This design comes from an exercise in tuning for small area on the open sky130 flow, not from production work. RTL that was checked went through simulation tests only; none was proved equivalent to the original. Not every run is shown, and edits may drop behaviour that the tests do not exercise. The RTL of run 2 was laid out without a check of its function. Power figures rest on the tool's default switching activity, not on a simulated workload.

===== design/flow/design.v =====
module test_pattern_lcd (
		clk,
		reset,
		vsync,
		hsync,
		active,  
		rgb
	);
	input wire clk;
	input wire reset;
	input wire vsync, hsync, active;
	output wire [4*3*8-1:0] rgb; 
	reg [10:0] x, y, px, py;
	reg del_active, act;
	always @(posedge clk) begin
		del_active <= active;
		act <= del_active; 
		py <= ( vsync ) ? 0 : ( del_active && !active ) ? py + 1 : py;  
		px <= ( hsync ) ? 0 : ( del_active &&  active ) ? px + 4 : px;  
		x <= px;
		y <= py;
	end
	wire [8:0] xl;
	assign xl = x[10:2];  
	smpte_test i_test0( clk, act, {xl,2'd0}, y, rgb[ 7: 0], rgb[15: 8], rgb[23:16] );
	smpte_test i_test1( clk, act, {xl,2'd1}, y, rgb[31:24], rgb[39:32], rgb[47:40] );
	smpte_test i_test2( clk, act, {xl,2'd2}, y, rgb[55:48], rgb[63:56], rgb[71:64] );
	smpte_test i_test3( clk, act, {xl,2'd3}, y, rgb[79:72], rgb[87:80], rgb[95:88] );	
endmodule
module smpte_test(	clk, act, x,	y,	r,	g, b );
	parameter VID_HEIGHT 	= 1600;
	parameter VID_WIDTH		= 1600;
	input wire clk;
	input wire [10:0] x, y;
	output wire [7:0] r, g, b;
	input wire act;
	localparam SMPTE_Argent 		= 24'hc0c0c0;
	localparam SMPTE_Acid_Green 	= 24'hc0c000;
	localparam SMPTE_Turquise_Surf 	= 24'h00c0c0;
	localparam SMPTE_Islamic_Green 	= 24'h00c000;
	localparam SMPTE_Deep_Magenta 	= 24'hc000c0;
	localparam SMPTE_UE_Red 		= 24'hc00000;
	localparam SMPTE_Medium_Blue 	= 24'h0000c0;
	localparam SMPTE_Oxford_Blue 	= 24'h00214c;
	localparam SMPTE_White 			= 24'hffffff;
	localparam SMPTE_Deep_Violet 	= 24'h32006a;
	localparam SMPTE_Eerie_Black 	= 24'h1d1d1d;
	localparam SMPTE_Chineese_Black = 24'h131313;
	localparam SMPTE_Vampire_Black 	= 24'h090909;
	reg [23:0] rgb;
	always @(posedge clk) begin
		if( !act ) begin
			rgb <= 0;
		end else if( x == 0 || y == 0 || x == VID_HEIGHT-1 || y == VID_WIDTH-1 ) begin  
			rgb <= SMPTE_White;
		end else if ( (x == 500 || x == 1099 ) && y >= 500 && y < 1100 ||
		              (y == 500 || y == 1099 ) && x >= 500 && x < 1100 ) begin  
			rgb <= SMPTE_White;
		end else if ( x == y || x == VID_HEIGHT-y-1 ) begin  
			rgb <= SMPTE_White;
		end else if ( y <= ((VID_HEIGHT*3)/4)) begin  
			if( x < ((VID_WIDTH*1)/7)) begin
				rgb <= SMPTE_Argent;
			end else if( x < ((VID_WIDTH*2)/7)) begin
				rgb <= SMPTE_Acid_Green;
			end else if( x < ((VID_WIDTH*3)/7)) begin
				rgb <= SMPTE_Turquise_Surf;
			end else if( x < ((VID_WIDTH*4)/7)) begin
				rgb <= SMPTE_Islamic_Green;
			end else if( x < ((VID_WIDTH*5)/7)) begin
				rgb <= SMPTE_Deep_Magenta;
			end else if( x < ((VID_WIDTH*6)/7)) begin
				rgb <= SMPTE_UE_Red;
			end else begin
				rgb <= SMPTE_Medium_Blue;
			end
		end else begin  
			if( x < ((VID_WIDTH*1)/6) ) begin
				rgb <= SMPTE_Oxford_Blue;
			end else if( x < ((VID_WIDTH*2)/6) ) begin
				rgb <= SMPTE_White;
			end else if( x < ((VID_WIDTH*3)/6) ) begin
				rgb <= SMPTE_Deep_Violet;
			end else if( x < ((VID_WIDTH*4)/6) ) begin
				rgb <= SMPTE_Eerie_Black;
			end else if( x < ((VID_WIDTH*5)/6) ) begin
				rgb <= SMPTE_Chineese_Black;
			end else begin
				rgb <= SMPTE_Vampire_Black;
			end
		end
	end
	assign {r,g,b} = rgb;
endmodule
module hex_font4 (
		clk,
		reset,
		vsync,
		hsync,
		active,  
		char_x, 
		char_y,
		hex_char   
	);
	input wire clk;
	input wire reset;
	input wire vsync, hsync, active;
	output wire [7:0] char_x;
	output wire [7:0] char_y;
	output wire [63:0] hex_char;   
	reg [10:0] x, y;
	reg del_active;
	always @(posedge clk) begin
		del_active <= active;
		y <= ( vsync ) ? 11'd0 : ( del_active && !active ) ? y + 11'd1 : y;
		x <= ( hsync ) ? 11'd0 : ( active ) ? x + 11'd1 : x;
	end
	assign char_x = x[8:1]; 
	assign char_y = { 1'b0, y[10:4]};
	reg [16*5-1:0] hex_char_row;
	always @(y) begin
		case ( y[3:1] ) 
		3'd0: hex_char_row = 80'b01110_00100_01110_11110_10001_11111_01110_11111_01110_01110_01110_11110_01110_11110_11111_11111;
		3'd1: hex_char_row = 80'b10001_01100_10001_00001_10001_10000_10001_00001_10001_10001_10001_10001_10001_10001_10000_10000;
		3'd2: hex_char_row = 80'b10011_00100_00001_00001_10001_10000_10000_00001_10001_10001_10001_10001_10000_10001_10000_10000;
		3'd3: hex_char_row = 80'b10101_00100_00010_01110_11111_11110_11110_00010_01110_01111_10001_11110_10000_10001_11110_11110;
		3'd4: hex_char_row = 80'b11001_00100_00100_00001_00001_00001_10001_00100_10001_00001_11111_10001_10000_10001_10000_10000;
		3'd5: hex_char_row = 80'b10001_00100_01000_00001_00001_00001_10001_00100_10001_10001_10001_10001_10001_10001_10000_10000;
		3'd6: hex_char_row = 80'b01110_01110_11111_11110_00001_11110_01110_00100_01110_01110_10001_11110_01110_11110_11111_10000;
		default: hex_char_row = 80'b0;
		endcase
	end
	reg [16*4-1:0] exp_row;
	integer ii;
	always @(x, hex_char_row) begin
		for( ii = 0; ii < 16; ii = ii + 1 ) begin
			exp_row[ii*4+3-:4] = (!x[0]) ? { hex_char_row[80-ii*5-4], hex_char_row[80-ii*5-5], hex_char_row[80-ii*5-5], 1'b0 } 
			                             : { hex_char_row[80-ii*5-1], hex_char_row[80-ii*5-1], hex_char_row[80-ii*5-2], hex_char_row[80-ii*5-3] };
		end
	end
	reg [63:0] hex_reg;
	always @(posedge clk)
		hex_reg <= exp_row;
	assign hex_char = hex_reg;
endmodule
module hex_overlay4
#( 
	parameter LEN = 1 
)
(
	clk,
	reset,
	char_x,
	char_y,
	hex_char,  
	in,  
	x,
	y,
	out
);	
	input wire clk, reset;
	input wire [7:0] char_x, char_y;
	input wire [63:0] hex_char;  
	input wire [LEN*4-1:0] in;  
	input wire [7:0] x;
	input wire [7:0] y;
	output wire [3:0] out;
	reg [LEN-1:0] cov0, cov1, cov2, cov3;
	integer ii;
	always @(char_x, char_y, hex_char, in, x, y) begin
		for( ii = 0; ii < LEN; ii = ii + 1 ) begin
			{ cov3[ii], cov2[ii], 
			  cov1[ii], cov0[ii] }  = ( char_x != ( x + ii ) ) ? 4'b0000 :
			                           ( char_y !=   y        ) ? 4'b0000 :
									   ( in[(LEN-ii)*4-1-:4] == 4'h0 ) ? hex_char[0*4+3-:4] :
									   ( in[(LEN-ii)*4-1-:4] == 4'h1 ) ? hex_char[1*4+3-:4] :
									   ( in[(LEN-ii)*4-1-:4] == 4'h2 ) ? hex_char[2*4+3-:4] :
									   ( in[(LEN-ii)*4-1-:4] == 4'h3 ) ? hex_char[3*4+3-:4] :
									   ( in[(LEN-ii)*4-1-:4] == 4'h4 ) ? hex_char[4*4+3-:4] :
									   ( in[(LEN-ii)*4-1-:4] == 4'h5 ) ? hex_char[5*4+3-:4] :
									   ( in[(LEN-ii)*4-1-:4] == 4'h6 ) ? hex_char[6*4+3-:4] :
									   ( in[(LEN-ii)*4-1-:4] == 4'h7 ) ? hex_char[7*4+3-:4] :
									   ( in[(LEN-ii)*4-1-:4] == 4'h8 ) ? hex_char[8*4+3-:4] :
									   ( in[(LEN-ii)*4-1-:4] == 4'h9 ) ? hex_char[9*4+3-:4] :
									   ( in[(LEN-ii)*4-1-:4] == 4'hA ) ? hex_char[10*4+3-:4] :
									   ( in[(LEN-ii)*4-1-:4] == 4'hB ) ? hex_char[11*4+3-:4] :
									   ( in[(LEN-ii)*4-1-:4] == 4'hC ) ? hex_char[12*4+3-:4] :
									   ( in[(LEN-ii)*4-1-:4] == 4'hD ) ? hex_char[13*4+3-:4] :
									   ( in[(LEN-ii)*4-1-:4] == 4'hE ) ? hex_char[14*4+3-:4] :
									     hex_char[15*4+3-:4] ;
		end
	end
	reg [3:0] oreg;
	always @(posedge clk)
		oreg <= { |cov3, |cov2, |cov1, |cov0 };  
	assign out = oreg;
endmodule
module commit_overlay
#( 
	parameter R =  29
)
( 
		clk,
		reset,
		vsync,
		hsync,
		active,
		out,
		blink
	);
	input wire clk;
	input wire reset;
	input wire vsync, hsync, active;
	output wire [3:0] out;
	output wire blink;
	reg [10:0] x, y;
	reg del_active;
	always @(posedge clk) begin
		del_active <= active;
		y <= ( vsync ) ? 0 : ( del_active && !active ) ? y + 1 : y;  
		x <= ( hsync ) ? 0 : ( active ) ? x + 1 : x;  
	end 
	reg [7:0] commit_rom [63:0];  
	initial $readmemb("commit.mem", commit_rom );
	wire window;
	assign window = ( y[10:4] == 7'd50 && x[10:4] == 7'd1 ) ? 1'b1 : 1'b0;
	reg [29:0] bcnt;  
	always @(posedge clk)
		bcnt <= ( reset ) ? 30'd0 : bcnt + 1;
	wire [5:0] raddr;
	reg [7:0] rdata;
	assign raddr[5:0] = ( window ) ? { x[3:1], y[3:1] } :  
						              { bcnt[R-:3], 3'b111 };  
	always @(posedge clk) rdata <= commit_rom[ raddr ];  
	reg del_x0;
	reg del_window;
	reg [3:0] oreg;
	always @(posedge clk) begin
		del_window <= window;
		del_x0 <= x[0];
		oreg <= ( !del_window ) ? 4'b0000 :  
				 ( y[3:1] == 3'b111 ) ? 4'b0000 :  
	             ( del_x0 ) ? { rdata[1], {2{rdata[0]}}, 1'b0 } :
	                          { {2{rdata[4]}}, rdata[3:2] };
	end
	assign out = oreg;
	assign blink = ( bcnt[R-:3] == 3'd7 ) ? 1'b0 :  
	               ( bcnt[R-5-:3] == 3'd0 ) ? 1'b1 :
	               ( bcnt[R-5-:3] == 3'd2 ) ? 1'b1 :
	               ( bcnt[R-5-:3] == 3'd3 ) ? 1'b0 :
	               ( bcnt[R-5-:3] == 3'd4 ) ? 1'b0 :
	               ( bcnt[R-5-:3] == 3'd5 ) ? 1'b0 :
	               ( bcnt[R-5-:3] == 3'd6 ) ? 1'b0 :
	               ( bcnt[R-5-:3] == 3'd7 ) ? 1'b0 :
				   ( bcnt[R-3-:2] == 2'd0 ) ? rdata[3] :  
				   ( bcnt[R-3-:2] == 2'd1 ) ? rdata[2] :
				   ( bcnt[R-3-:2] == 2'd2 ) ? rdata[1] :
				     rdata[0] ;
endmodule
module pixel_source (
	clk,
	reset,
	vsync,
	hsync,
	active,
	rgb,
	ovl,
	led0
	);
	input wire clk;
	input wire reset;
	input wire vsync, hsync, active;
	output wire [95:0] rgb;
	output wire [3:0] ovl;
	output wire led0;
	wire [3:0] ovl0, ovl1, ovl2;
	test_pattern_lcd i_test_pat (
		.clk	( clk ),
		.reset  ( reset ),
		.vsync	( vsync ),
		.hsync	( hsync ),
		.active ( active ),
		.rgb( rgb )
	);
	wire [7:0] char_x, char_y;
	wire [63:0] hex_char;
	hex_font4 i_font (
		.clk	( clk ),
		.reset  ( reset ),
		.vsync	( vsync ),
		.hsync	( hsync ),
		.active ( active ),
		.char_x ( char_x ),
		.char_y ( char_y ),
		.hex_char ( hex_char )
	);
	commit_overlay i_com_ovl( clk, reset, vsync, hsync, active, ovl0, led0 );
	reg [31:0] frame_count;
	always @(posedge clk) begin
		frame_count <= ( reset ) ? 0 : ( vsync ) ? frame_count + 1 : frame_count;
	end
	hex_overlay4 #( 8 ) i_hex1( clk, reset, char_x, char_y, hex_char, frame_count, 8'd90, 8'd4, ovl1 );
	reg [31:0] clk_count;
	always @(posedge clk)
		clk_count <= ( reset ) ? 0 : clk_count + 1;
	hex_overlay4 #( 8 ) i_hex2( clk, reset, char_x, char_y, hex_char, clk_count, 8'd90, 8'd6, ovl2 );
	assign ovl = ovl0 | ovl1 | ovl2;
endmodule

===== design/flow/commit.mem =====
00001110
00010001
00010001
00010001
00011111
00010001
00010001
00001010
00011110
00010001
00010001
00011110
00010001
00010001
00011110
00001011
00001110
00010001
00010000
00010000
00010000
00010001
00001110
00001100
00001110
00010001
00010011
00010101
00011001
00010001
00001110
00000000
00000100
00001100
00000100
00000100
00000100
00000100
00001110
00000001
00001110
00010001
00000001
00000010
00000100
00001000
00011111
00000010
00011110
00000001
00000001
00001110
00000001
00000001
00011110
00000011
00000000
00000000
00000000
00000000
00000000
00000000
00000000
00000000

===== design/flow/run.sh =====
#!/bin/bash
# synth_recipe.tcl (not shown) runs the flow's synth.tcl, then flattens the netlist and writes it again
# the make line also repeats each setting of config.mk as NAME=value (left out here)
make -C /OpenROAD-flow-scripts/flow DESIGN_CONFIG=/design/flow/config.mk WORK_HOME=/design/flow/orfs CLKGATE_MAP_FILE= SYNTH_SCRIPT=/design/flow/synth_recipe.tcl finish

===== design/flow/config.mk =====
export PLATFORM = sky130hd
export DESIGN_NAME = pixel_source
export DESIGN_NICKNAME = pixel_source
export VERILOG_FILES = /design/flow/design.v
export SDC_FILE = /design/flow/constraint.sdc
export NUM_CORES = 4
export LEC_CHECK = 0
export CAP_MARGIN = 20
export CORE_MARGIN = 2
export CORE_UTILIZATION = 40
export SLEW_MARGIN = 20

===== design/flow/constraint.sdc =====
create_clock -name core_clock -period 5.0 [get_ports {clk}]
set_input_delay 1.0000 -clock core_clock [delete_from_list [all_inputs] [get_ports {clk}]]
set_output_delay 1.0000 -clock core_clock [all_outputs]
set_load 0.01 [all_outputs]

Run 1, cell classes on the final placement:
Drawn at 2 px/µm. Fill, decap, tap and diode cells in gray.
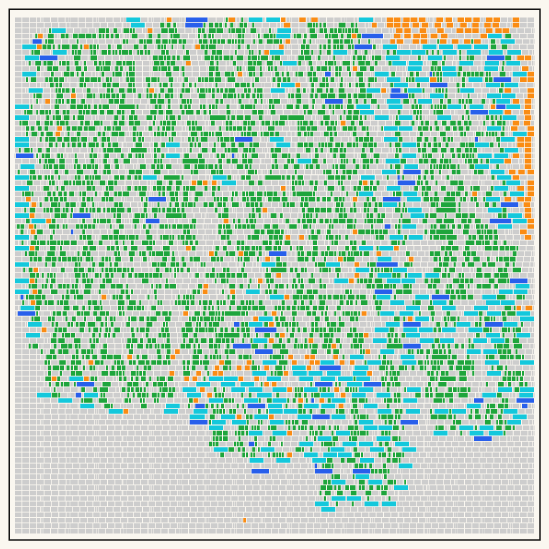
| color | class | cells | share of their area |
|---|---|---|---|
| orange | other buffers and delay cells | 232 | 6.9% |
| green | combinational and other logic | 3,193 | 67% |
| blue | clock drivers and dummy loads | 65 | 4.6% |
| cyan | flops | 311 | 22% |

Run 1, PDN straps and rails:
Drawn at 2 px/µm. Pins as bars on the die edge. Tap cells in gray.
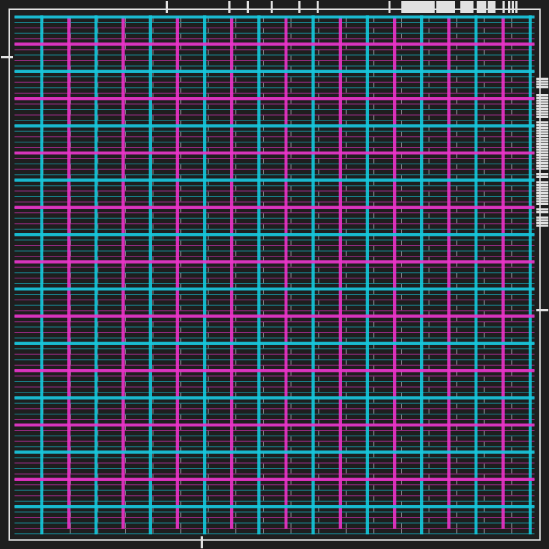
| color | net |
|---|---|
| magenta | VDD |
| cyan | VSS |
signal pins: 106
met5 straps: 19
area of the core: 0.06716 mm²
Max VDD drop: 0.2112 mV
DIE WIDTH: 264.6 µm

Run 1, clock routing:
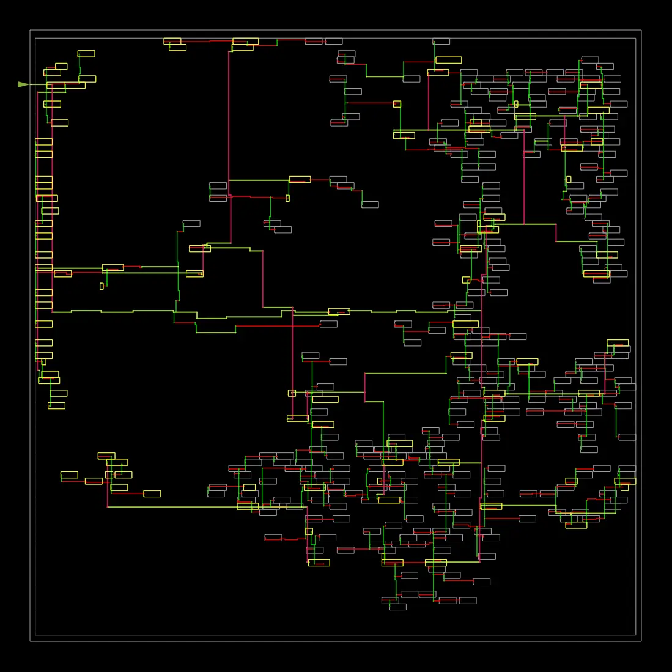
sequential cell count: 311
clk pwr: 0.00300 W
Post-Route Skew: 34.34 ps
Num Clock Sinks: 311
# clk buffers: 49

==> run 1: synthesized netlist by cell type, types with 23 or more instances <==
cell type  instances  area share
nor2_1           405       0.056
nand2_1          403       0.056
a21oi_1          371       0.068
clkbuf_1         328       0.045
dfxtp_1          311        0.23
o21ai_0          298       0.055
o22ai_1          100       0.023
nand3_1           93       0.017
nand2b_1          90       0.021
inv_1             88       0.012
mux2i_1           83       0.031
xor2_1            82       0.026
nor2b_1           79       0.018
nor3_1            77       0.014
a31oi_1           70       0.016
buf_1             68      0.0094
xnor2_1           66       0.021
nand4_1           52       0.012
or3_1             50       0.012
a221oi_1          43       0.014
and3_1            43      0.0099
o211ai_1          42       0.012
a211oi_1          40       0.011
a22oi_1           36      0.0099
buf_4             33      0.0091
o221ai_1          33       0.011
o31ai_1           31      0.0086
nor4_1            27      0.0062
and2_1            24      0.0055
ha_1              24       0.011
a21o_1            23      0.0064
a32oi_1           23      0.0074
nor3b_1           23      0.0064
==> run 1: worst reg2reg max path, stage by stage (launching register included) <==
cell and delay [ps]:
dfxtp_1 410, inv_1 180, ha_1 420, nor3b_1 740
mux2i_1 240, a211oi_1 460, o21a_1 190, o22a_1 320
nor3_4 90, a221o_1 490, o31a_1 340
==> results.ini, run 1 <==
[power]
total_power_w=0.007086
p_leak_nw=10.25
powerDensity_mw_per_mm2=237.3
p_sw_frac=0.3175
power_frac_clock=0.424

[worst_setup_path]
crit_buf_inv=1
rrSetupSlack_ps=1030
crit_path_start=i_test_pat.y[1]
cp_top_family=compound AO/OA/AOI/OAI gates
cp-end-kind=flop

[layout]
antennaDiodeCount=8
layout.nets=3806
signal_buffers=232
bufAreaShareNonClock=0.06688
multi_input_gates=3088
final_cell_mix=nor2_1 (405), nand2_1 (403), a21oi_1 (371)
layout-drive-gt1-share=0.07156
postLayoutCellArea_mm2=0.02986
instances_no_fill=4682
multi_input_area_mm2=0.01879

[yosys]
async_flop_share=0
ys.warnings.count=6
synth_mux_area_frac=0.05098
synth-xor-area-share=0.04858
ys_ff_latch=311
yosys.area_share.adder=0.01253
synthSimpleGateAreaFrac=0.2536

[place]
dp_hpwl_mm=76.73
dp_cells=4609

[timing]
fin_crit_sh=0.7943
rsz0062_at_grt=no
worst_slew_pin_slew_ps=1330
whs_ps=362.6

[drt]
route.detailed.drc=0
drtAntennaViolNets=0
wl_met2_mm=49.06

[global_route]
met1_usage=0.4109
grt_pass1_wl_mm=178.1
gr-total-overflow=0
antenna_found_initial=4

[status]
status=timing/DRC/antenna clean

[die]
dieArea_mm2=0.07003

--- run 2 (changed files replaced; the others as in run 1) ---
==> design/flow/design.v <==
module test_pattern4 (
	input  wire        act,
	input  wire [8:0]  xl,
	input  wire [10:0] y,
	output wire [95:0] rgb
);
	wire [8:0] yh = y[10:2];
	wire [1:0] yl = y[1:0];
	wire y_edge  = ( y == 11'd0 ) || ( y == 11'd1599 );
	wire y_sqh   = ( y == 11'd500 ) || ( y == 11'd1099 );
	wire y_sqin  = ( y >= 11'd500 ) && ( y < 11'd1100 );
	wire x_sqin  = ( xl >= 9'd125 ) && ( xl < 9'd275 );
	wire upper   = ( y <= 11'd1200 );
	wire diag    = ( xl == yh );
	localparam [9:0] AD = 10'd399;
	wire [8:0] ap = xl ^ yh;
	wire [8:0] ag = xl & yh;
	wire [9:0] cneed = { 1'b0, ap ^ AD[8:0] };
	wire [8:0] cmade;
	genvar i;
	generate for( i = 0; i < 9; i = i + 1 ) begin : g_ad
		assign cmade[i] = AD[i] ? ag[i] : ( xl[i] | yh[i] );
	end endgenerate
	wire adiag = ( cneed[0] == 1'b0 ) && ( cmade == cneed[9:1] );
	wire lt57 = xl < 9'd57;
	wire lt114 = xl < 9'd114,  eq114 = xl == 9'd114;
	wire lt171 = xl < 9'd171,  eq171 = xl == 9'd171;
	wire lt228 = xl < 9'd228,  eq228 = xl == 9'd228;
	wire lt285 = xl < 9'd285,  eq285 = xl == 9'd285;
	wire lt342 = xl < 9'd342,  eq342 = xl == 9'd342;
	wire lt66  = xl < 9'd66,   eq66  = xl == 9'd66;
	wire lt133 = xl < 9'd133,  eq133 = xl == 9'd133;
	wire lt200 = xl < 9'd200;
	wire lt266 = xl < 9'd266,  eq266 = xl == 9'd266;
	wire lt333 = xl < 9'd333,  eq333 = xl == 9'd333;
	wire wcom = y_edge || ( y_sqh && x_sqin );
	generate for( i = 0; i < 4; i = i + 1 ) begin : g_pix
		localparam [1:0] K = i;
		wire white = wcom ||
		             ( K == 2'd0 && ( xl == 9'd0 || ( xl == 9'd125 && y_sqin ) ) ) ||
		             ( K == 2'd3 && ( xl == 9'd399 || ( xl == 9'd274 && y_sqin ) ) ) ||
		             ( diag && yl == K ) || ( adiag && yl == ~K );
		wire t1 = !( lt57 );
		wire t2 = !( lt114 || ( eq114 && K < 1 ) );
		wire t3 = !( lt171 || ( eq171 && K < 1 ) );
		wire t4 = !( lt228 || ( eq228 && K < 2 ) );
		wire t5 = !( lt285 || ( eq285 && K < 2 ) );
		wire t6 = !( lt342 || ( eq342 && K < 3 ) );
		wire s1 = !( lt66  || ( eq66  && K < 2 ) );
		wire s2 = !( lt133 || ( eq133 && K < 1 ) );
		wire s3 = !( lt200 );
		wire s4 = !( lt266 || ( eq266 && K < 2 ) );
		wire s5 = !( lt333 || ( eq333 && K < 1 ) );
		wire ron = !t2 || ( t4 && !t6 );
		wire gon = !t4;
		wire bon = !t1 || ( t2 && !t3 ) || ( t4 && !t5 ) || t6;
		wire l1 = s1 && !s2;
		wire r7 = upper ? ron : l1;
		wire g7 = upper ? gon : l1;
		wire b7 = upper ? bon : l1;
		wire b6 = upper ? bon : !s3;
		wire r5 = !upper && s1 && !s3;
		wire r4 = !upper && s1 && !s5;
		wire r3 = !upper && ( l1 || ( s3 && !s4 ) || s5 );
		wire r2 = !upper && ( l1 || ( s3 && !s4 ) );
		wire r1 = !upper && ( ( s1 && !s3 ) || ( s4 && !s5 ) );
		wire r0 = !upper && ( l1 || s3 );
		wire g5 = !upper && !s2;
		wire g4 = !upper && ( l1 || ( s3 && !s5 ) );
		wire g1 = !upper && ( l1 || ( s4 && !s5 ) );
		wire g0 = !upper && ( !s2 || s3 );
		wire b3 = !upper && ( !s4 || s5 );
		wire b2 = !upper && ( !s2 || ( s3 && !s4 ) );
		wire [7:0] r = { r7, r7, r5, r4, r3, r2, r1, r0 };
		wire [7:0] g = { g7, g7, g5, g4, r3, r2, g1, g0 };
		wire [7:0] b = { b7, b6, r5, g4, b3, b2, r1, r0 };
		assign rgb[24*i+23:24*i] = {24{ act }} & ( {24{ white }} | { b, g, r } );
	end endgenerate
endmodule
module pixel_source (
	clk,
	reset,
	vsync,
	hsync,
	active,
	rgb,
	ovl,
	led0
	);
	input wire clk;
	input wire reset;
	input wire vsync, hsync, active;
	output wire [95:0] rgb;
	output wire [3:0] ovl;
	output wire led0;
	reg a1, a2, a3, h1, h2, v1, v2, r1;
	always @(posedge clk) begin
		a1 <= active;
		a2 <= a1;
		a3 <= a2;
		h1 <= hsync;
		h2 <= h1;
		v1 <= vsync;
		v2 <= v1;
		r1 <= reset;
	end
	reg [10:0] y2;
	wire inc_m1 = a3 & ~a2;
	wire inc_0  = a2 & ~a1;
	wire [11:0] yp;
	prefix_and #( 11 ) i_yp( .x( y2 ), .p( yp ) );
	wire [10:0] ym1 = v2 ? 11'd0 : y2 ^ ( { 11{ inc_m1 } } & yp[10:0] );
	wire [10:0] y0  = v1 ? 11'd0 :
	                  v2 ? { 10'd0, inc_0 } : y2 ^ ( { 11{ inc_m1 | inc_0 } } & yp[10:0] );
	always @(posedge clk) y2 <= ym1;
	reg [8:0] px2;
	wire [9:0] pxp;
	prefix_and #( 9 ) i_pxp( .x( px2 ), .p( pxp ) );
	always @(posedge clk)
		px2 <= h2 ? 9'd0 : px2 ^ ( { 9{ a2 & a3 } } & pxp[8:0] );
	test_pattern4 i_test_pat( .act( a3 ), .xl( px2 ), .y( y2 ), .rgb( rgb ) );
	reg [10:0] x1;
	wire [11:0] xp;
	prefix_and #( 11 ) i_xp( .x( x1 ), .p( xp ) );
	wire [10:0] x0 = h1 ? 11'd0 : x1 ^ ( { 11{ a1 } } & xp[10:0] );
	always @(posedge clk) x1 <= x0;
	reg [31:0] cc1;
	wire [32:0] ct;
	prefix_and #( 32 ) i_ccp( .x( cc1 ), .p( ct ) );
	wire [31:0] cc0 = ~{ 32{ r1 } } & ( cc1 ^ ct[31:0] );
	always @(posedge clk) cc1 <= cc0;
	reg [31:0] frame_count;
	wire [32:0] ft;
	prefix_and #( 32 ) i_fcp( .x( frame_count ), .p( ft ) );
	always @(posedge clk)
		frame_count <= ~{ 32{ reset } } & ( frame_count ^ ( { 32{ vsync } } & ft[31:0] ) );
	reg [7:0] commit_rom [63:0];
	initial $readmemb("commit.mem", commit_rom );
	wire win_m1 = ( ym1[10:4] == 7'd50 ) && ( x1[10:4] == 7'd1 );
	wire [5:0] raddr = win_m1 ? { x1[3:1], ym1[3:1] } : { cc1[29:27], 3'b111 };
	wire [7:0] rdata = commit_rom[ raddr ];
	function [4:0] font;
		input [3:0] d;
		input [2:0] r;
		begin
			case ( { d, r } )
			7'h00: font = 5'b01110;
			7'h01: font = 5'b10001;
			7'h02: font = 5'b10011;
			7'h03: font = 5'b10101;
			7'h04: font = 5'b11001;
			7'h05: font = 5'b10001;
			7'h06: font = 5'b01110;
			7'h07: font = 5'b00000;
			7'h08: font = 5'b00100;
			7'h09: font = 5'b01100;
			7'h0a: font = 5'b00100;
			7'h0b: font = 5'b00100;
			7'h0c: font = 5'b00100;
			7'h0d: font = 5'b00100;
			7'h0e: font = 5'b01110;
			7'h0f: font = 5'b00000;
			7'h10: font = 5'b01110;
			7'h11: font = 5'b10001;
			7'h12: font = 5'b00001;
			7'h13: font = 5'b00010;
			7'h14: font = 5'b00100;
			7'h15: font = 5'b01000;
			7'h16: font = 5'b11111;
			7'h17: font = 5'b00000;
			7'h18: font = 5'b11110;
			7'h19: font = 5'b00001;
			7'h1a: font = 5'b00001;
			7'h1b: font = 5'b01110;
			7'h1c: font = 5'b00001;
			7'h1d: font = 5'b00001;
			7'h1e: font = 5'b11110;
			7'h1f: font = 5'b00000;
			7'h20: font = 5'b10001;
			7'h21: font = 5'b10001;
			7'h22: font = 5'b10001;
			7'h23: font = 5'b11111;
			7'h24: font = 5'b00001;
			7'h25: font = 5'b00001;
			7'h26: font = 5'b00001;
			7'h27: font = 5'b00000;
			7'h28: font = 5'b11111;
			7'h29: font = 5'b10000;
			7'h2a: font = 5'b10000;
			7'h2b: font = 5'b11110;
			7'h2c: font = 5'b00001;
			7'h2d: font = 5'b00001;
			7'h2e: font = 5'b11110;
			7'h2f: font = 5'b00000;
			7'h30: font = 5'b01110;
			7'h31: font = 5'b10001;
			7'h32: font = 5'b10000;
			7'h33: font = 5'b11110;
			7'h34: font = 5'b10001;
			7'h35: font = 5'b10001;
			7'h36: font = 5'b01110;
			7'h37: font = 5'b00000;
			7'h38: font = 5'b11111;
			7'h39: font = 5'b00001;
			7'h3a: font = 5'b00001;
			7'h3b: font = 5'b00010;
			7'h3c: font = 5'b00100;
			7'h3d: font = 5'b00100;
			7'h3e: font = 5'b00100;
			7'h3f: font = 5'b00000;
			7'h40: font = 5'b01110;
			7'h41: font = 5'b10001;
			7'h42: font = 5'b10001;
			7'h43: font = 5'b01110;
			7'h44: font = 5'b10001;
			7'h45: font = 5'b10001;
			7'h46: font = 5'b01110;
			7'h47: font = 5'b00000;
			7'h48: font = 5'b01110;
			7'h49: font = 5'b10001;
			7'h4a: font = 5'b10001;
			7'h4b: font = 5'b01111;
			7'h4c: font = 5'b00001;
			7'h4d: font = 5'b10001;
			7'h4e: font = 5'b01110;
			7'h4f: font = 5'b00000;
			7'h50: font = 5'b01110;
			7'h51: font = 5'b10001;
			7'h52: font = 5'b10001;
			7'h53: font = 5'b10001;
			7'h54: font = 5'b11111;
			7'h55: font = 5'b10001;
			7'h56: font = 5'b10001;
			7'h57: font = 5'b00000;
			7'h58: font = 5'b11110;
			7'h59: font = 5'b10001;
			7'h5a: font = 5'b10001;
			7'h5b: font = 5'b11110;
			7'h5c: font = 5'b10001;
			7'h5d: font = 5'b10001;
			7'h5e: font = 5'b11110;
			7'h5f: font = 5'b00000;
			7'h60: font = 5'b01110;
			7'h61: font = 5'b10001;
			7'h62: font = 5'b10000;
			7'h63: font = 5'b10000;
			7'h64: font = 5'b10000;
			7'h65: font = 5'b10001;
			7'h66: font = 5'b01110;
			7'h67: font = 5'b00000;
			7'h68: font = 5'b11110;
			7'h69: font = 5'b10001;
			7'h6a: font = 5'b10001;
			7'h6b: font = 5'b10001;
			7'h6c: font = 5'b10001;
			7'h6d: font = 5'b10001;
			7'h6e: font = 5'b11110;
			7'h6f: font = 5'b00000;
			7'h70: font = 5'b11111;
			7'h71: font = 5'b10000;
			7'h72: font = 5'b10000;
			7'h73: font = 5'b11110;
			7'h74: font = 5'b10000;
			7'h75: font = 5'b10000;
			7'h76: font = 5'b11111;
			7'h77: font = 5'b00000;
			7'h78: font = 5'b11111;
			7'h79: font = 5'b10000;
			7'h7a: font = 5'b10000;
			7'h7b: font = 5'b11110;
			7'h7c: font = 5'b10000;
			7'h7d: font = 5'b10000;
			7'h7e: font = 5'b10000;
			7'h7f: font = 5'b00000;
			default: font = 5'b00000;
			endcase
		end
	endfunction
	wire [7:0] cx = x0[8:1];
	wire [6:0] cy = y0[10:4];
	wire hexwin = ( cx >= 8'd90 ) && ( cx <= 8'd97 ) && ( cy == 7'd4 || cy == 7'd6 );
	wire [31:0] num = ( cy[1] ) ? cc0 : frame_count;
	wire [2:0] nsel = 3'd1 - cx[2:0];
	wire [3:0] digit = num[ nsel*4 +: 4 ];
	wire [4:0] hglyph = font( digit, ym1[3:1] );
	wire [4:0] hg = hexwin ? hglyph : 5'd0;
	wire cwin = win_m1 && ( y0[3:1] != 3'b111 );
	wire [4:0] cg = cwin ? rdata[4:0] : 5'd0;
	reg [3:0] oreg;
	always @(posedge clk)
		oreg <= x1[0] ? ( { cg[1], cg[0], cg[0], 1'b0 } | { hg[4], hg[4], hg[3], hg[2] } )
		              : ( { cg[4], cg[4], cg[3], cg[2] } | { hg[1], hg[0], hg[0], 1'b0 } );
	assign ovl = oreg;
	wire [29:0] bcnt = cc0[29:0];
	assign led0 = ( bcnt[29:27] == 3'd7 ) ? 1'b0 :
	              ( bcnt[24:22] == 3'd0 ) ? 1'b1 :
	              ( bcnt[24:22] == 3'd2 ) ? 1'b1 :
	              ( bcnt[24:22] != 3'd1 ) ? 1'b0 :
	              ( bcnt[26:25] == 2'd0 ) ? rdata[3] :
	              ( bcnt[26:25] == 2'd1 ) ? rdata[2] :
	              ( bcnt[26:25] == 2'd2 ) ? rdata[1] :
	                                        rdata[0] ;
endmodule
module prefix_and #( parameter N = 32 ) ( input wire [N-1:0] x, output wire [N:0] p );
	localparam G = ( N + 3 ) / 4;
	wire [4*G-1:0] xx = { { ( 4*G - N ){ 1'b1 } }, x };
	wire [G:0] gp;
	assign gp[0] = 1'b1;
	wire [4*G:0] pp;
	genvar j;
	generate for( j = 0; j < G; j = j + 1 ) begin : g_grp
		assign gp[j+1] = gp[j] & ( &xx[4*j+3:4*j] );
		assign pp[4*j]   = gp[j];
		assign pp[4*j+1] = gp[j] & xx[4*j];
		assign pp[4*j+2] = gp[j] & ( &xx[4*j+1:4*j] );
		assign pp[4*j+3] = gp[j] & ( &xx[4*j+2:4*j] );
	end endgenerate
	assign pp[4*G] = gp[G];
	assign p = pp[N:0];
endmodule
Run 2, clock routing:
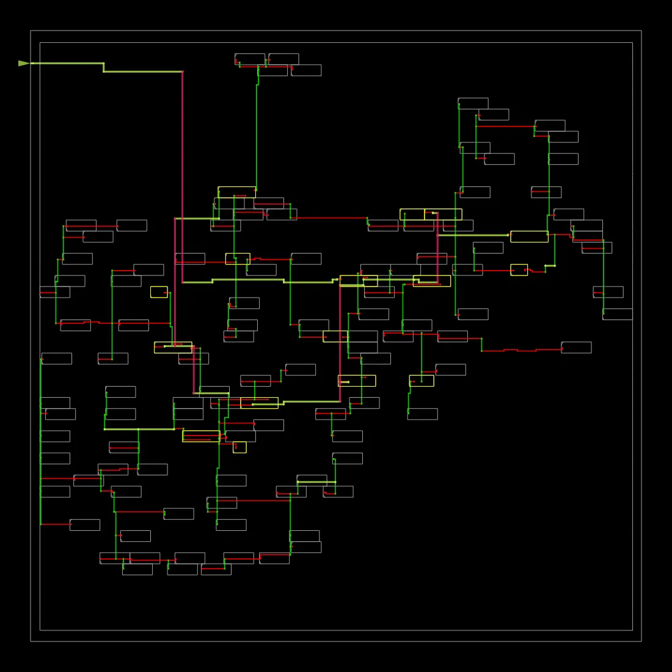
Num Clock Sinks: 107
# clk buffers: 9

Run 2, clock wires, drivers and flops:
Drawn at 3 px/µm.
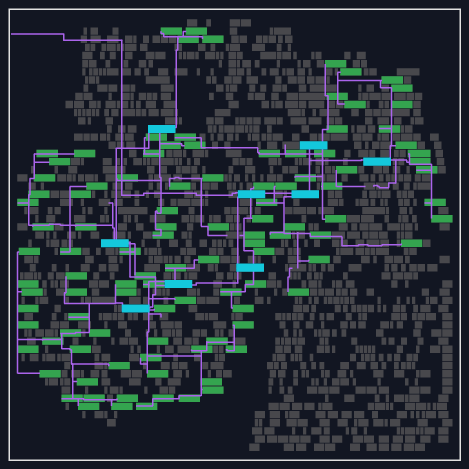
[green] flip-flops | count: 107
[cyan] clock drivers | count: 9
[purple] clock wires | length: 1,480 µm
routed clock nets: 10
clk pwr: 0.000760 W
Clock Latency Late Sink: 370 ps

Run 2, PDN straps and rails:
Drawn at 3 px/µm. Pins as bars on the die edge. Tap cells in gray.
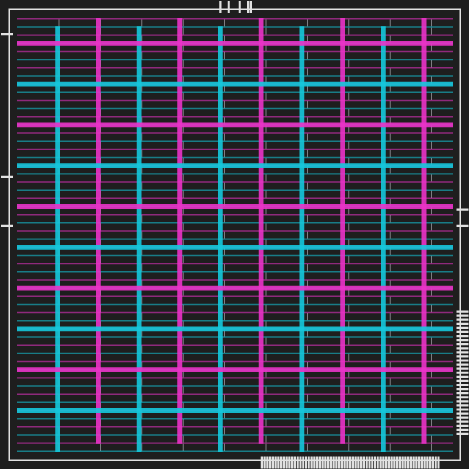
| color | net |
|---|---|
| magenta | VDD |
| cyan | VSS |
met5 straps: 10
tap cells: 275
met1 rails: 54
met4 straps: 10
DIE WIDTH: 149.8 µm
area of the core: 0.02096 mm²
Die Ht: 149.8 µm
Max VDD drop: 0.1540 mV

Run 2, cell classes on the final placement:
Drawn at 3 px/µm. Fill, decap, tap and diode cells in gray.
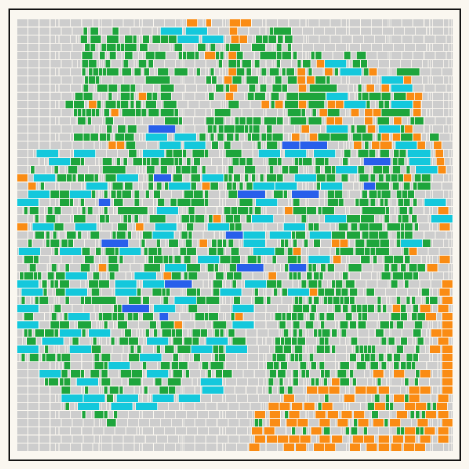
| color | class | cells | share of their area |
|---|---|---|---|
| green | combinational and other logic | 936 | 60% |
| orange | other buffers and delay cells | 181 | 16% |
| blue | clock drivers and dummy loads | 16 | 3.2% |
| cyan | flops | 107 | 21% |
Seq area share: 0.2044
post-layout util: 0.5005
row cnt: 53
cell area after layout: 0.01049 mm²

==> run 2 against run 1 <==
Wire length decreased by 78%. Die area decreased by 68%. Clock power fell by 75%. Non-clock buffer count is 51 lower. Register-to-register slack got worse by 710 ps. Clock-buffer cell count shrank 40. Fmax down 19%. First-iteration DRC count fell by 86%. Worst hold slack improved by 81 ps. Combinational power down 71%. Cell count shrank 68%. Sequential power down 68%. Critical path type is now reg2out. Largest cell class unchanged.
==> results.ini, run 2 <==
[power]
intPower_w=0.001420
switchingPower_w=0.0006082
seq_power_w=0.000888
p_sw_frac=0.2999
p_leak_nw=4.050
powerDensity_mw_per_mm2=193.4
combPwrFrac=0.187
power.group.top=sequential cells
powerComb_w=0.000380
power_frac_clock=0.375

[worst_setup_path]
arrival_ps=3930
crit_path_start=a2
rrSetupSlack_ps=320
cp-end-kind=output port
slowest_delay_ps=500
crit_buf_inv=3
cp_top_family=compound AO/OA/AOI/OAI gates
path_depth=16
cp_max_fo=7
crit_top_cell=buf_4
path_class=reg2out

[layout]
nFlopsAndLatches=107
multi_input_gates=893
bufAreaShareNonClock=0.1545
largest_cell_class=multi-input gates
clk_share=0.03066
layout.nets=1276
final_cell_mix=nor2_1 (131), nand2_1 (127), dfxtp_1 (106)
layout-drive-gt1-share=0.1331
multi_input_area_mm2=0.005897
signal_buffers=181
antennaDiodeCount=0
area_growth_pct=23.30
final_common_cell=nor2_1
inverters=43
instances_no_fill=1515

[yosys]
synth_compound_area_frac=0.2137
synth_edf_count=0
ys_top_cells_by_count=nor2_1 (132), nand2_1 (129), dfxtp_1 (107)
synth-xor-area-share=0.07723
netlist.area_leader.share=0.2518
synth_cells=1138
async_flop_share=0
yosysMostFrequentCell=nor2_1
ys.warnings.count=1
synth_mux_area_frac=0.03692
yosys.area.top_type=dfxtp_1
ys_top_cells_by_area=dfxtp_1 (25%), nor2_1 (5.8%), nand2_1 (5.7%), ha_1 (5.3%), xnor2_1 (4.7%)
ys_ff_latch=107
yosys.area_share.adder=0.05296
synthFlopType=dfxtp_1
syn-num-nets=1179
synthSimpleGateAreaFrac=0.2876

[timing]
period_needed_ps=4931
rsz0062_at_grt=yes
max_clock_freq_mhz=202.8
worst_slew_pin_slew_ps=805.3
fin_crit_sh=0.9861
whs_ps=443.4
setup_violations=0
skew_ps=13.46
final_max_slew_viol_count=0

[global_route]
grt_max_degree=35
met1_usage=0.3062
track_usage=0.2313
grt_pass1_wl_mm=42.16
use_met3=0.02927
antenna_found_initial=0
gr-total-overflow=0
grt_pass1_vias=8079

[hold_path]
min_from=v1
hold_path_end=v2

[status]
status=timing/DRC/antenna clean

[drt]
drt-met1-wl_mm=11.80
wl_met2_mm=12.63
first_pass_iters=5
route.detailed.drc=0
wl_per_cell_um=17.23
drtAntennaViolNets=0
dr.max_layer_used=met4
routed_via_density=5.719
drtIter0Drc=719
wl_met3_mm=1.270

[place]
port_buffers=105
dp_cells=1482
dp_hpwl_mm=19.63

[clocking]
h-tree-depth=3
cts_root_buffer=clkbuf_16
ctsHoldBuffers=0
clkTransAtPathRegs_ps=80

[die]
dieArea_mm2=0.02245
tap_cells=275
start_util=0.4059

==> run 2: cell types whose count changed in the layout (fill, tap and decap cells not counted), sizes merged, moves of 52 or more <==
cell | before | now
a21oi | 373 | 44
o21ai | 298 | 60
xor2 | 82 | 29
a31oi | 70 | 8
nor2 | 406 | 132
dfxtp | 311 | 107
nand3 | 93 | 35
mux2i | 84 | 19
o22ai | 100 | 7
nand2b | 90 | 17
nand2 | 403 | 129
nor2b | 79 | 21
buf | 129 | 77
==> run 2: through the flow <==
step	power [W]	instance area, µm²	setup slack, ps	setup TNS, ps
after floorplan	0.001113	8506	97.21	0
after global placement	0.001285	9827	-10.55	-10.55
after detailed placement	0.001285	9834	-71.22	-71.22
after CTS	0.002044	10250	39.17	0
after global routing	0.002114	10490	-110.5	-146.3
final	0.002028	10490	69.42	0
==> run 2: how the worst max path moves through the flow <==
stage           end  slack, ps
5_1_grt        led0       -110
3_5_place_dp   led0        -70
4_1_cts        led0         40
3_3_place_gp   led0        -10
2_1_floorplan  led0        100
6_report       led0         70
==> run 2: timing repair <==
item / CTS / global route
endpoints found under the hold margin: 0 / 0
setup endpoints to repair: 1 / 27
pin swaps: 6 / 15
gates resized for setup: 12 / 41
setup buffers: 9 / 8
==> run 3, diff against run 2 <==
--- a/design/flow/design.v
+++ b/design/flow/design.v
@@ -94,5 +94,5 @@
 	output wire [3:0] ovl;
 	output wire led0;
-	reg a1, a2, a3, h1, h2, v1, v2, r1;
+	reg a1, a2, a3, h1, h2, v1, v2;
 	always @(posedge clk) begin
 		a1 <= active;
@@ -103,5 +103,4 @@
 		v1 <= vsync;
 		v2 <= v1;
-		r1 <= reset;
 	end
 	reg [10:0] y2;
@@ -120,14 +119,16 @@
 		px2 <= h2 ? 9'd0 : px2 ^ ( { 9{ a2 & a3 } } & pxp[8:0] );
 	test_pattern4 i_test_pat( .act( a3 ), .xl( px2 ), .y( y2 ), .rgb( rgb ) );
-	reg [10:0] x1;
+	reg [10:0] x;
 	wire [11:0] xp;
-	prefix_and #( 11 ) i_xp( .x( x1 ), .p( xp ) );
-	wire [10:0] x0 = h1 ? 11'd0 : x1 ^ ( { 11{ a1 } } & xp[10:0] );
-	always @(posedge clk) x1 <= x0;
-	reg [31:0] cc1;
+	prefix_and #( 11 ) i_xp( .x( x ), .p( xp ) );
+	always @(posedge clk)
+		x <= hsync ? 11'd0 : x ^ ( { 11{ active } } & xp[10:0] );
+	reg del_x0;
+	always @(posedge clk) del_x0 <= x[0];
+	reg [31:0] clk_count;
 	wire [32:0] ct;
-	prefix_and #( 32 ) i_ccp( .x( cc1 ), .p( ct ) );
-	wire [31:0] cc0 = ~{ 32{ r1 } } & ( cc1 ^ ct[31:0] );
-	always @(posedge clk) cc1 <= cc0;
+	prefix_and #( 32 ) i_ccp( .x( clk_count ), .p( ct ) );
+	always @(posedge clk)
+		clk_count <= ~{ 32{ reset } } & ( clk_count ^ ct[31:0] );
 	reg [31:0] frame_count;
 	wire [32:0] ft;
@@ -137,7 +138,13 @@
 	reg [7:0] commit_rom [63:0];
 	initial $readmemb("commit.mem", commit_rom );
-	wire win_m1 = ( ym1[10:4] == 7'd50 ) && ( x1[10:4] == 7'd1 );
-	wire [5:0] raddr = win_m1 ? { x1[3:1], ym1[3:1] } : { cc1[29:27], 3'b111 };
-	wire [7:0] rdata = commit_rom[ raddr ];
+	wire window = ( y0[10:4] == 7'd50 ) && ( x[10:4] == 7'd1 );
+	wire [5:0] raddr = window ? { x[3:1], y0[3:1] } : { clk_count[29:27], 3'b111 };
+	wire [7:0] rom_q = commit_rom[ raddr ];
+	reg [4:0] rdata;
+	reg del_window;
+	always @(posedge clk) begin
+		rdata <= rom_q[4:0];
+		del_window <= window;
+	end
 	function [4:0] font;
 		input [3:0] d;
@@ -277,20 +284,20 @@
 		end
 	endfunction
-	wire [7:0] cx = x0[8:1];
+	wire [7:0] cx = x[8:1];
 	wire [6:0] cy = y0[10:4];
 	wire hexwin = ( cx >= 8'd90 ) && ( cx <= 8'd97 ) && ( cy == 7'd4 || cy == 7'd6 );
-	wire [31:0] num = ( cy[1] ) ? cc0 : frame_count;
+	wire [31:0] num = ( cy[1] ) ? clk_count : frame_count;
 	wire [2:0] nsel = 3'd1 - cx[2:0];
 	wire [3:0] digit = num[ nsel*4 +: 4 ];
 	wire [4:0] hglyph = font( digit, ym1[3:1] );
 	wire [4:0] hg = hexwin ? hglyph : 5'd0;
-	wire cwin = win_m1 && ( y0[3:1] != 3'b111 );
-	wire [4:0] cg = cwin ? rdata[4:0] : 5'd0;
+	wire cwin = del_window && ( y0[3:1] != 3'b111 );
+	wire [4:0] cg = cwin ? rdata : 5'd0;
 	reg [3:0] oreg;
 	always @(posedge clk)
-		oreg <= x1[0] ? ( { cg[1], cg[0], cg[0], 1'b0 } | { hg[4], hg[4], hg[3], hg[2] } )
-		              : ( { cg[4], cg[4], cg[3], cg[2] } | { hg[1], hg[0], hg[0], 1'b0 } );
+		oreg <= del_x0 ? ( { cg[1], cg[0], cg[0], 1'b0 } | { hg[4], hg[4], hg[3], hg[2] } )
+		               : ( { cg[4], cg[4], cg[3], cg[2] } | { hg[1], hg[0], hg[0], 1'b0 } );
 	assign ovl = oreg;
-	wire [29:0] bcnt = cc0[29:0];
+	wire [29:0] bcnt = clk_count[29:0];
 	assign led0 = ( bcnt[29:27] == 3'd7 ) ? 1'b0 :
 	              ( bcnt[24:22] == 3'd0 ) ? 1'b1 :
Run 3, metal 1:
Drawn at 2 px/µm. Cells faint in the background.
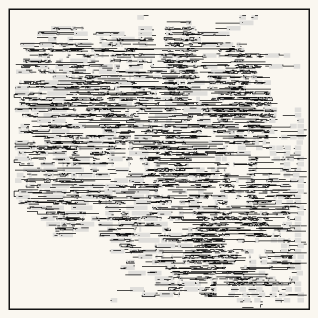
share of all routed wire: 45%
longest straight run: 53.8 µm
main direction: horizontal
wire length on this layer: 10,700 µm
nets with wire on the layer: 1,099
met1 usage: 0.2729
Vias: 8,086
DRT Wirelength: 23.89 mm

Run 3, clock wires, drivers and flops:
Drawn at 3 px/µm.
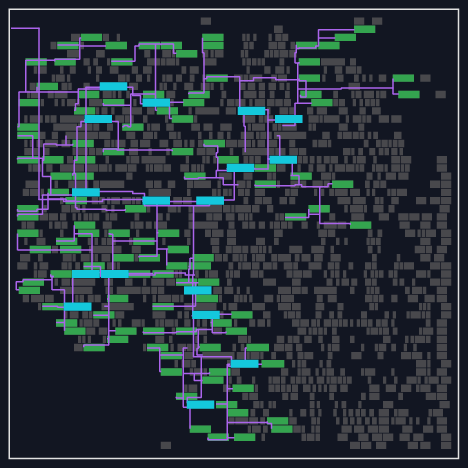
[cyan] clock drivers | count: 17
[green] flip-flops | count: 113
[purple] clock wires | length: 1,710 µm
routed clock nets: 18

Run 3, cell classes on the final placement:
Drawn at 3 px/µm. Fill, decap, tap and diode cells in gray.
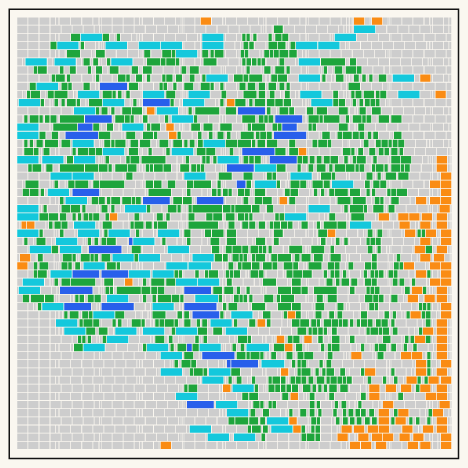
| color | class | cells | share of their area |
|---|---|---|---|
| cyan | flops | 113 | 23% |
| orange | other buffers and delay cells | 125 | 12% |
| blue | clock drivers and dummy loads | 31 | 7.2% |
| green | combinational and other logic | 914 | 58% |
area of the core: 0.02089 mm²
cell area after layout: 0.01023 mm²
Seq area share: 0.2217
post-layout util: 0.4895

Run 3, PDN straps and rails:
Drawn at 3 px/µm. Pins as bars on the die edge. Tap cells in gray.
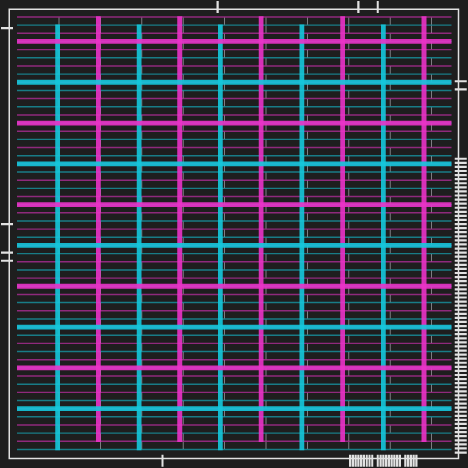
| color | net |
|---|---|
| magenta | VDD |
| cyan | VSS |
rows: 53
met4 straps: 10

==> run 3 against run 2 <==
Still clean on timing, DRC and antenna. First-iteration DRC count fell by 16%. Area after synthesis shrank 0.84%. Non-clock buffer count down 56. Wire length down 8.5%. Final area is 2.5% lower. Via count shrank 6.7%. Flip-flop and latch count increased by 6. Global-route usage is 1.7 points lower. Clock power is 96% higher. Die area fell by 0.81%. Sequential share of layout area increased by 1.7 points. Largest cell class unchanged.
==> results.ini, run 3 <==
[status]
status=timing/DRC/antenna clean

[place]
dp_cells=1427
postPlaceCellArea_mm2=0.009488
port_buffers=105
dp_hpwl_mm=18.28
dp_slack_ps=509.7

[power]
power_frac_clock=0.528
power.group.top=the clock network
p_sw_frac=0.2306
total_power_w=0.002812
powerComb_w=0.000388
ir_drop_mv=0.2489
powerClk_w=0.00149
switchingPower_w=0.0006483
intPower_w=0.002163
seq_power_w=0.000937
p_leak_nw=3.895
combPwrFrac=0.138

[global_route]
use_met3=0.03639
grt_max_degree=66
grt_pass1_vias=7338
track_usage=0.2145
antenna_found_initial=0
grt_pass1_wl_mm=38.21

[worst_setup_path]
cp_max_fo=9
crit_top_cell=nand2_1
path_class=reg2out
cp-end-kind=output port
cp_top_family=simple AND/OR/NAND/NOR gates
arrival_ps=3670
crit_buf_inv=1
slowest_delay_ps=560

[drt]
first_pass_iters=7
drt-met1-wl_mm=10.69
wl_met3_mm=1.258
dr.max_layer_used=met4
route.detailed.drc=0
wl_met2_mm=11.37
drtAntennaViolNets=0

[clocking]
cts_resized=0
clock-sinks=113
cts_setup_buffers=0
clk_latency_ps=420
ctsHoldBuffers=0
cts_root_buffer=clkbuf_16

[die]
start_util=0.4038
dieArea_mm2=0.02226
die_w_um=149.2
die_h_um=149.2
rows=53

[yosys]
ys_ff_latch=113
yosys.area.top_type=dfxtp_1
ys_top_cells_by_count=nand2_1 (145), nor2_1 (133), dfxtp_1 (113)
ys_top_cells_by_area=dfxtp_1 (27%), nand2_1 (6.5%), xnor2_1 (6.1%), nor2_1 (5.9%), ha_1 (5.2%)
synth_cells=1118
synth_edf_count=0
ys.warnings.count=1
async_flop_share=0
netlist.area_leader.share=0.2682
syn-num-nets=1158

[layout]
area_growth_pct=21.24
final_cell_mix=nand2_1 (145), nor2_1 (133), dfxtp_1 (109)
instances_no_fill=1458
layout-drive-gt1-share=0.07608
layout.nets=1211
final_common_cell=nand2_1

[timing]
worst_slew_pin_slew_ps=710.3
setup_slack_ps=325.4
final_max_slew_viol_count=0
tns_ps=0
period_needed_ps=4675
setup_violations=0
fin_crit_sh=0.9349
max_clock_freq_mhz=213.9

==> run 3: cell count changes in the layout (fill, tap and decap cells not counted), sizes merged, moves of 8 or more <==
cell,previous run,this run
a21oi,44,59
a22oi,9,0
and4,16,2
buf,77,21
bufinv,0,8
clkbuf,9,21
nand2,129,146
nand2b,17,7
o21ai,60,51
or4,9,1
xnor2,46,59
==> run 3: cell type report <==
type                    count  area [µm²]  share of cell area
multi-input cells         861        5502              0.5380
well taps                 275       344.1             0.03365
clock inverters            10       254.0             0.02484
inverters                  53       202.7             0.01982
repair buffers            125        1196              0.1170
flip-flops and latches    113        2267              0.2217
clock buffers              21       460.4             0.04503
==> run 3: kinds of logic after synthesis <==
kind of cell,Yosys count,synth area share
xor+xnor,92,0.09554
compound gates,222,0.1810
buf+inv,144,0.08174
fa+ha+maj,35,0.05192
simple gates,480,0.2697
flops,113,0.2682
mux,32,0.05192
==> run 3: path summary, 6_finish.rpt <==
path / start / to / slack (ps) / depth (start not counted)
worst max register to register: y2[2] / rdata[3] / 850 / 12
worst min-delay path: h1 / h2 / 320 / 0
worst max-delay path: y2[10] / rgb[26] / 330 / 11
worst min register to register: h1 / h2 / 320 / 0
==> run 4, diff against run 3 <==
--- a/design/flow/design.v
+++ b/design/flow/design.v
@@ -94,5 +94,5 @@
 	output wire [3:0] ovl;
 	output wire led0;
-	reg a1, a2, a3, h1, h2, v1, v2;
+	reg a1, a2, a3, h1, h2, v1, v2, r1;
 	always @(posedge clk) begin
 		a1 <= active;
@@ -103,48 +103,41 @@
 		v1 <= vsync;
 		v2 <= v1;
+		r1 <= reset;
 	end
 	reg [10:0] y2;
 	wire inc_m1 = a3 & ~a2;
 	wire inc_0  = a2 & ~a1;
-	wire [11:0] yp;
-	prefix_and #( 11 ) i_yp( .x( y2 ), .p( yp ) );
-	wire [10:0] ym1 = v2 ? 11'd0 : y2 ^ ( { 11{ inc_m1 } } & yp[10:0] );
-	wire [10:0] y0  = v1 ? 11'd0 :
-	                  v2 ? { 10'd0, inc_0 } : y2 ^ ( { 11{ inc_m1 | inc_0 } } & yp[10:0] );
+	wire [10:0] ym1 = v2 ? 11'd0 : y2 + { 10'd0, inc_m1 };
+	wire [10:0] y0  = v1 ? 11'd0 : ym1 + { 10'd0, inc_0 };
 	always @(posedge clk) y2 <= ym1;
 	reg [8:0] px2;
-	wire [9:0] pxp;
-	prefix_and #( 9 ) i_pxp( .x( px2 ), .p( pxp ) );
 	always @(posedge clk)
-		px2 <= h2 ? 9'd0 : px2 ^ ( { 9{ a2 & a3 } } & pxp[8:0] );
+		px2 <= h2 ? 9'd0 : ( a2 & a3 ) ? px2 + 9'd1 : px2;
 	test_pattern4 i_test_pat( .act( a3 ), .xl( px2 ), .y( y2 ), .rgb( rgb ) );
-	reg [10:0] x;
-	wire [11:0] xp;
-	prefix_and #( 11 ) i_xp( .x( x ), .p( xp ) );
-	always @(posedge clk)
-		x <= hsync ? 11'd0 : x ^ ( { 11{ active } } & xp[10:0] );
-	reg del_x0;
-	always @(posedge clk) del_x0 <= x[0];
-	reg [31:0] clk_count;
+	reg [10:0] x1;
+	wire [10:0] x0 = h1 ? 11'd0 : a1 ? x1 + 11'd1 : x1;
+	always @(posedge clk) x1 <= x0;
+	reg [31:0] cc1;
 	wire [32:0] ct;
-	prefix_and #( 32 ) i_ccp( .x( clk_count ), .p( ct ) );
-	always @(posedge clk)
-		clk_count <= ~{ 32{ reset } } & ( clk_count ^ ct[31:0] );
+	assign ct[0] = 1'b1;
+	genvar i;
+	generate for( i = 0; i < 32; i = i + 1 ) begin : g_cc
+		assign ct[i+1] = ct[i] & cc1[i];
+	end endgenerate
+	wire [31:0] cc0 = ~{ 32{ r1 } } & ( cc1 ^ ct[31:0] );
+	always @(posedge clk) cc1 <= cc0;
 	reg [31:0] frame_count;
 	wire [32:0] ft;
-	prefix_and #( 32 ) i_fcp( .x( frame_count ), .p( ft ) );
+	assign ft[0] = vsync;
+	generate for( i = 0; i < 32; i = i + 1 ) begin : g_fc
+		assign ft[i+1] = ft[i] & frame_count[i];
+	end endgenerate
 	always @(posedge clk)
-		frame_count <= ~{ 32{ reset } } & ( frame_count ^ ( { 32{ vsync } } & ft[31:0] ) );
+		frame_count <= ~{ 32{ reset } } & ( frame_count ^ ft[31:0] );
 	reg [7:0] commit_rom [63:0];
 	initial $readmemb("commit.mem", commit_rom );
-	wire window = ( y0[10:4] == 7'd50 ) && ( x[10:4] == 7'd1 );
-	wire [5:0] raddr = window ? { x[3:1], y0[3:1] } : { clk_count[29:27], 3'b111 };
-	wire [7:0] rom_q = commit_rom[ raddr ];
-	reg [4:0] rdata;
-	reg del_window;
-	always @(posedge clk) begin
-		rdata <= rom_q[4:0];
-		del_window <= window;
-	end
+	wire win_m1 = ( ym1[10:4] == 7'd50 ) && ( x1[10:4] == 7'd1 );
+	wire [5:0] raddr = win_m1 ? { x1[3:1], ym1[3:1] } : { cc1[29:27], 3'b111 };
+	wire [7:0] rdata = commit_rom[ raddr ];
 	function [4:0] font;
 		input [3:0] d;
@@ -284,20 +277,20 @@
 		end
 	endfunction
-	wire [7:0] cx = x[8:1];
+	wire [7:0] cx = x0[8:1];
 	wire [6:0] cy = y0[10:4];
 	wire hexwin = ( cx >= 8'd90 ) && ( cx <= 8'd97 ) && ( cy == 7'd4 || cy == 7'd6 );
-	wire [31:0] num = ( cy[1] ) ? clk_count : frame_count;
+	wire [31:0] num = ( cy[1] ) ? cc0 : frame_count;
 	wire [2:0] nsel = 3'd1 - cx[2:0];
 	wire [3:0] digit = num[ nsel*4 +: 4 ];
 	wire [4:0] hglyph = font( digit, ym1[3:1] );
 	wire [4:0] hg = hexwin ? hglyph : 5'd0;
-	wire cwin = del_window && ( y0[3:1] != 3'b111 );
-	wire [4:0] cg = cwin ? rdata : 5'd0;
+	wire cwin = win_m1 && ( y0[3:1] != 3'b111 );
+	wire [4:0] cg = cwin ? rdata[4:0] : 5'd0;
 	reg [3:0] oreg;
 	always @(posedge clk)
-		oreg <= del_x0 ? ( { cg[1], cg[0], cg[0], 1'b0 } | { hg[4], hg[4], hg[3], hg[2] } )
-		               : ( { cg[4], cg[4], cg[3], cg[2] } | { hg[1], hg[0], hg[0], 1'b0 } );
+		oreg <= x1[0] ? ( { cg[1], cg[0], cg[0], 1'b0 } | { hg[4], hg[4], hg[3], hg[2] } )
+		              : ( { cg[4], cg[4], cg[3], cg[2] } | { hg[1], hg[0], hg[0], 1'b0 } );
 	assign ovl = oreg;
-	wire [29:0] bcnt = clk_count[29:0];
+	wire [29:0] bcnt = cc0[29:0];
 	assign led0 = ( bcnt[29:27] == 3'd7 ) ? 1'b0 :
 	              ( bcnt[24:22] == 3'd0 ) ? 1'b1 :
@@ -309,19 +302,2 @@
 	                                        rdata[0] ;
 endmodule
-module prefix_and #( parameter N = 32 ) ( input wire [N-1:0] x, output wire [N:0] p );
-	localparam G = ( N + 3 ) / 4;
-	wire [4*G-1:0] xx = { { ( 4*G - N ){ 1'b1 } }, x };
-	wire [G:0] gp;
-	assign gp[0] = 1'b1;
-	wire [4*G:0] pp;
-	genvar j;
-	generate for( j = 0; j < G; j = j + 1 ) begin : g_grp
-		assign gp[j+1] = gp[j] & ( &xx[4*j+3:4*j] );
-		assign pp[4*j]   = gp[j];
-		assign pp[4*j+1] = gp[j] & xx[4*j];
-		assign pp[4*j+2] = gp[j] & ( &xx[4*j+1:4*j] );
-		assign pp[4*j+3] = gp[j] & ( &xx[4*j+2:4*j] );
-	end endgenerate
-	assign pp[4*G] = gp[G];
-	assign p = pp[N:0];
-endmodule
Run 4, clock wires, drivers and flops:
Drawn at 3 px/µm.
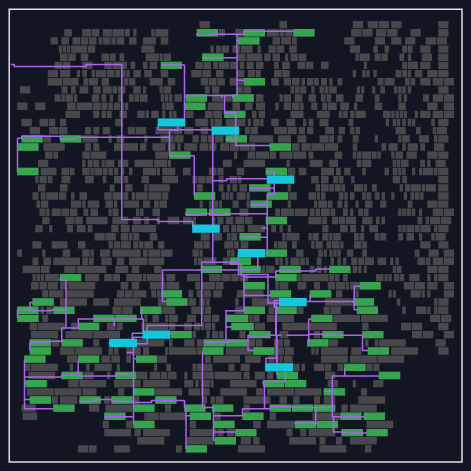
[cyan] clock drivers | count: 9
[purple] clock wires | length: 1,420 µm
[green] flip-flops | count: 107
flops lie: widely spread
routed clock nets: 10

Run 4, metal 1:
Drawn at 2 px/µm. Cells faint in the background.
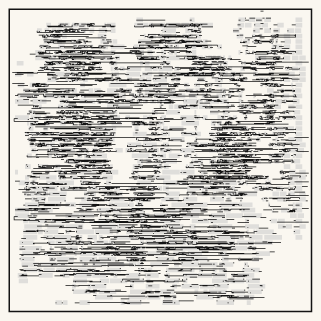
wire length on this layer: 11,700 µm
nets with wire on the layer: 1,198
share of all routed wire: 44%
main direction: horizontal
longest straight run: 52.4 µm

Run 4, PDN straps and rails:
Drawn at 3 px/µm. Pins as bars on the die edge. Tap cells in gray.
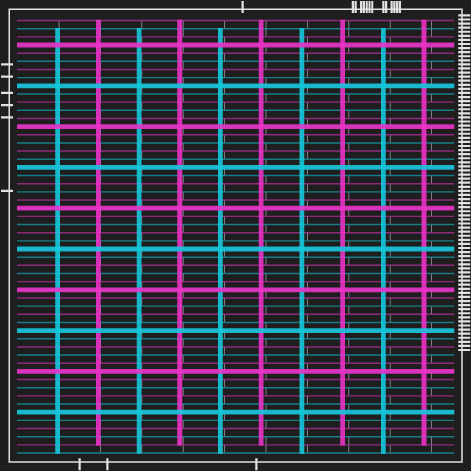
| color | net |
|---|---|
| cyan | VSS |
| magenta | VDD |
met4 straps: 10
tap cells: 275
met5 straps: 10
area of the core: 0.02102 mm²
DIE WIDTH: 150.4 µm
Die Ht: 150.4 µm

Run 4, clock routing:
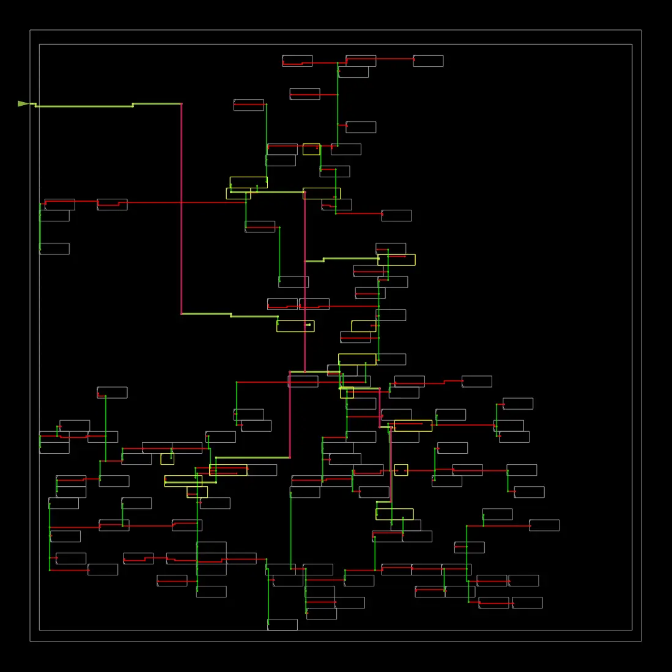
CTS Buf Count: 9
sequential cell count: 107

==> run 4 against run 3 <==
Now fails the layout checks on setup timing. Via count increased by 3.8%. Setup slack got worse by 2400 ps. Critical path depth increased by 22. Clock skew decreased by 1.7 ps. Sequential power decreased by 5.4%. Combinational power increased by 16%. Largest power group is now sequential cells.
==> results.ini, run 4 <==
[global_route]
antenna_found_initial=0
grt_max_degree=34
met1_usage=0.2965
grt_pass1_wl_mm=41.77
track_usage=0.2325

[layout]
postLayoutCellArea_mm2=0.01193
regArea_mm2=0.002145
multi_input_area_mm2=0.006735
layout-drive-gt1-share=0.2442
final_common_cell=buf_4
final_cell_mix=buf_4 (144), nand2_1 (105), dfxtp_1 (105)
layout.nets=1334

[drt]
drt-met1-wl_mm=11.73
routed_via_density=5.522
wl_met2_mm=12.57
route.detailed.drc=0
wl_met3_mm=1.379
first_pass_iters=8
vias=8393

[worst_setup_path]
crit_top_cell=ha_4
r2r_cells=39
path_class=reg2out
crit_buf_inv=1
cp-end-kind=output port
timing.rr.start=cc1[0]
cp_top_family=adder cells
slowest_delay_ps=340

[status]
so.violations=setup timing
status=complete, but fails checks

[power]
powerDensity_mw_per_mm2=172.9
ir_drop_mv=0.1647
power_frac_clock=0.353
p_leak_nw=4.824
powerComb_w=0.000449
combPwrFrac=0.218
intPower_w=0.001461
total_power_w=0.002063
switchingPower_w=0.0006027

[yosys]
synthSimpleGateAreaFrac=0.2484
netlist.area_leader.share=0.2499
ys_top_cells_by_area=dfxtp_1 (25%), ha_1 (13%), nor2b_1 (4.7%), nand2_1 (4.6%), nor2_1 (4.1%)
ys_ff_latch=107
ys_top_cells_by_count=dfxtp_1 (107), nand2_1 (106), nor2_1 (94)
synth-xor-area-share=0.03474
synth_compound_area_frac=0.2019
yosysMostFrequentCell=dfxtp_1
ys.warnings.count=1

[place]
dp_slack_ps=-2224
postPlaceCellArea_mm2=0.01137
dp_hpwl_mm=20.92

[timing]
skew_ps=11.73
worst_slew_pin_slew_ps=818.7
setup_slack_ps=-2067
whs_ps=445.4
max_clock_freq_mhz=141.5
rsz0062_at_grt=yes
setup_violations=16

[clocking]
ctsHoldBuffers=0
cts_root_buffer=clkbuf_16
clk_latency_ps=360
clkTransAtPathRegs_ps=70

[die]
start_util=0.4078

[hold_path]
min_path_cells=1

-- run 4: cell count changes in the layout (fill, tap and decap cells not counted), moves of 9 or more --
cell	previous run	this run
a31oi_1	7	16
xor2_1	33	16
nor4_1	15	6
nand3_1	40	30
buf_4	20	144
xnor2_1	59	16
nand2_1	145	105
nor3_1	23	32
ha_4	0	61
nor2_1	133	91
and2_1	14	3
nor2b_1	22	58
-- run 4: final cells by class --
cell class	instances	area share
Inverter	47	0.01479
Multi-Input combinational cell	820	0.5646
Timing Repair Buffer	255	0.1862
Clock inverter	6	0.005873
Clock buffer	10	0.02003
Tap cell	275	0.02884
Sequential cell	107	0.1798
-- run 4: timing repair --
item,CTS,global route
pin swaps,38,20
resized for setup,30,26
cloned,0,0
setup buffers,4,4
setup endpoints to repair,21,17
-- run 4: how the worst max path moves through the flow --
stage | endpoint | from | cells after the start
floorplan | oreg[3] | cc1[0] | 38
finish | led0 | cc1[0] | 33
detailed placement | led0 | cc1[0] | 33
CTS | led0 | cc1[0] | 33
global route | led0 | cc1[0] | 33
global placement | led0 | cc1[0] | 33
==> run 5, diff against run 4 <==
--- a/design/flow/design.v
+++ b/design/flow/design.v
@@ -94,5 +94,5 @@
 	output wire [3:0] ovl;
 	output wire led0;
-	reg a1, a2, a3, h1, h2, v1, v2, r1;
+	reg a1, a2, a3, h1, h2, v1, v2;
 	always @(posedge clk) begin
 		a1 <= active;
@@ -103,41 +103,48 @@
 		v1 <= vsync;
 		v2 <= v1;
-		r1 <= reset;
 	end
 	reg [10:0] y2;
 	wire inc_m1 = a3 & ~a2;
 	wire inc_0  = a2 & ~a1;
-	wire [10:0] ym1 = v2 ? 11'd0 : y2 + { 10'd0, inc_m1 };
-	wire [10:0] y0  = v1 ? 11'd0 : ym1 + { 10'd0, inc_0 };
+	wire [11:0] yp;
+	prefix_and #( 11 ) i_yp( .x( y2 ), .p( yp ) );
+	wire [10:0] ym1 = v2 ? 11'd0 : y2 ^ ( { 11{ inc_m1 } } & yp[10:0] );
+	wire [10:0] y0  = v1 ? 11'd0 :
+	                  v2 ? { 10'd0, inc_0 } : y2 ^ ( { 11{ inc_m1 | inc_0 } } & yp[10:0] );
 	always @(posedge clk) y2 <= ym1;
 	reg [8:0] px2;
+	wire [9:0] pxp;
+	prefix_and #( 9 ) i_pxp( .x( px2 ), .p( pxp ) );
 	always @(posedge clk)
-		px2 <= h2 ? 9'd0 : ( a2 & a3 ) ? px2 + 9'd1 : px2;
+		px2 <= h2 ? 9'd0 : px2 ^ ( { 9{ a2 & a3 } } & pxp[8:0] );
 	test_pattern4 i_test_pat( .act( a3 ), .xl( px2 ), .y( y2 ), .rgb( rgb ) );
-	reg [10:0] x1;
-	wire [10:0] x0 = h1 ? 11'd0 : a1 ? x1 + 11'd1 : x1;
-	always @(posedge clk) x1 <= x0;
-	reg [31:0] cc1;
+	reg [10:0] x;
+	wire [11:0] xp;
+	prefix_and #( 11 ) i_xp( .x( x ), .p( xp ) );
+	always @(posedge clk)
+		x <= hsync ? 11'd0 : x ^ ( { 11{ active } } & xp[10:0] );
+	reg del_x0;
+	always @(posedge clk) del_x0 <= x[0];
+	reg [31:0] clk_count;
 	wire [32:0] ct;
-	assign ct[0] = 1'b1;
-	genvar i;
-	generate for( i = 0; i < 32; i = i + 1 ) begin : g_cc
-		assign ct[i+1] = ct[i] & cc1[i];
-	end endgenerate
-	wire [31:0] cc0 = ~{ 32{ r1 } } & ( cc1 ^ ct[31:0] );
-	always @(posedge clk) cc1 <= cc0;
+	prefix_and #( 32 ) i_ccp( .x( clk_count ), .p( ct ) );
+	always @(posedge clk)
+		clk_count <= ~{ 32{ reset } } & ( clk_count ^ ct[31:0] );
 	reg [31:0] frame_count;
 	wire [32:0] ft;
-	assign ft[0] = vsync;
-	generate for( i = 0; i < 32; i = i + 1 ) begin : g_fc
-		assign ft[i+1] = ft[i] & frame_count[i];
-	end endgenerate
+	prefix_and #( 32 ) i_fcp( .x( frame_count ), .p( ft ) );
 	always @(posedge clk)
-		frame_count <= ~{ 32{ reset } } & ( frame_count ^ ft[31:0] );
+		frame_count <= ~{ 32{ reset } } & ( frame_count ^ ( { 32{ vsync } } & ft[31:0] ) );
 	reg [7:0] commit_rom [63:0];
 	initial $readmemb("commit.mem", commit_rom );
-	wire win_m1 = ( ym1[10:4] == 7'd50 ) && ( x1[10:4] == 7'd1 );
-	wire [5:0] raddr = win_m1 ? { x1[3:1], ym1[3:1] } : { cc1[29:27], 3'b111 };
-	wire [7:0] rdata = commit_rom[ raddr ];
+	wire window = ( y0[10:4] == 7'd50 ) && ( x[10:4] == 7'd1 );
+	wire [5:0] raddr = window ? { x[3:1], y0[3:1] } : { clk_count[29:27], 3'b111 };
+	wire [7:0] rom_q = commit_rom[ raddr ];
+	reg [4:0] rdata;
+	reg del_window;
+	always @(posedge clk) begin
+		rdata <= rom_q[4:0];
+		del_window <= window;
+	end
 	function [4:0] font;
 		input [3:0] d;
@@ -277,20 +284,20 @@
 		end
 	endfunction
-	wire [7:0] cx = x0[8:1];
+	wire [7:0] cx = x[8:1];
 	wire [6:0] cy = y0[10:4];
 	wire hexwin = ( cx >= 8'd90 ) && ( cx <= 8'd97 ) && ( cy == 7'd4 || cy == 7'd6 );
-	wire [31:0] num = ( cy[1] ) ? cc0 : frame_count;
+	wire [31:0] num = ( cy[1] ) ? clk_count : frame_count;
 	wire [2:0] nsel = 3'd1 - cx[2:0];
 	wire [3:0] digit = num[ nsel*4 +: 4 ];
 	wire [4:0] hglyph = font( digit, ym1[3:1] );
 	wire [4:0] hg = hexwin ? hglyph : 5'd0;
-	wire cwin = win_m1 && ( y0[3:1] != 3'b111 );
-	wire [4:0] cg = cwin ? rdata[4:0] : 5'd0;
+	wire cwin = del_window && ( y0[3:1] != 3'b111 );
+	wire [4:0] cg = cwin ? rdata : 5'd0;
 	reg [3:0] oreg;
 	always @(posedge clk)
-		oreg <= x1[0] ? ( { cg[1], cg[0], cg[0], 1'b0 } | { hg[4], hg[4], hg[3], hg[2] } )
-		              : ( { cg[4], cg[4], cg[3], cg[2] } | { hg[1], hg[0], hg[0], 1'b0 } );
+		oreg <= del_x0 ? ( { cg[1], cg[0], cg[0], 1'b0 } | { hg[4], hg[4], hg[3], hg[2] } )
+		               : ( { cg[4], cg[4], cg[3], cg[2] } | { hg[1], hg[0], hg[0], 1'b0 } );
 	assign ovl = oreg;
-	wire [29:0] bcnt = cc0[29:0];
+	wire [29:0] bcnt = clk_count[29:0];
 	assign led0 = ( bcnt[29:27] == 3'd7 ) ? 1'b0 :
 	              ( bcnt[24:22] == 3'd0 ) ? 1'b1 :
@@ -302,2 +309,19 @@
 	                                        rdata[0] ;
 endmodule
+module prefix_and #( parameter N = 32 ) ( input wire [N-1:0] x, output wire [N:0] p );
+	localparam G = ( N + 3 ) / 4;
+	wire [4*G-1:0] xx = { { ( 4*G - N ){ 1'b1 } }, x };
+	wire [G:0] gp;
+	assign gp[0] = 1'b1;
+	wire [4*G:0] pp;
+	genvar j;
+	generate for( j = 0; j < G; j = j + 1 ) begin : g_grp
+		assign gp[j+1] = gp[j] & ( &xx[4*j+3:4*j] );
+		assign pp[4*j]   = gp[j];
+		assign pp[4*j+1] = gp[j] & xx[4*j];
+		assign pp[4*j+2] = gp[j] & ( &xx[4*j+1:4*j] );
+		assign pp[4*j+3] = gp[j] & ( &xx[4*j+2:4*j] );
+	end endgenerate
+	assign pp[4*G] = gp[G];
+	assign p = pp[N:0];
+endmodule
==> design/flow/flow/run.sh (new file) <==
#!/bin/bash
# Own layout flow: the standard synthesis, then an area re-mapping of its
# combinational logic (registers untouched), then the standard layout steps
# with 1x port buffers. Each tool's output goes to a log file here.
set -euo pipefail
W=$(pwd)
R=$W/orfs/results/$FLOW_PLATFORM/pixel_source/base
LIB=$FLOW_HOME/platforms/$FLOW_PLATFORM/lib/sky130_fd_sc_hd__tt_025C_1v80.lib
YOSYS=$FLOW_HOME/../tools/install/yosys/bin/yosys
[[ -x $YOSYS ]] || YOSYS=$(command -v yosys)

# 1. standard synthesis
bash standard.sh synth > $W/log_1_standard_synth.log 2>&1

# 2. re-map the combinational logic for area
python3 $W/flow/gen_models.py $LIB > $W/cell_models.v 2> $W/log_2_gen_models.log
cp $R/1_2_yosys.v $W/standard_1_2_yosys.v
DU="-dont_use *probe* -dont_use *lpflow* -dont_use *clkdly* -dont_use *dlygate* -dont_use *dlymetal* -dont_use *ebufn* -dont_use *einv* -dont_use *conb*"
SCRIPT='+strash;\&get -n;\&deepsyn -T 60;\&put;dch;amap;topo'
sed -e "s#@MODELS@#$W/cell_models.v#" -e "s#@IN@#$W/standard_1_2_yosys.v#" -e "s#@TOP@#$FLOW_TOP#" \
    -e "s#@LIB@#$LIB#g" -e "s#@DONTUSE@#$DU#" -e "s#@SCRIPT@#$SCRIPT#" -e "s#@OUT@#$W/remapped.v#" \
    $W/flow/post_opt.ys.in > $W/post_opt.ys
$YOSYS -s $W/post_opt.ys > $W/log_3_post_opt.log 2>&1
cp $W/remapped.v $R/1_2_yosys.v
rm -f $R/1_synth.odb

# 3. the standard layout from the re-mapped netlist, with 1x port buffers
export BUFFER_PORTS_ARGS="-buffer_cell sky130_fd_sc_hd__buf_1"
export CTS_ARGS="-sink_clustering_enable -repair_clock_nets -dont_use_dummy_load"
bash standard.sh > $W/log_4_standard_layout.log 2>&1
==> design/flow/flow/gen_models.py (new file) <==
# Write Verilog models of the sky130hd cells: combinational cells as assigns,
# sequential cells as blackboxes (kept as they are by the re-mapping).
import re, sys
lib = open(sys.argv[1]).read()
out = []
pos = 0
cells = re.split(r'\n\s*cell\s*\(\s*"?', lib)[1:]
for c in cells:
    name = re.match(r'(\w+)', c).group(1)
    body = c
    seq = re.search(r'\n\s*(ff|latch|statetable)\s*\(', body) is not None
    pins = []
    for m in re.finditer(r'\n\s*pin\s*\(\s*"?(\w+)"?\s*\)\s*\{', body):
        pname = m.group(1)
        # the pin's own attributes up to its first nested group end is enough for direction/function
        seg = body[m.end():m.end() + 4000]
        d = re.search(r'direction\s*:\s*"?(\w+)"?', seg)
        f = re.search(r'function\s*:\s*"([^"]*)"', seg.split('timing')[0].split('internal_power')[0])
        if pname not in [p[0] for p in pins]:
            pins.append((pname, d.group(1) if d else 'input', f.group(1) if f else None))
    if not pins:
        continue
    ports = ", ".join(p[0] for p in pins)
    decl = "".join("  %s %s;\n" % ("output" if p[1] == 'output' else ("inout" if p[1] == 'inout' else "input"), p[0]) for p in pins)
    outs = [p for p in pins if p[1] == 'output']
    comb = (not seq) and outs and all(p[2] for p in outs)
    if comb:
        body_v = "".join("  assign %s = %s;\n" % (p[0], p[2].replace('!', '~')) for p in outs)
        out.append("module %s(%s);\n%s%sendmodule\n" % (name, ports, decl, body_v))
    else:
        out.append("(* blackbox *)\nmodule %s(%s);\n%sendmodule\n" % (name, ports, decl))
print("\n".join(out))
==> design/flow/flow/post_opt.ys.in (new file) <==
# Re-map the combinational logic of the standard synthesis for area.
# The flip-flops stay as they are (same instances, names and cells).
read_verilog @MODELS@
read_verilog @IN@
hierarchy -top @TOP@
flatten
hierarchy -top @TOP@
read_liberty -lib -overwrite @LIB@
techmap
opt -purge
abc -liberty @LIB@ @DONTUSE@ -script "@SCRIPT@"
opt_clean -purge
splitnets
opt_clean -purge
hilomap -singleton -hicell sky130_fd_sc_hd__conb_1 HI -locell sky130_fd_sc_hd__conb_1 LO
insbuf -buf sky130_fd_sc_hd__buf_4 A X
stat -liberty @LIB@
check -assert -mapped
write_verilog -noattr -nohex -nodec @OUT@
==> design/flow/standard.sh (new file) <==
#!/bin/bash
# synth_recipe.tcl (not shown) runs the flow's synth.tcl, then flattens the netlist and writes it again
# the make line also repeats each setting of config.mk as NAME=value (left out here)
make -C /OpenROAD-flow-scripts/flow DESIGN_CONFIG=/design/flow/config.mk WORK_HOME=/design/flow/orfs CLKGATE_MAP_FILE= SYNTH_SCRIPT=/design/flow/synth_recipe.tcl "${@:-finish}"
--- a/design/flow/config.mk
+++ b/design/flow/config.mk
@@ -9,3 +9,4 @@
 export CORE_MARGIN = 2
 export CORE_UTILIZATION = 40
+export GPL_TIMING_DRIVEN = 0
 export SLEW_MARGIN = 20
removed: design/flow/run.sh
Run 5, cell classes on the final placement:
Drawn at 3 px/µm. Fill, decap, tap and diode cells in gray.
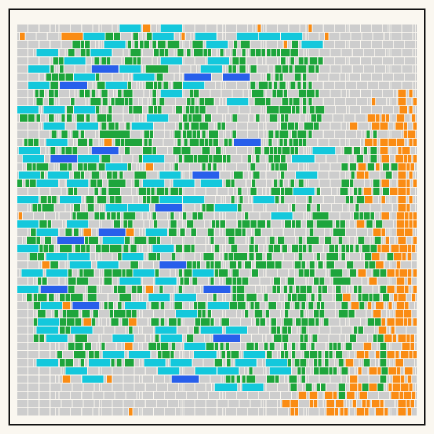
| color | class | cells | share of their area |
|---|---|---|---|
| orange | other buffers and delay cells | 215 | 15% |
| cyan | flops | 113 | 27% |
| blue | clock drivers | 17 | 5.0% |
| green | combinational and other logic | 814 | 53% |
cell area after layout: 0.008710 mm²
row cnt: 48
area of the core: 0.01742 mm²

Run 5, clock wires, drivers and flops:
Drawn at 3 px/µm.
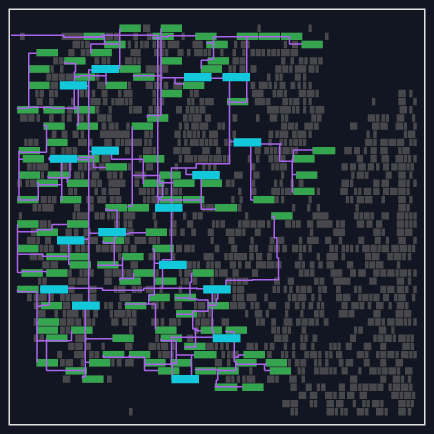
[cyan] clock drivers | count: 17
[purple] clock wires | length: 1,570 µm
[green] flip-flops | count: 113
routed clock nets: 18
Clock Latency Late Sink: 420 ps
Post-Route Skew: 16.03 ps
clk pwr: 0.000941 W
Clk network pwr share: 0.419

Run 5, metal 1:
Drawn at 3 px/µm. Cells faint in the background.
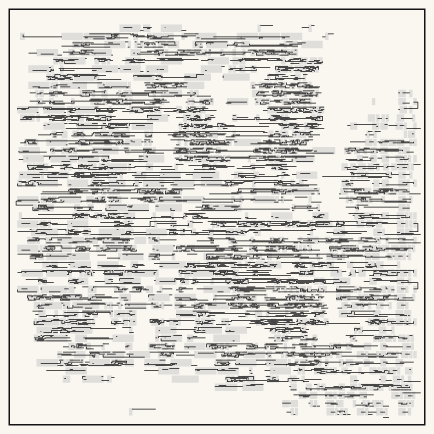
main direction: horizontal
wire length on this layer: 9,070 µm

Run 5, clock routing:
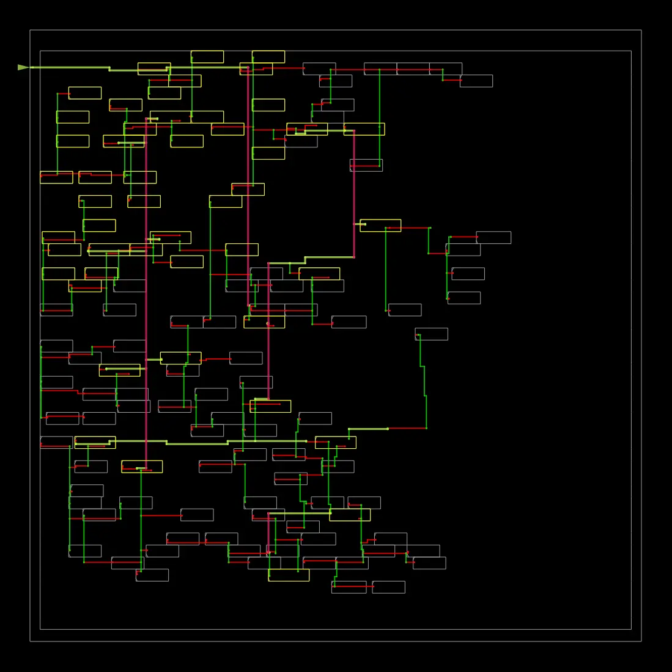
Num Clock Sinks: 113
sequential cell count: 113
CTS Buf Count: 17
# clk buffers: 17

==> run 5 against run 4 <==
Now clean on timing, DRC and antenna. Cell count fell by 8.9%. Sequential share of layout area rose by 8.1 points. Final area fell by 27%. Clock power up 29%. Critical path depth fell by 18. Clock skew is 4.3 ps higher. Critical endpoint is now oreg[3]. Worst hold slack lost 120 ps. Total power up 8.8%.
==> results.ini, run 5 <==
[layout]
antennaDiodeCount=0
layout.nets=1166
utilization=0.5001
final_common_cell=nor2_1
layout-drive-gt1-share=0.1717
instances_no_fill=1384
final_cell_mix=nor2_1 (171), clkinv_1 (111), buf_4 (109)
area_growth_pct=21.29

[worst_setup_path]
crit_top_cell=clkinv_1
rrSetupSlack_ps=260
cp-end-kind=flop
path_depth=15
slowest_delay_ps=580
crit_buf_inv=3
timing.rr.start=x[3]
crit_end=oreg[3]
cp_max_fo=12
r2r_cells=15
arrival_ps=5040
reg2reg_to=oreg[3]
cp_top_family=compound AO/OA/AOI/OAI gates
path_class=reg2reg
crit_path_start=x[3]

[drt]
wl_mm=20.81
drtAntennaViolNets=0
vias=7408
first_pass_iters=5
wl_per_cell_um=15.03
route.detailed.drc=0
drtIter0Drc=528
routed_via_density=5.353

[power]
total_power_w=0.002244
switchingPower_w=0.0005690
p_sw_frac=0.2535
p_leak_nw=3.005
ir_drop_mv=0.1956
intPower_w=0.001675
combPwrFrac=0.168
powerDensity_mw_per_mm2=257.7

[yosys]
syn-num-nets=1028
avgSynthCellArea_um2=7.019
synth_cells=1023
syn_area_mm2=0.007181
ys.warnings.count=1

[timing]
setup_slack_ps=262.5
tns_ps=0
hold_viol=0
worst_slew_pin_slew_ps=1118
max_clock_freq_mhz=211.1
period_needed_ps=4737
setup_violations=0
final_max_slew_viol_count=0
fin_crit_sh=0.9475
whs_ps=323.1

[die]
die_h_um=138.0
die_w_um=138.0
start_util=0.4123

[clocking]
h-tree-depth=4
cts_root_buffer=clkbuf_16
ctsHoldBuffers=0
clkTransAtPathRegs_ps=50

[global_route]
antenna_found_initial=0
grt_max_degree=34
grt_pass1_vias=6607
gr-total-overflow=0
track_usage=0.2201
grt_pass1_wl_mm=33.05

[place]
dp_cells=1354
dp_slack_ps=-902.9
port_buffers=105
dp_hpwl_mm=15.87
postPlaceCellArea_mm2=0.007895

[hold_path]
hold_path_end=h2
min_path_cells=0

[flow_run]
max_cap_violations=0

[status]
status=timing/DRC/antenna clean

run 5: layout make-up:
type | instances | area, µm²
Clock buffer | 17 | 425.4
Multi-Input combinational cell | 697 | 4044
Buffer | 96 | 720.7
Sequential cell | 113 | 2270
Tap cell | 225 | 281.5
Timing Repair Buffer | 119 | 514.2
Fill cell | 1781 | 8707
Inverter | 117 | 454.2
run 5: power by group through the flow:
stage	clock network, W	registers, W	logic (W)
global placement	0	0.000944	0.000365
CTS	0.000960	0.000927	0.000371
finish	0.000941	0.000928	0.000376
global route	0.00100	0.000928	0.000418
detailed placement	0	0.000944	0.000367
floorplan	0	0.000939	0.000264
run 5: what timing repair did:
action,CTS,global route
cloned,0,0
gates resized for setup,30,57
endpoints found under the hold margin,0,0
setup endpoints to repair,55,74
setup buffers,2,11
pin swaps,2,14
run 5: per-layer routing:
layer  part of all wire  global-route usage  routed length (µm)
met3              0.061             0.04605                1268
met5                  0                   0                   0
met4              0.026             0.09524                 550
met2               0.48              0.3845                9916
met1               0.44              0.2601                9073
==> run 6, diff against run 5 <==
--- a/design/flow/flow/run.sh
+++ b/design/flow/flow/run.sh
@@ -27,4 +27,3 @@
 # 3. the standard layout from the re-mapped netlist, with 1x port buffers
 export BUFFER_PORTS_ARGS="-buffer_cell sky130_fd_sc_hd__buf_1"
-export CTS_ARGS="-sink_clustering_enable -repair_clock_nets -dont_use_dummy_load"
 bash standard.sh > $W/log_4_standard_layout.log 2>&1
--- a/design/flow/config.mk
+++ b/design/flow/config.mk
@@ -9,4 +9,3 @@
 export CORE_MARGIN = 2
 export CORE_UTILIZATION = 40
-export GPL_TIMING_DRIVEN = 0
 export SLEW_MARGIN = 20
Run 6, cell classes on the final placement:
Drawn at 3 px/µm. Fill, decap, tap and diode cells in gray.
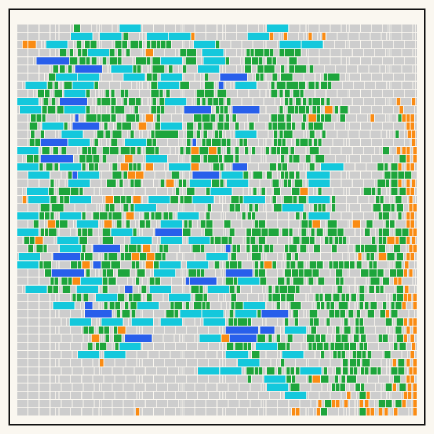
| color | class | cells | share of their area |
|---|---|---|---|
| green | combinational and other logic | 814 | 55% |
| orange | other buffers and delay cells | 142 | 8.6% |
| cyan | flops | 113 | 29% |
| blue | clock drivers and dummy loads | 32 | 7.9% |
post-layout util: 0.4670
cell area after layout: 0.008134 mm²
Seq area share: 0.2786

Run 6, clock wires, drivers and flops:
Drawn at 3 px/µm.
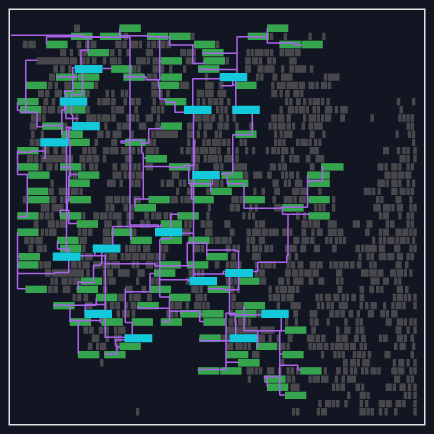
[green] flip-flops | count: 113
[purple] clock wires | length: 1,580 µm
[cyan] clock drivers | count: 17
flops lie: widely spread
routed clock nets: 18
clk pwr: 0.00127 W
Post-Route Skew: 9.807 ps
Clock Latency Late Sink: 410 ps
Clk network pwr share: 0.516

Run 6, PDN straps and rails:
Drawn at 3 px/µm. Pins as bars on the die edge. Tap cells in gray.
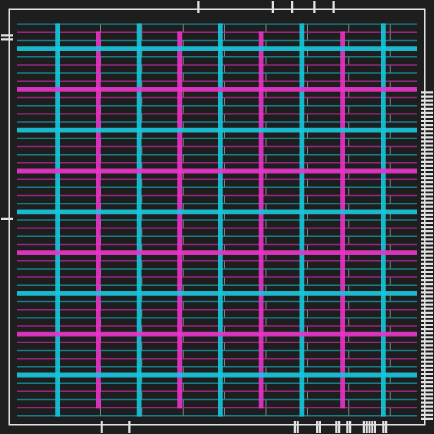
| color | net |
|---|---|
| cyan | VSS |
| magenta | VDD |
rows: 48
met4 straps: 9
signal pins: 106

Run 6, clock routing:
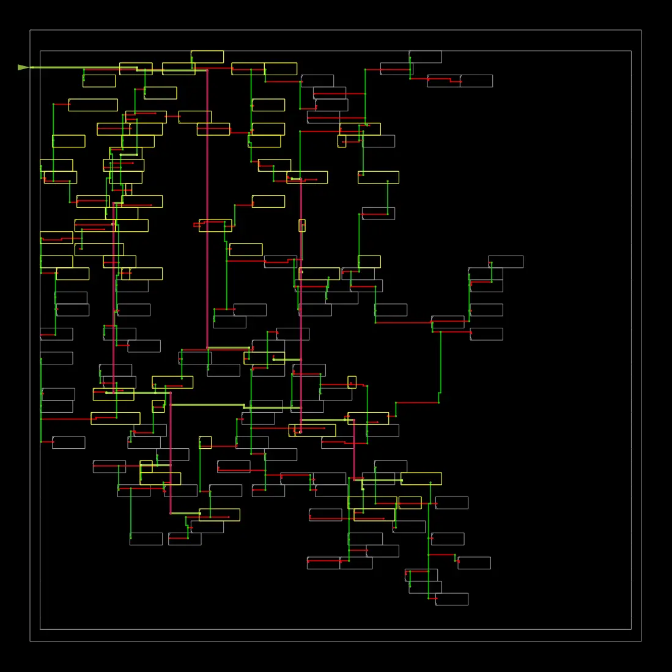
# clk buffers: 22

==> run 6 against run 5 <==
Still clean. Global-route usage shrank 0.96 points. Clock-buffer cell count grew 5. Sequential power shrank 0.4%. Largest power group unchanged. Highest routed layer unchanged.
==> results.ini, run 6 <==
[hold_path]
hold_path_end=h2
min_from=h1
min_path_cells=0

[die]
dieArea_mm2=0.01904
die_w_um=138.0
coreArea_mm2=0.01742

[yosys]
synth_cells=1023
avgSynthCellArea_um2=7.019
syn-num-nets=1028
syn_area_mm2=0.007181
ys.warnings.count=1

[timing]
max_clock_freq_mhz=212.1
setup_violations=0
final_max_slew_viol_count=0
period_needed_ps=4716
worst_slew_pin_slew_ps=961.7
whs_ps=323.9
tns_ps=0

[drt]
drtAntennaViolNets=0
vias=7307
drtIter0Drc=486
wl_mm=19.93
routed_via_density=5.511
route.detailed.drc=0
first_pass_iters=5

[worst_setup_path]
cp_top_family=simple AND/OR/NAND/NOR gates
cp_max_fo=9
slowest_delay_ps=500
r2r_cells=26
arrival_ps=3720
cp-end-kind=output port
path_depth=12
path_class=reg2out
timing.rr.start=clk_count[0]

[layout]
layout-drive-gt1-share=0.08538
fill_cells=1806
antennaDiodeCount=0
area_growth_pct=13.28
instances_no_fill=1326

[power]
power.group.top=the clock network
switchingPower_w=0.0006026
seq_power_w=0.000924
powerDensity_mw_per_mm2=303.0
combPwrFrac=0.109
p_sw_frac=0.2445
intPower_w=0.001862
total_power_w=0.002464
p_leak_nw=2.711
ir_drop_mv=0.2510

[global_route]
grt_pass1_vias=6580
gr-total-overflow=0
track_usage=0.2105
grt_pass1_wl_mm=31.61

[clocking]
h-tree-depth=4
cts_buffers=17
clock-sinks=113
clkTransAtPathRegs_ps=50

[place]
dp_hpwl_mm=15.06
postPlaceCellArea_mm2=0.007395
port_buffers=105

[flow_run]
max_cap_violations=0

[status]
status=timing/DRC/antenna clean

-- run 6: layout make-up --
| cell class | count | area (µm²) | share of cell area |
|---|---|---|---|
| well taps | 225 | 281.5 | 0.03461 |
| multi-input cells | 697 | 3841 | 0.4722 |
| repair buffers | 142 | 673.1 | 0.08276 |
| inverters | 117 | 450.4 | 0.05538 |
| flip-flops and latches | 113 | 2266 | 0.2786 |
| clock inverters | 10 | 157.7 | 0.01938 |
| clock buffers | 22 | 464.2 | 0.05707 |
-- run 6: per-layer routing --
layer | global-route usage | wire [µm] | vias up
li1 | - | - | 3679
met1 | 0.2528 | 8737 | 3272
met2 | 0.3677 | 9503 | 303
met3 | 0.03070 | 1086 | 53
met4 | 0.1015 | 605 | 0
met5 | 0 | 0 | -
-- run 6: worst max-delay path by stage --
stage / start / endpoint / slack [ps]
final: y2[4] / rgb[11] / 280
after global routing: clk_count[0] / clk_count[31] / -30
after CTS: y2[3] / rgb[11] / 100
after detailed placement: vsync / frame_count[31] / 60
after global placement: vsync / frame_count[31] / 140
after floorplan: vsync / frame_count[31] / 20
-- run 6: what timing repair did --
item                                    CTS  global route
setup buffers                             0             4
gates resized for setup                   0            29
endpoints found under the setup margin    0            57
==> run 7, diff against run 6 <==
--- a/design/flow/flow/run.sh
+++ b/design/flow/flow/run.sh
@@ -24,6 +24,13 @@
 cp $W/remapped.v $R/1_2_yosys.v
 rm -f $R/1_synth.odb
+bash standard.sh synth > $W/log_4_standard_synth_odb.log 2>&1
+TECH_LEF=$FLOW_HOME/platforms/$FLOW_PLATFORM/lef/sky130_fd_sc_hd.tlef \
+SC_LEF=$FLOW_HOME/platforms/$FLOW_PLATFORM/lef/sky130_fd_sc_hd_merged.lef \
+LIB=$LIB ODB=$R/1_synth.odb openroad -no_init -exit $W/flow/remove_buffers.tcl > $W/log_5_remove_buffers.log 2>&1
 
-# 3. the standard layout from the re-mapped netlist, with 1x port buffers
+# 3. remove the synthesis buffers
+
+# 4. the standard layout from the re-mapped netlist, with 1x port buffers
 export BUFFER_PORTS_ARGS="-buffer_cell sky130_fd_sc_hd__buf_1"
-bash standard.sh > $W/log_4_standard_layout.log 2>&1
+export CTS_ARGS="-sink_clustering_enable -repair_clock_nets -dont_use_dummy_load"
+bash standard.sh > $W/log_6_standard_layout.log 2>&1
==> design/flow/flow/remove_buffers.tcl (new file) <==
# Drop the buffers synthesis put between the logic and the ports; port
# buffering adds one buffer per port later, as in the timing-driven flow.
read_lef $::env(TECH_LEF)
read_lef $::env(SC_LEF)
read_liberty $::env(LIB)
read_db $::env(ODB)
remove_buffers
write_db $::env(ODB)
--- a/design/flow/config.mk
+++ b/design/flow/config.mk
@@ -9,3 +9,4 @@
 export CORE_MARGIN = 2
 export CORE_UTILIZATION = 40
+export GPL_TIMING_DRIVEN = 0
 export SLEW_MARGIN = 20
Run 7, clock routing:
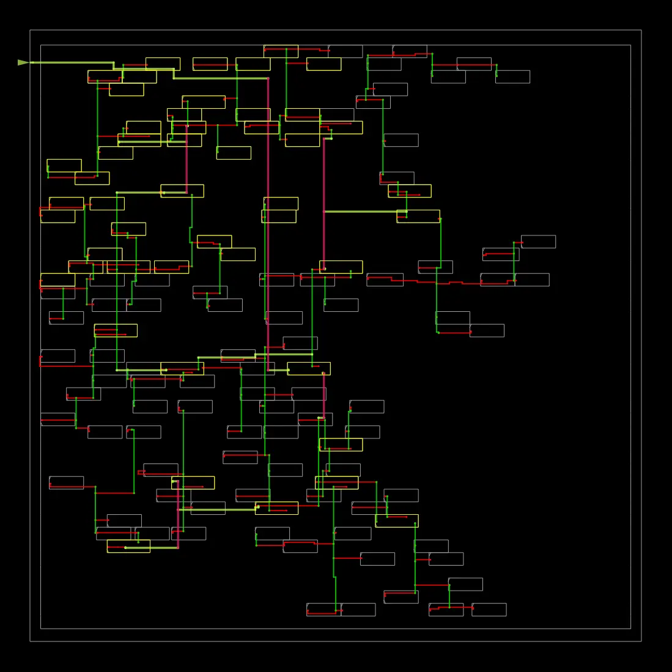
# clk buffers: 17
clk pwr: 0.000933 W

Run 7, PDN straps and rails:
Drawn at 4 px/µm. Pins as bars on the die edge. Tap cells in gray.
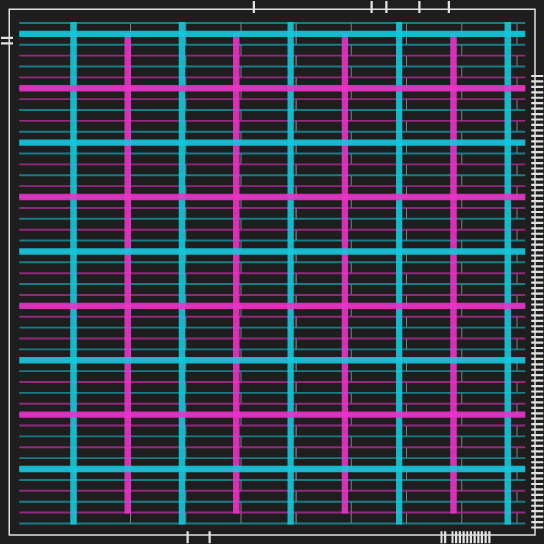
| color | net |
|---|---|
| cyan | VSS |
| magenta | VDD |
tap cells: 216
met5 straps: 9
area of the core: 0.01583 mm²
Die Ht: 131.1 µm
DIE WIDTH: 131.1 µm
Max VDD drop: 0.1895 mV

Run 7, cell classes on the final placement:
Drawn at 4 px/µm. Fill, decap, tap and diode cells in gray.
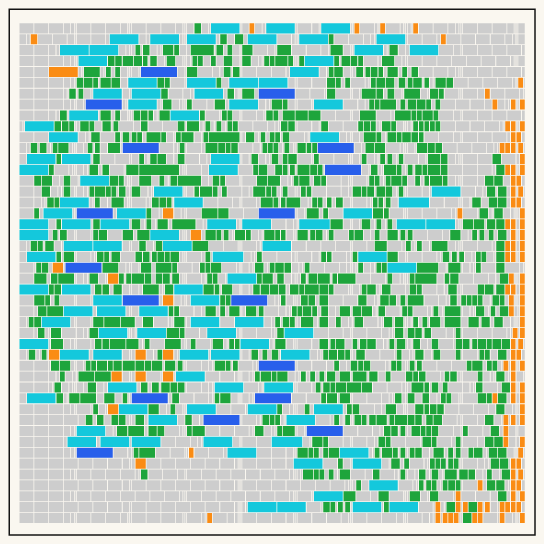
| color | class | cells | share of their area |
|---|---|---|---|
| cyan | flops | 113 | 29% |
| blue | clock drivers | 17 | 5.5% |
| orange | other buffers and delay cells | 119 | 6.7% |
| green | combinational and other logic | 814 | 58% |
row cnt: 46
cell area after layout: 0.007960 mm²
Seq area share: 0.2848
post-layout util: 0.5029

Run 7, metal 1:
Drawn at 3 px/µm. Cells faint in the background.
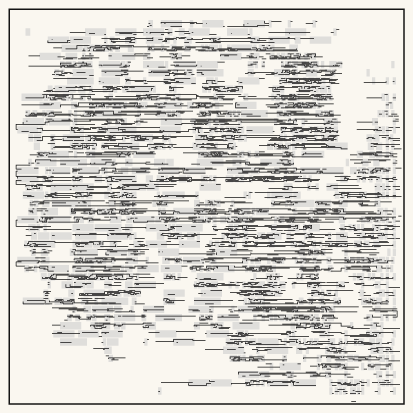
longest straight run: 46.0 µm
wire length on this layer: 8,690 µm
share of all routed wire: 43%
main direction: horizontal
nets with wire on the layer: 999
DRT Wirelength: 20.15 mm
Vias: 7,178
met1 usage: 0.2663

==> run 7 against run 6 <==
Still clean on timing, DRC and antenna. Critical path type unchanged. Synthesized cell count decreased by 9.4%. Wire length is 1.1% higher. Register-to-register slack got worse by 240 ps. Total power decreased by 13%. Via count shrank 1.8%. Global-route usage rose by 2.2 points. Setup slack worse by 18 ps. First-iteration DRC count decreased by 10%. Die area shrank 9.8%. Worst hold slack worse by 2.2 ps. Largest power group unchanged. Critical endpoint is now rgb[26].
==> results.ini, run 7 <==
[place]
gp_congestion=0.9552
dp_cells=1249
postPlaceCellArea_mm2=0.007156
dp_hpwl_mm=15.19
port_buffers=105
dp_slack_ps=-848.0

[yosys]
avgSynthCellArea_um2=6.969
syn-num-nets=932
synth_cells=927
syn_area_mm2=0.006460
ys.warnings.count=1

[clocking]
cts_tree=built
cts_resized=22
h-tree-depth=4
cts_setup_buffers=0
clkTransAtPathRegs_ps=50
cts_root_buffer=clkbuf_16
cts_buffers=17
ctsHoldBuffers=0
clock-sinks=113
clk_path_buf_depth=2
clk_latency_ps=410

[die]
start_util=0.4081
ios=106
dieArea_mm2=0.01718

[worst_setup_path]
path_cells=clkinvlp_4 > o22ai_1 > clkinv_1 > or2_0 > or4_1 > or3_1 > o221ai_2 > o21bai_2 > or2_0 > buf_1
crit_buf_inv=3
crit_top_cell=or2_0
rrSetupSlack_ps=280
worstSetupStartpointType=flop
cp-end-kind=output port
path_class=reg2out
slowest_delay_ps=490
required_ps=4000
cp_max_fo=9
cp_top_family=simple AND/OR/NAND/NOR gates
arrival_ps=3730
cp_slowest_cell=or4_1

[timing]
whs_ps=321.7
tns_ps=0
fin_crit_sh=0.9468
max_clock_freq_mhz=211.2
worst_slew_pin_slew_ps=1001
hold_viol=0
period_needed_ps=4734
final_max_slew_viol_count=0
skew_ps=15.20
relSlewSlack=0.3285
setup_violations=0
setup_slack_ps=266.0

[drt]
drtIter0Drc=437
wl_per_cell_um=15.75
first_pass_iters=5
drtAntennaViolNets=0
route.detailed.drc=0
routed_via_density=5.612

[layout]
layout-drive-gt1-share=0.09031
final_cell_mix=nor2_1 (173), clkinv_1 (111), dfxtp_1 (109)
layout.nets=1070
area_growth_pct=23.22
instances_no_fill=1279
final_common_cell=nor2_1
antennaDiodeCount=0

[flow_run]
max_cap_violations=0

[status]
status=timing/DRC/antenna clean

[global_route]
antenna_found_initial=0
grt_max_degree=32
gr-total-overflow=0
track_usage=0.2329
grt_pass1_wl_mm=31.35
grt_pass1_vias=6435

[hold_path]
hp-class=reg2reg

[power]
powerDensity_mw_per_mm2=267.9
total_power_w=0.002133
p_leak_nw=2.559

==> run 7: final timing paths <==
path,from,end,cells after the start
worst min register to register,h1,h2,0
worst min-delay path,h1,h2,0
worst max-delay path,px2[2],rgb[26],10
worst max register to register,x[1],oreg[3],18
==> run 7: where the power goes <==
part,switching (W),internal (W),leakage (nW),total [W]
sequential,0.0000143,0.000914,0.917,0.000928
clock,0.000350,0.000583,0.209,0.000933
combinational,0.000181,0.0000907,1.43,0.000272
==> run 7: metal layers <==
| layer | GRT usage | vias up | part of all wire |
|---|---|---|---|
| met5 | 0 | - | 0 |
| met4 | 0.09011 | 0 | 0.020 |
| met3 | 0.04667 | 32 | 0.053 |
| met2 | 0.4258 | 258 | 0.50 |
| met1 | 0.2663 | 3282 | 0.43 |
| li1 | - | 3606 | - |
==> run 7: final cells by class <==
| cell class | instances | area (µm²) |
|---|---|---|
| Fill cell | 1646 | 7868 |
| Multi-Input combinational cell | 697 | 4026 |
| Sequential cell | 113 | 2267 |
| Timing Repair Buffer | 119 | 513.0 |
| Inverter | 117 | 457.9 |
| Clock buffer | 17 | 425.4 |
| Tap cell | 216 | 270.3 |
==> run 8, diff against run 7 <==
--- a/design/flow/flow/run.sh
+++ b/design/flow/flow/run.sh
@@ -33,4 +33,4 @@
 # 4. the standard layout from the re-mapped netlist, with 1x port buffers
 export BUFFER_PORTS_ARGS="-buffer_cell sky130_fd_sc_hd__buf_1"
-export CTS_ARGS="-sink_clustering_enable -repair_clock_nets -dont_use_dummy_load"
+export CTS_ARGS="-sink_clustering_enable -repair_clock_nets -dont_use_dummy_load -buf_list sky130_fd_sc_hd__clkbuf_8 -sink_clustering_size 30 -sink_clustering_max_diameter 150"
 bash standard.sh > $W/log_6_standard_layout.log 2>&1
Run 8, metal 1:
Drawn at 3 px/µm. Cells faint in the background.
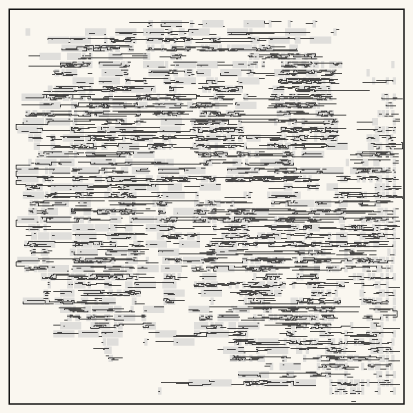
share of all routed wire: 43%
nets with wire on the layer: 1,003
longest straight run: 46.0 µm
main direction: horizontal
wire length on this layer: 8,630 µm

Run 8, clock routing:
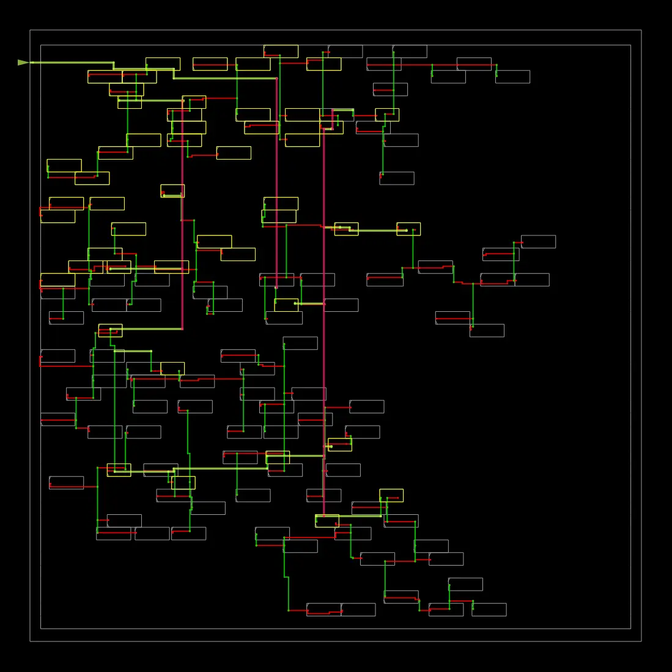
Post-Route Skew: 21.15 ps
Clock Latency Late Sink: 440 ps

Run 8, cell classes on the final placement:
Drawn at 4 px/µm. Fill, decap, tap and diode cells in gray.
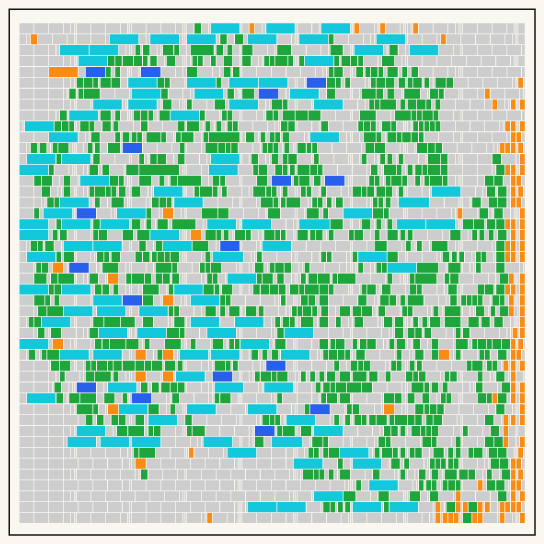
| color | class | cells | share of their area |
|---|---|---|---|
| orange | other buffers and delay cells | 120 | 6.9% |
| blue | clock drivers | 17 | 3.1% |
| green | combinational and other logic | 814 | 60% |
| cyan | flops | 113 | 30% |

Run 8, clock wires, drivers and flops:
Drawn at 4 px/µm.
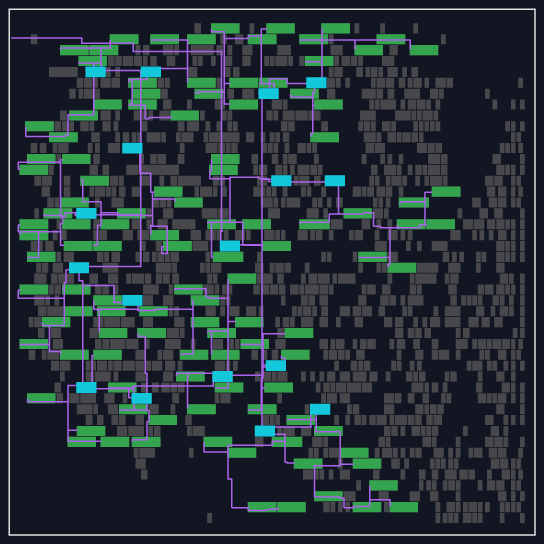
[purple] clock wires | length: 1,510 µm
[cyan] clock drivers | count: 17
[green] flip-flops | count: 113
routed clock nets: 18
Clk network pwr share: 0.339
clk pwr: 0.000613 W

==> run 8 against run 7 <==
Total power decreased by 15%. Register-to-register slack improved by 20 ps. Fmax increased by 0.63%. Via count about the same. Clock skew increased by 5.9 ps. Setup slack improved by 30 ps. Combinational power about the same. Non-clock buffer count increased by 1. Area after synthesis unchanged.
==> results.ini, run 8 <==
[status]
status=timing/DRC/antenna clean

[timing]
relSlewSlack=0.3392
setup_violations=0
hold_viol=0
worst_slew_pin_slew_ps=985.3
fin_crit_sh=0.9409
rsz0062_at_grt=yes
max_clock_freq_mhz=212.6
tns_ps=0
final_max_slew_viol_count=0
period_needed_ps=4704

[global_route]
use_met3=0.04099
grt_pass1_wl_mm=31.37
grt_pass1_vias=6417
met1_usage=0.2691
track_usage=0.2325
antenna_found_initial=0
grt.met2_usage=0.4282
gr-total-overflow=0
busiest_layer=met2
grt_max_degree=32

[place]
port_buffers=105
gp_congestion=0.9552
postPlaceCellArea_mm2=0.007156
dp_cells=1249

[power]
combPwrFrac=0.150
powerDensity_mw_per_mm2=232.9
seqPwrFrac=0.511
powerComb_w=0.000272
switchingPower_w=0.0005112
seq_power_w=0.000926
ir_drop_mv=0.1545
power.group.top=sequential cells
total_power_w=0.001810
p_leak_nw=2.471

[worst_setup_path]
timing.rr.start=x[1]
cp_max_fo=10
worstSetupStartpointType=flop
cp-end-kind=flop
rrSetupSlack_ps=300
reg2reg_to=oreg[3]
path_class=reg2reg
r2r_cells=18
crit_end=oreg[3]

[hold_path]
min_from=h1
hp-class=reg2reg

[layout]
instances_no_fill=1280
postLayoutCellArea_mm2=0.007772
area_growth_pct=20.32
final_common_cell=nor2_1
layout-drive-gt1-share=0.08929
antennaDiodeCount=0
utilization=0.4911
layout.nets=1071

[clocking]
cts_buffers=17
cts_root_buffer=clkbuf_8
cts_tree=built
cts_resized=22
ctsHoldBuffers=0
cts_setup_buffers=0
clock-sinks=113
clk_path_buf_depth=2
h-tree-depth=4

[yosys]
syn_area_mm2=0.006460
avgSynthCellArea_um2=6.969
synth_cells=927
syn-num-nets=932
ys.warnings.count=1

[drt]
drtAntennaViolNets=0
route.detailed.drc=0
vias=7172
drtIter0Drc=554
wl_per_cell_um=15.72
drt-met1-wl_mm=8.629
wl_mm=20.12
dr.max_layer_used=met4
routed_via_density=5.603
wl_met2_mm=10.03
wl_met3_mm=1.061

[die]
ios=106
dieArea_mm2=0.01718
coreArea_mm2=0.01583
die_h_um=131.1
start_util=0.4081
rows=46
die_w_um=131.1

[flow_run]
max_cap_violations=0

==> run 8: critical path: stages, from the launching register on <==
cell        delay [ps]
dfxtp_1            500
clkinvlp_4         270
nor2_4             320
clkinvlp_4         270
o21ai_0            180
a2111oi_0          110
o32ai_2            630
nand2_1            170
nor2_1             160
clkinv_1           120
a311oi_1           330
clkinv_1           170
a31oi_1            260
nor2_1             100
o221ai_1           300
o2111a_1           250
o32a_1             150
o22ai_1             80
a211o_1            230
==> run 8: worst min path at each step <==
stage                     end  slack, ps  cells after the start
after global placement     h2        310                      0
after detailed placement   h2        310                      0
after global routing       h2        350                      0
after floorplan            h2        310                      0
final                      h2        320                      0
after CTS                  h2        320                      0
==> run 8: metrics by stage <==
stage	hold slack [ps]	setup slack, ps
final	324.3	295.5
after detailed placement	312.1	-848.0
after global routing	348.0	-126.6
after CTS	324.8	6.038
after global placement	310.8	-921.3
after floorplan	309.6	19.38
==> run 8: layout make-up <==
| type | count | area [µm²] |
|---|---|---|
| clock buffers | 17 | 234.0 |
| fillers | 1667 | 8055 |
| inverters | 117 | 457.9 |
| multi-input cells | 697 | 4023 |
| flip-flops and latches | 113 | 2267 |
| well taps | 216 | 270.3 |
| repair buffers | 120 | 520.5 |
==> run 9, diff against run 8 <==
--- a/design/flow/flow/run.sh
+++ b/design/flow/flow/run.sh
@@ -33,4 +33,4 @@
 # 4. the standard layout from the re-mapped netlist, with 1x port buffers
 export BUFFER_PORTS_ARGS="-buffer_cell sky130_fd_sc_hd__buf_1"
-export CTS_ARGS="-sink_clustering_enable -repair_clock_nets -dont_use_dummy_load -buf_list sky130_fd_sc_hd__clkbuf_8 -sink_clustering_size 30 -sink_clustering_max_diameter 150"
+export CTS_ARGS="-sink_clustering_enable -repair_clock_nets -dont_use_dummy_load -buf_list {sky130_fd_sc_hd__clkbuf_4 sky130_fd_sc_hd__clkbuf_8} -sink_clustering_size 20"
 bash standard.sh > $W/log_6_standard_layout.log 2>&1
==> run 9 against run 8 <==
Global-route usage stayed put. Worst hold slack unchanged. Sequential power is essentially flat. Clock-buffer cell count did not move. Clock skew is the same. Critical endpoint unchanged. Critical path depth is the same. Non-clock buffer count stayed put.
==> results.ini, run 9 <==
[status]
status=timing/DRC/antenna clean

[clocking]
clk_latency_ps=440
h-tree-depth=4
clkTransAtPathRegs_ps=60
cts_tree=built
clock-sinks=113

[global_route]
grt_pass1_vias=6417
grt.met2_usage=0.4282
busiest_layer=met2
grt_max_degree=32

[die]
dieArea_mm2=0.01718
start_util=0.4081
coreArea_mm2=0.01583
die_h_um=131.1

[worst_setup_path]
cp-end-kind=flop
cp_slowest_cell=o32ai_2
crit_end=oreg[3]
arrival_ps=5030
crit_buf_inv=4
reg2reg_to=oreg[3]
rrSetupSlack_ps=300
worstSetupStartpointType=flop

[place]
dp_hpwl_mm=15.19
port_buffers=105
gp_congestion=0.9552

[yosys]
avgSynthCellArea_um2=6.969
syn-num-nets=932
syn_area_mm2=0.006460
ys.warnings.count=1

[power]
total_power_w=0.001810
powerDensity_mw_per_mm2=232.9
p_leak_nw=2.471

[layout]
utilization=0.4911
final_cell_mix=nor2_1 (173), clkinv_1 (111), dfxtp_1 (109)
regArea_mm2=0.002267
multi_input_area_mm2=0.004023
fill_cells=1667
layout-drive-gt1-share=0.08929

[timing]
rsz0062_at_grt=yes
period_needed_ps=4704
final_max_slew_viol_count=0
skew_ps=21.15
whs_ps=324.3
hold_viol=0
worst_slew_pin_slew_ps=985.3

[hold_path]
min_from=h1

[drt]
route.detailed.drc=0
wl_per_cell_um=15.72
wl_mm=20.12

-- run 9: power breakdown --
part / internal, W / switching [W] / leakage, nW / total, W
clock: 0.000297 / 0.000316 / 0.122 / 0.000613
sequential: 0.000911 / 0.0000141 / 0.917 / 0.000926
combinational: 0.0000908 / 0.000181 / 1.43 / 0.000272
total: 0.00130 / 0.000511 / 2.47 / 0.00181
-- run 9: final cells by class --
cell class,instances,area share
inverters,117,0.05892
repair buffers,120,0.06697
clock buffers,17,0.03010
multi-input cells,697,0.5175
flip-flops and latches,113,0.2917
well taps,216,0.03477
-- run 9: metal layers --
layer | share of wire | up-vias
met4 | 0.020 | 0
met2 | 0.50 | 233
met1 | 0.43 | 3291
li1 | - | 3613
met3 | 0.053 | 35
met5 | 0 | -
-- run 9: what timing repair did --
| item | 4_1_cts | 5_1_grt |
|---|---|---|
| resized for setup | 22 | 56 |
| pin swaps | 0 | 13 |
| hold buffers | 0 | 0 |
| setup buffers | 0 | 14 |
| setup endpoints to repair | 52 | 71 |
==> run 10, diff against run 9 <==
--- a/design/flow/flow/run.sh
+++ b/design/flow/flow/run.sh
@@ -24,4 +24,6 @@
 cp $W/remapped.v $R/1_2_yosys.v
 rm -f $R/1_synth.odb
+
+# 3. rebuild the database and remove the synthesis buffers
 bash standard.sh synth > $W/log_4_standard_synth_odb.log 2>&1
 TECH_LEF=$FLOW_HOME/platforms/$FLOW_PLATFORM/lef/sky130_fd_sc_hd.tlef \
@@ -29,6 +31,4 @@
 LIB=$LIB ODB=$R/1_synth.odb openroad -no_init -exit $W/flow/remove_buffers.tcl > $W/log_5_remove_buffers.log 2>&1
 
-# 3. remove the synthesis buffers
-
 # 4. the standard layout from the re-mapped netlist, with 1x port buffers
 export BUFFER_PORTS_ARGS="-buffer_cell sky130_fd_sc_hd__buf_1"
==> run 10 against run 9 <==
Still clean. Core utilization is the same. Clock skew is the same. Combinational power is essentially flat. Critical path depth is the same. Sequential share of layout area is the same. Critical path type unchanged. Critical endpoint unchanged. Largest cell class unchanged.
==> results.ini, run 10 <==
[status]
status=timing/DRC/antenna clean

[hold_path]
hp-class=reg2reg

[layout]
area_growth_pct=20.32
final_cell_mix=nor2_1 (173), clkinv_1 (111), dfxtp_1 (109)
antennaDiodeCount=0
final_common_cell=nor2_1
utilization=0.4911

[power]
powerDensity_mw_per_mm2=232.9
power_frac_clock=0.339
powerComb_w=0.000272
p_leak_nw=2.471
switchingPower_w=0.0005112

[drt]
drt-met1-wl_mm=8.629
drtAntennaViolNets=0
route.detailed.drc=0
wl_per_cell_um=15.72
dr.max_layer_used=met4
drtIter0Drc=554

[yosys]
syn-num-nets=932
synth_cells=927
syn_area_mm2=0.006460

[timing]
final_max_slew_viol_count=0
max_clock_freq_mhz=212.6
hold_viol=0
skew_ps=21.15

[global_route]
met1_usage=0.2691
use_met3=0.04099
grt.met2_usage=0.4282
grt_pass1_wl_mm=31.37
grt_pass1_vias=6417

[die]
coreArea_mm2=0.01583
ios=106
rows=46
die_h_um=131.1
start_util=0.4081
die_w_um=131.1
dieArea_mm2=0.01718

[worst_setup_path]
path_class=reg2reg
arrival_ps=5030
worstSetupStartpointType=flop
slowest_delay_ps=630

[clocking]
cts_root_buffer=clkbuf_8
cts_tree=built
ctsHoldBuffers=0

[place]
dp_hpwl_mm=15.19

## run 10: cell counts in the layout (fill, tap and decap cells not counted)
No cell type changed its count.
## run 10: final timing paths
path,endpoint,slack [ps],cells past startpoint
worst max-delay path,oreg[3],300,18
worst min-delay path,h2,320,0
worst max register to register,oreg[3],300,18
worst min register to register,h2,320,0
## run 10: area by class of cell
class                           count  share of cell area
Multi-Input combinational cell    697              0.5175
Sequential cell                   113              0.2917
Timing Repair Buffer              120             0.06697
Inverter                          117             0.05892
Tap cell                          216             0.03477
Clock buffer                       17             0.03010
## run 10: repair_timing
action                                  4_1_cts  5_1_grt
endpoints found under the setup margin       52       71
buffers inserted                              0       14
pin swaps                                     0       13
resized for setup                            22       56
## run 10: worst max-delay path, delay by kind of cell, from the launching register on
family | cells | cell delay (ps)
compound gates | 10 | 2520
buf+inv | 4 | 830
flops | 1 | 500
simple gates | 4 | 750
## run 10: stage by stage
step	total power (W)	instance area (µm²)	worst slack, ps	setup TNS, ps
after detailed placement	0.001205	7156	-848.0	-5735
after CTS	0.001816	7471	6.038	0
final	0.001810	7772	295.5	0
after floorplan	0.001100	6470	19.38	0
after global routing	0.001889	7772	-126.6	-207.5
after global placement	0.001204	7134	-921.3	-6182

==> notes/layouts.md <==
Pictures saved along the way, in no particular order.

Metal 1.
shot_01.png
Drawn at 1.5 px/µm. Cells faint in the background.
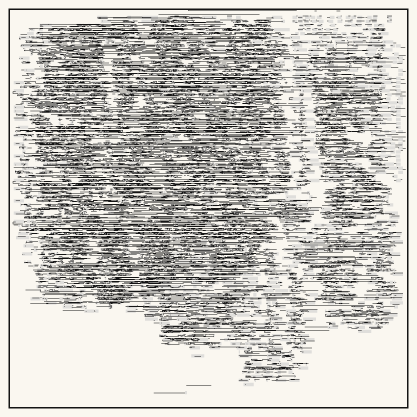
shot_02.png
Drawn at 3 px/µm. Cells faint in the background.
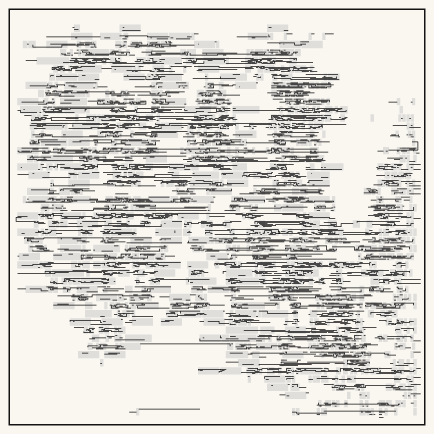
shot_03.png
Drawn at 2 px/µm. Cells faint in the background.
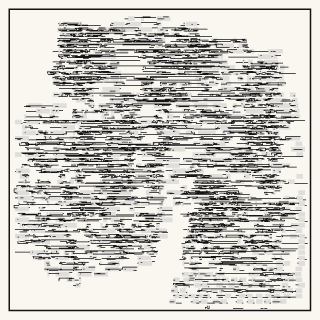
The one with the largest die is shot_01.png.
The one with the smallest die is shot_02.png.
shot_03.png -> run 2
shot_01.png -> run 1
shot_02.png -> run 6

## port drivers added, routing unchanged
Ports are ideal in the flow. The routed layouts listed here were re-timed in OpenROAD.
Step 1: set_driving_cell puts a clkbuf_16 on clk and a buf_2 on each other input, an assumption about the parent block.
Step 2 also shifts input and output timing later by t, the mid clock arrival at the registers, as if the neighbouring blocks saw the same clock.
a / b / c = ideal / step 1 / step 2; a / b = the first two.
| run | shift t [ns] | setup WS [ns] | hold slack, ns | slew at the worst register clock pin (ns) |
|---|---|---|---|---|
| run 1 | 0.643 | 1.029 / 1.029 / 1.029 | 0.363 / 0.363 / 0.363 | 0.07 / 0.07 |
| run 2 | 0.407 | 0.069 / 0.022 / 0.323 | 0.443 / 0.443 / 0.443 | 0.09 / 0.09 |
| run 3 | 0.454 | 0.325 / 0.280 / 0.734 | 0.324 / 0.324 / 0.324 | 0.06 / 0.06 |
| run 4 | 0.395 | -2.067 / -2.110 / -2.032 | 0.445 / 0.445 / 0.445 | 0.08 / 0.08 |
| run 5 | 0.448 | 0.263 / 0.229 / -0.131 | 0.323 / 0.323 / 0.323 | 0.05 / 0.05 |
| run 6 | 0.451 | 0.284 / 0.242 / 0.078 | 0.324 / 0.324 / 0.324 | 0.06 / 0.06 |
| run 7 | 0.447 | 0.266 / 0.222 / -0.053 | 0.322 / 0.322 / 0.322 | 0.05 / 0.05 |
| run 8 | 0.468 | 0.296 / 0.267 / -0.140 | 0.324 / 0.324 / 0.324 | 0.07 / 0.07 |
| run 9 | 0.468 | 0.296 / 0.267 / -0.140 | 0.324 / 0.324 / 0.324 | 0.07 / 0.07 |
| run 10 | 0.468 | 0.296 / 0.267 / -0.140 | 0.324 / 0.324 / 0.324 | 0.07 / 0.07 |
With both steps, setup timing fails in 5 of these runs, where it was met with ideal ports.
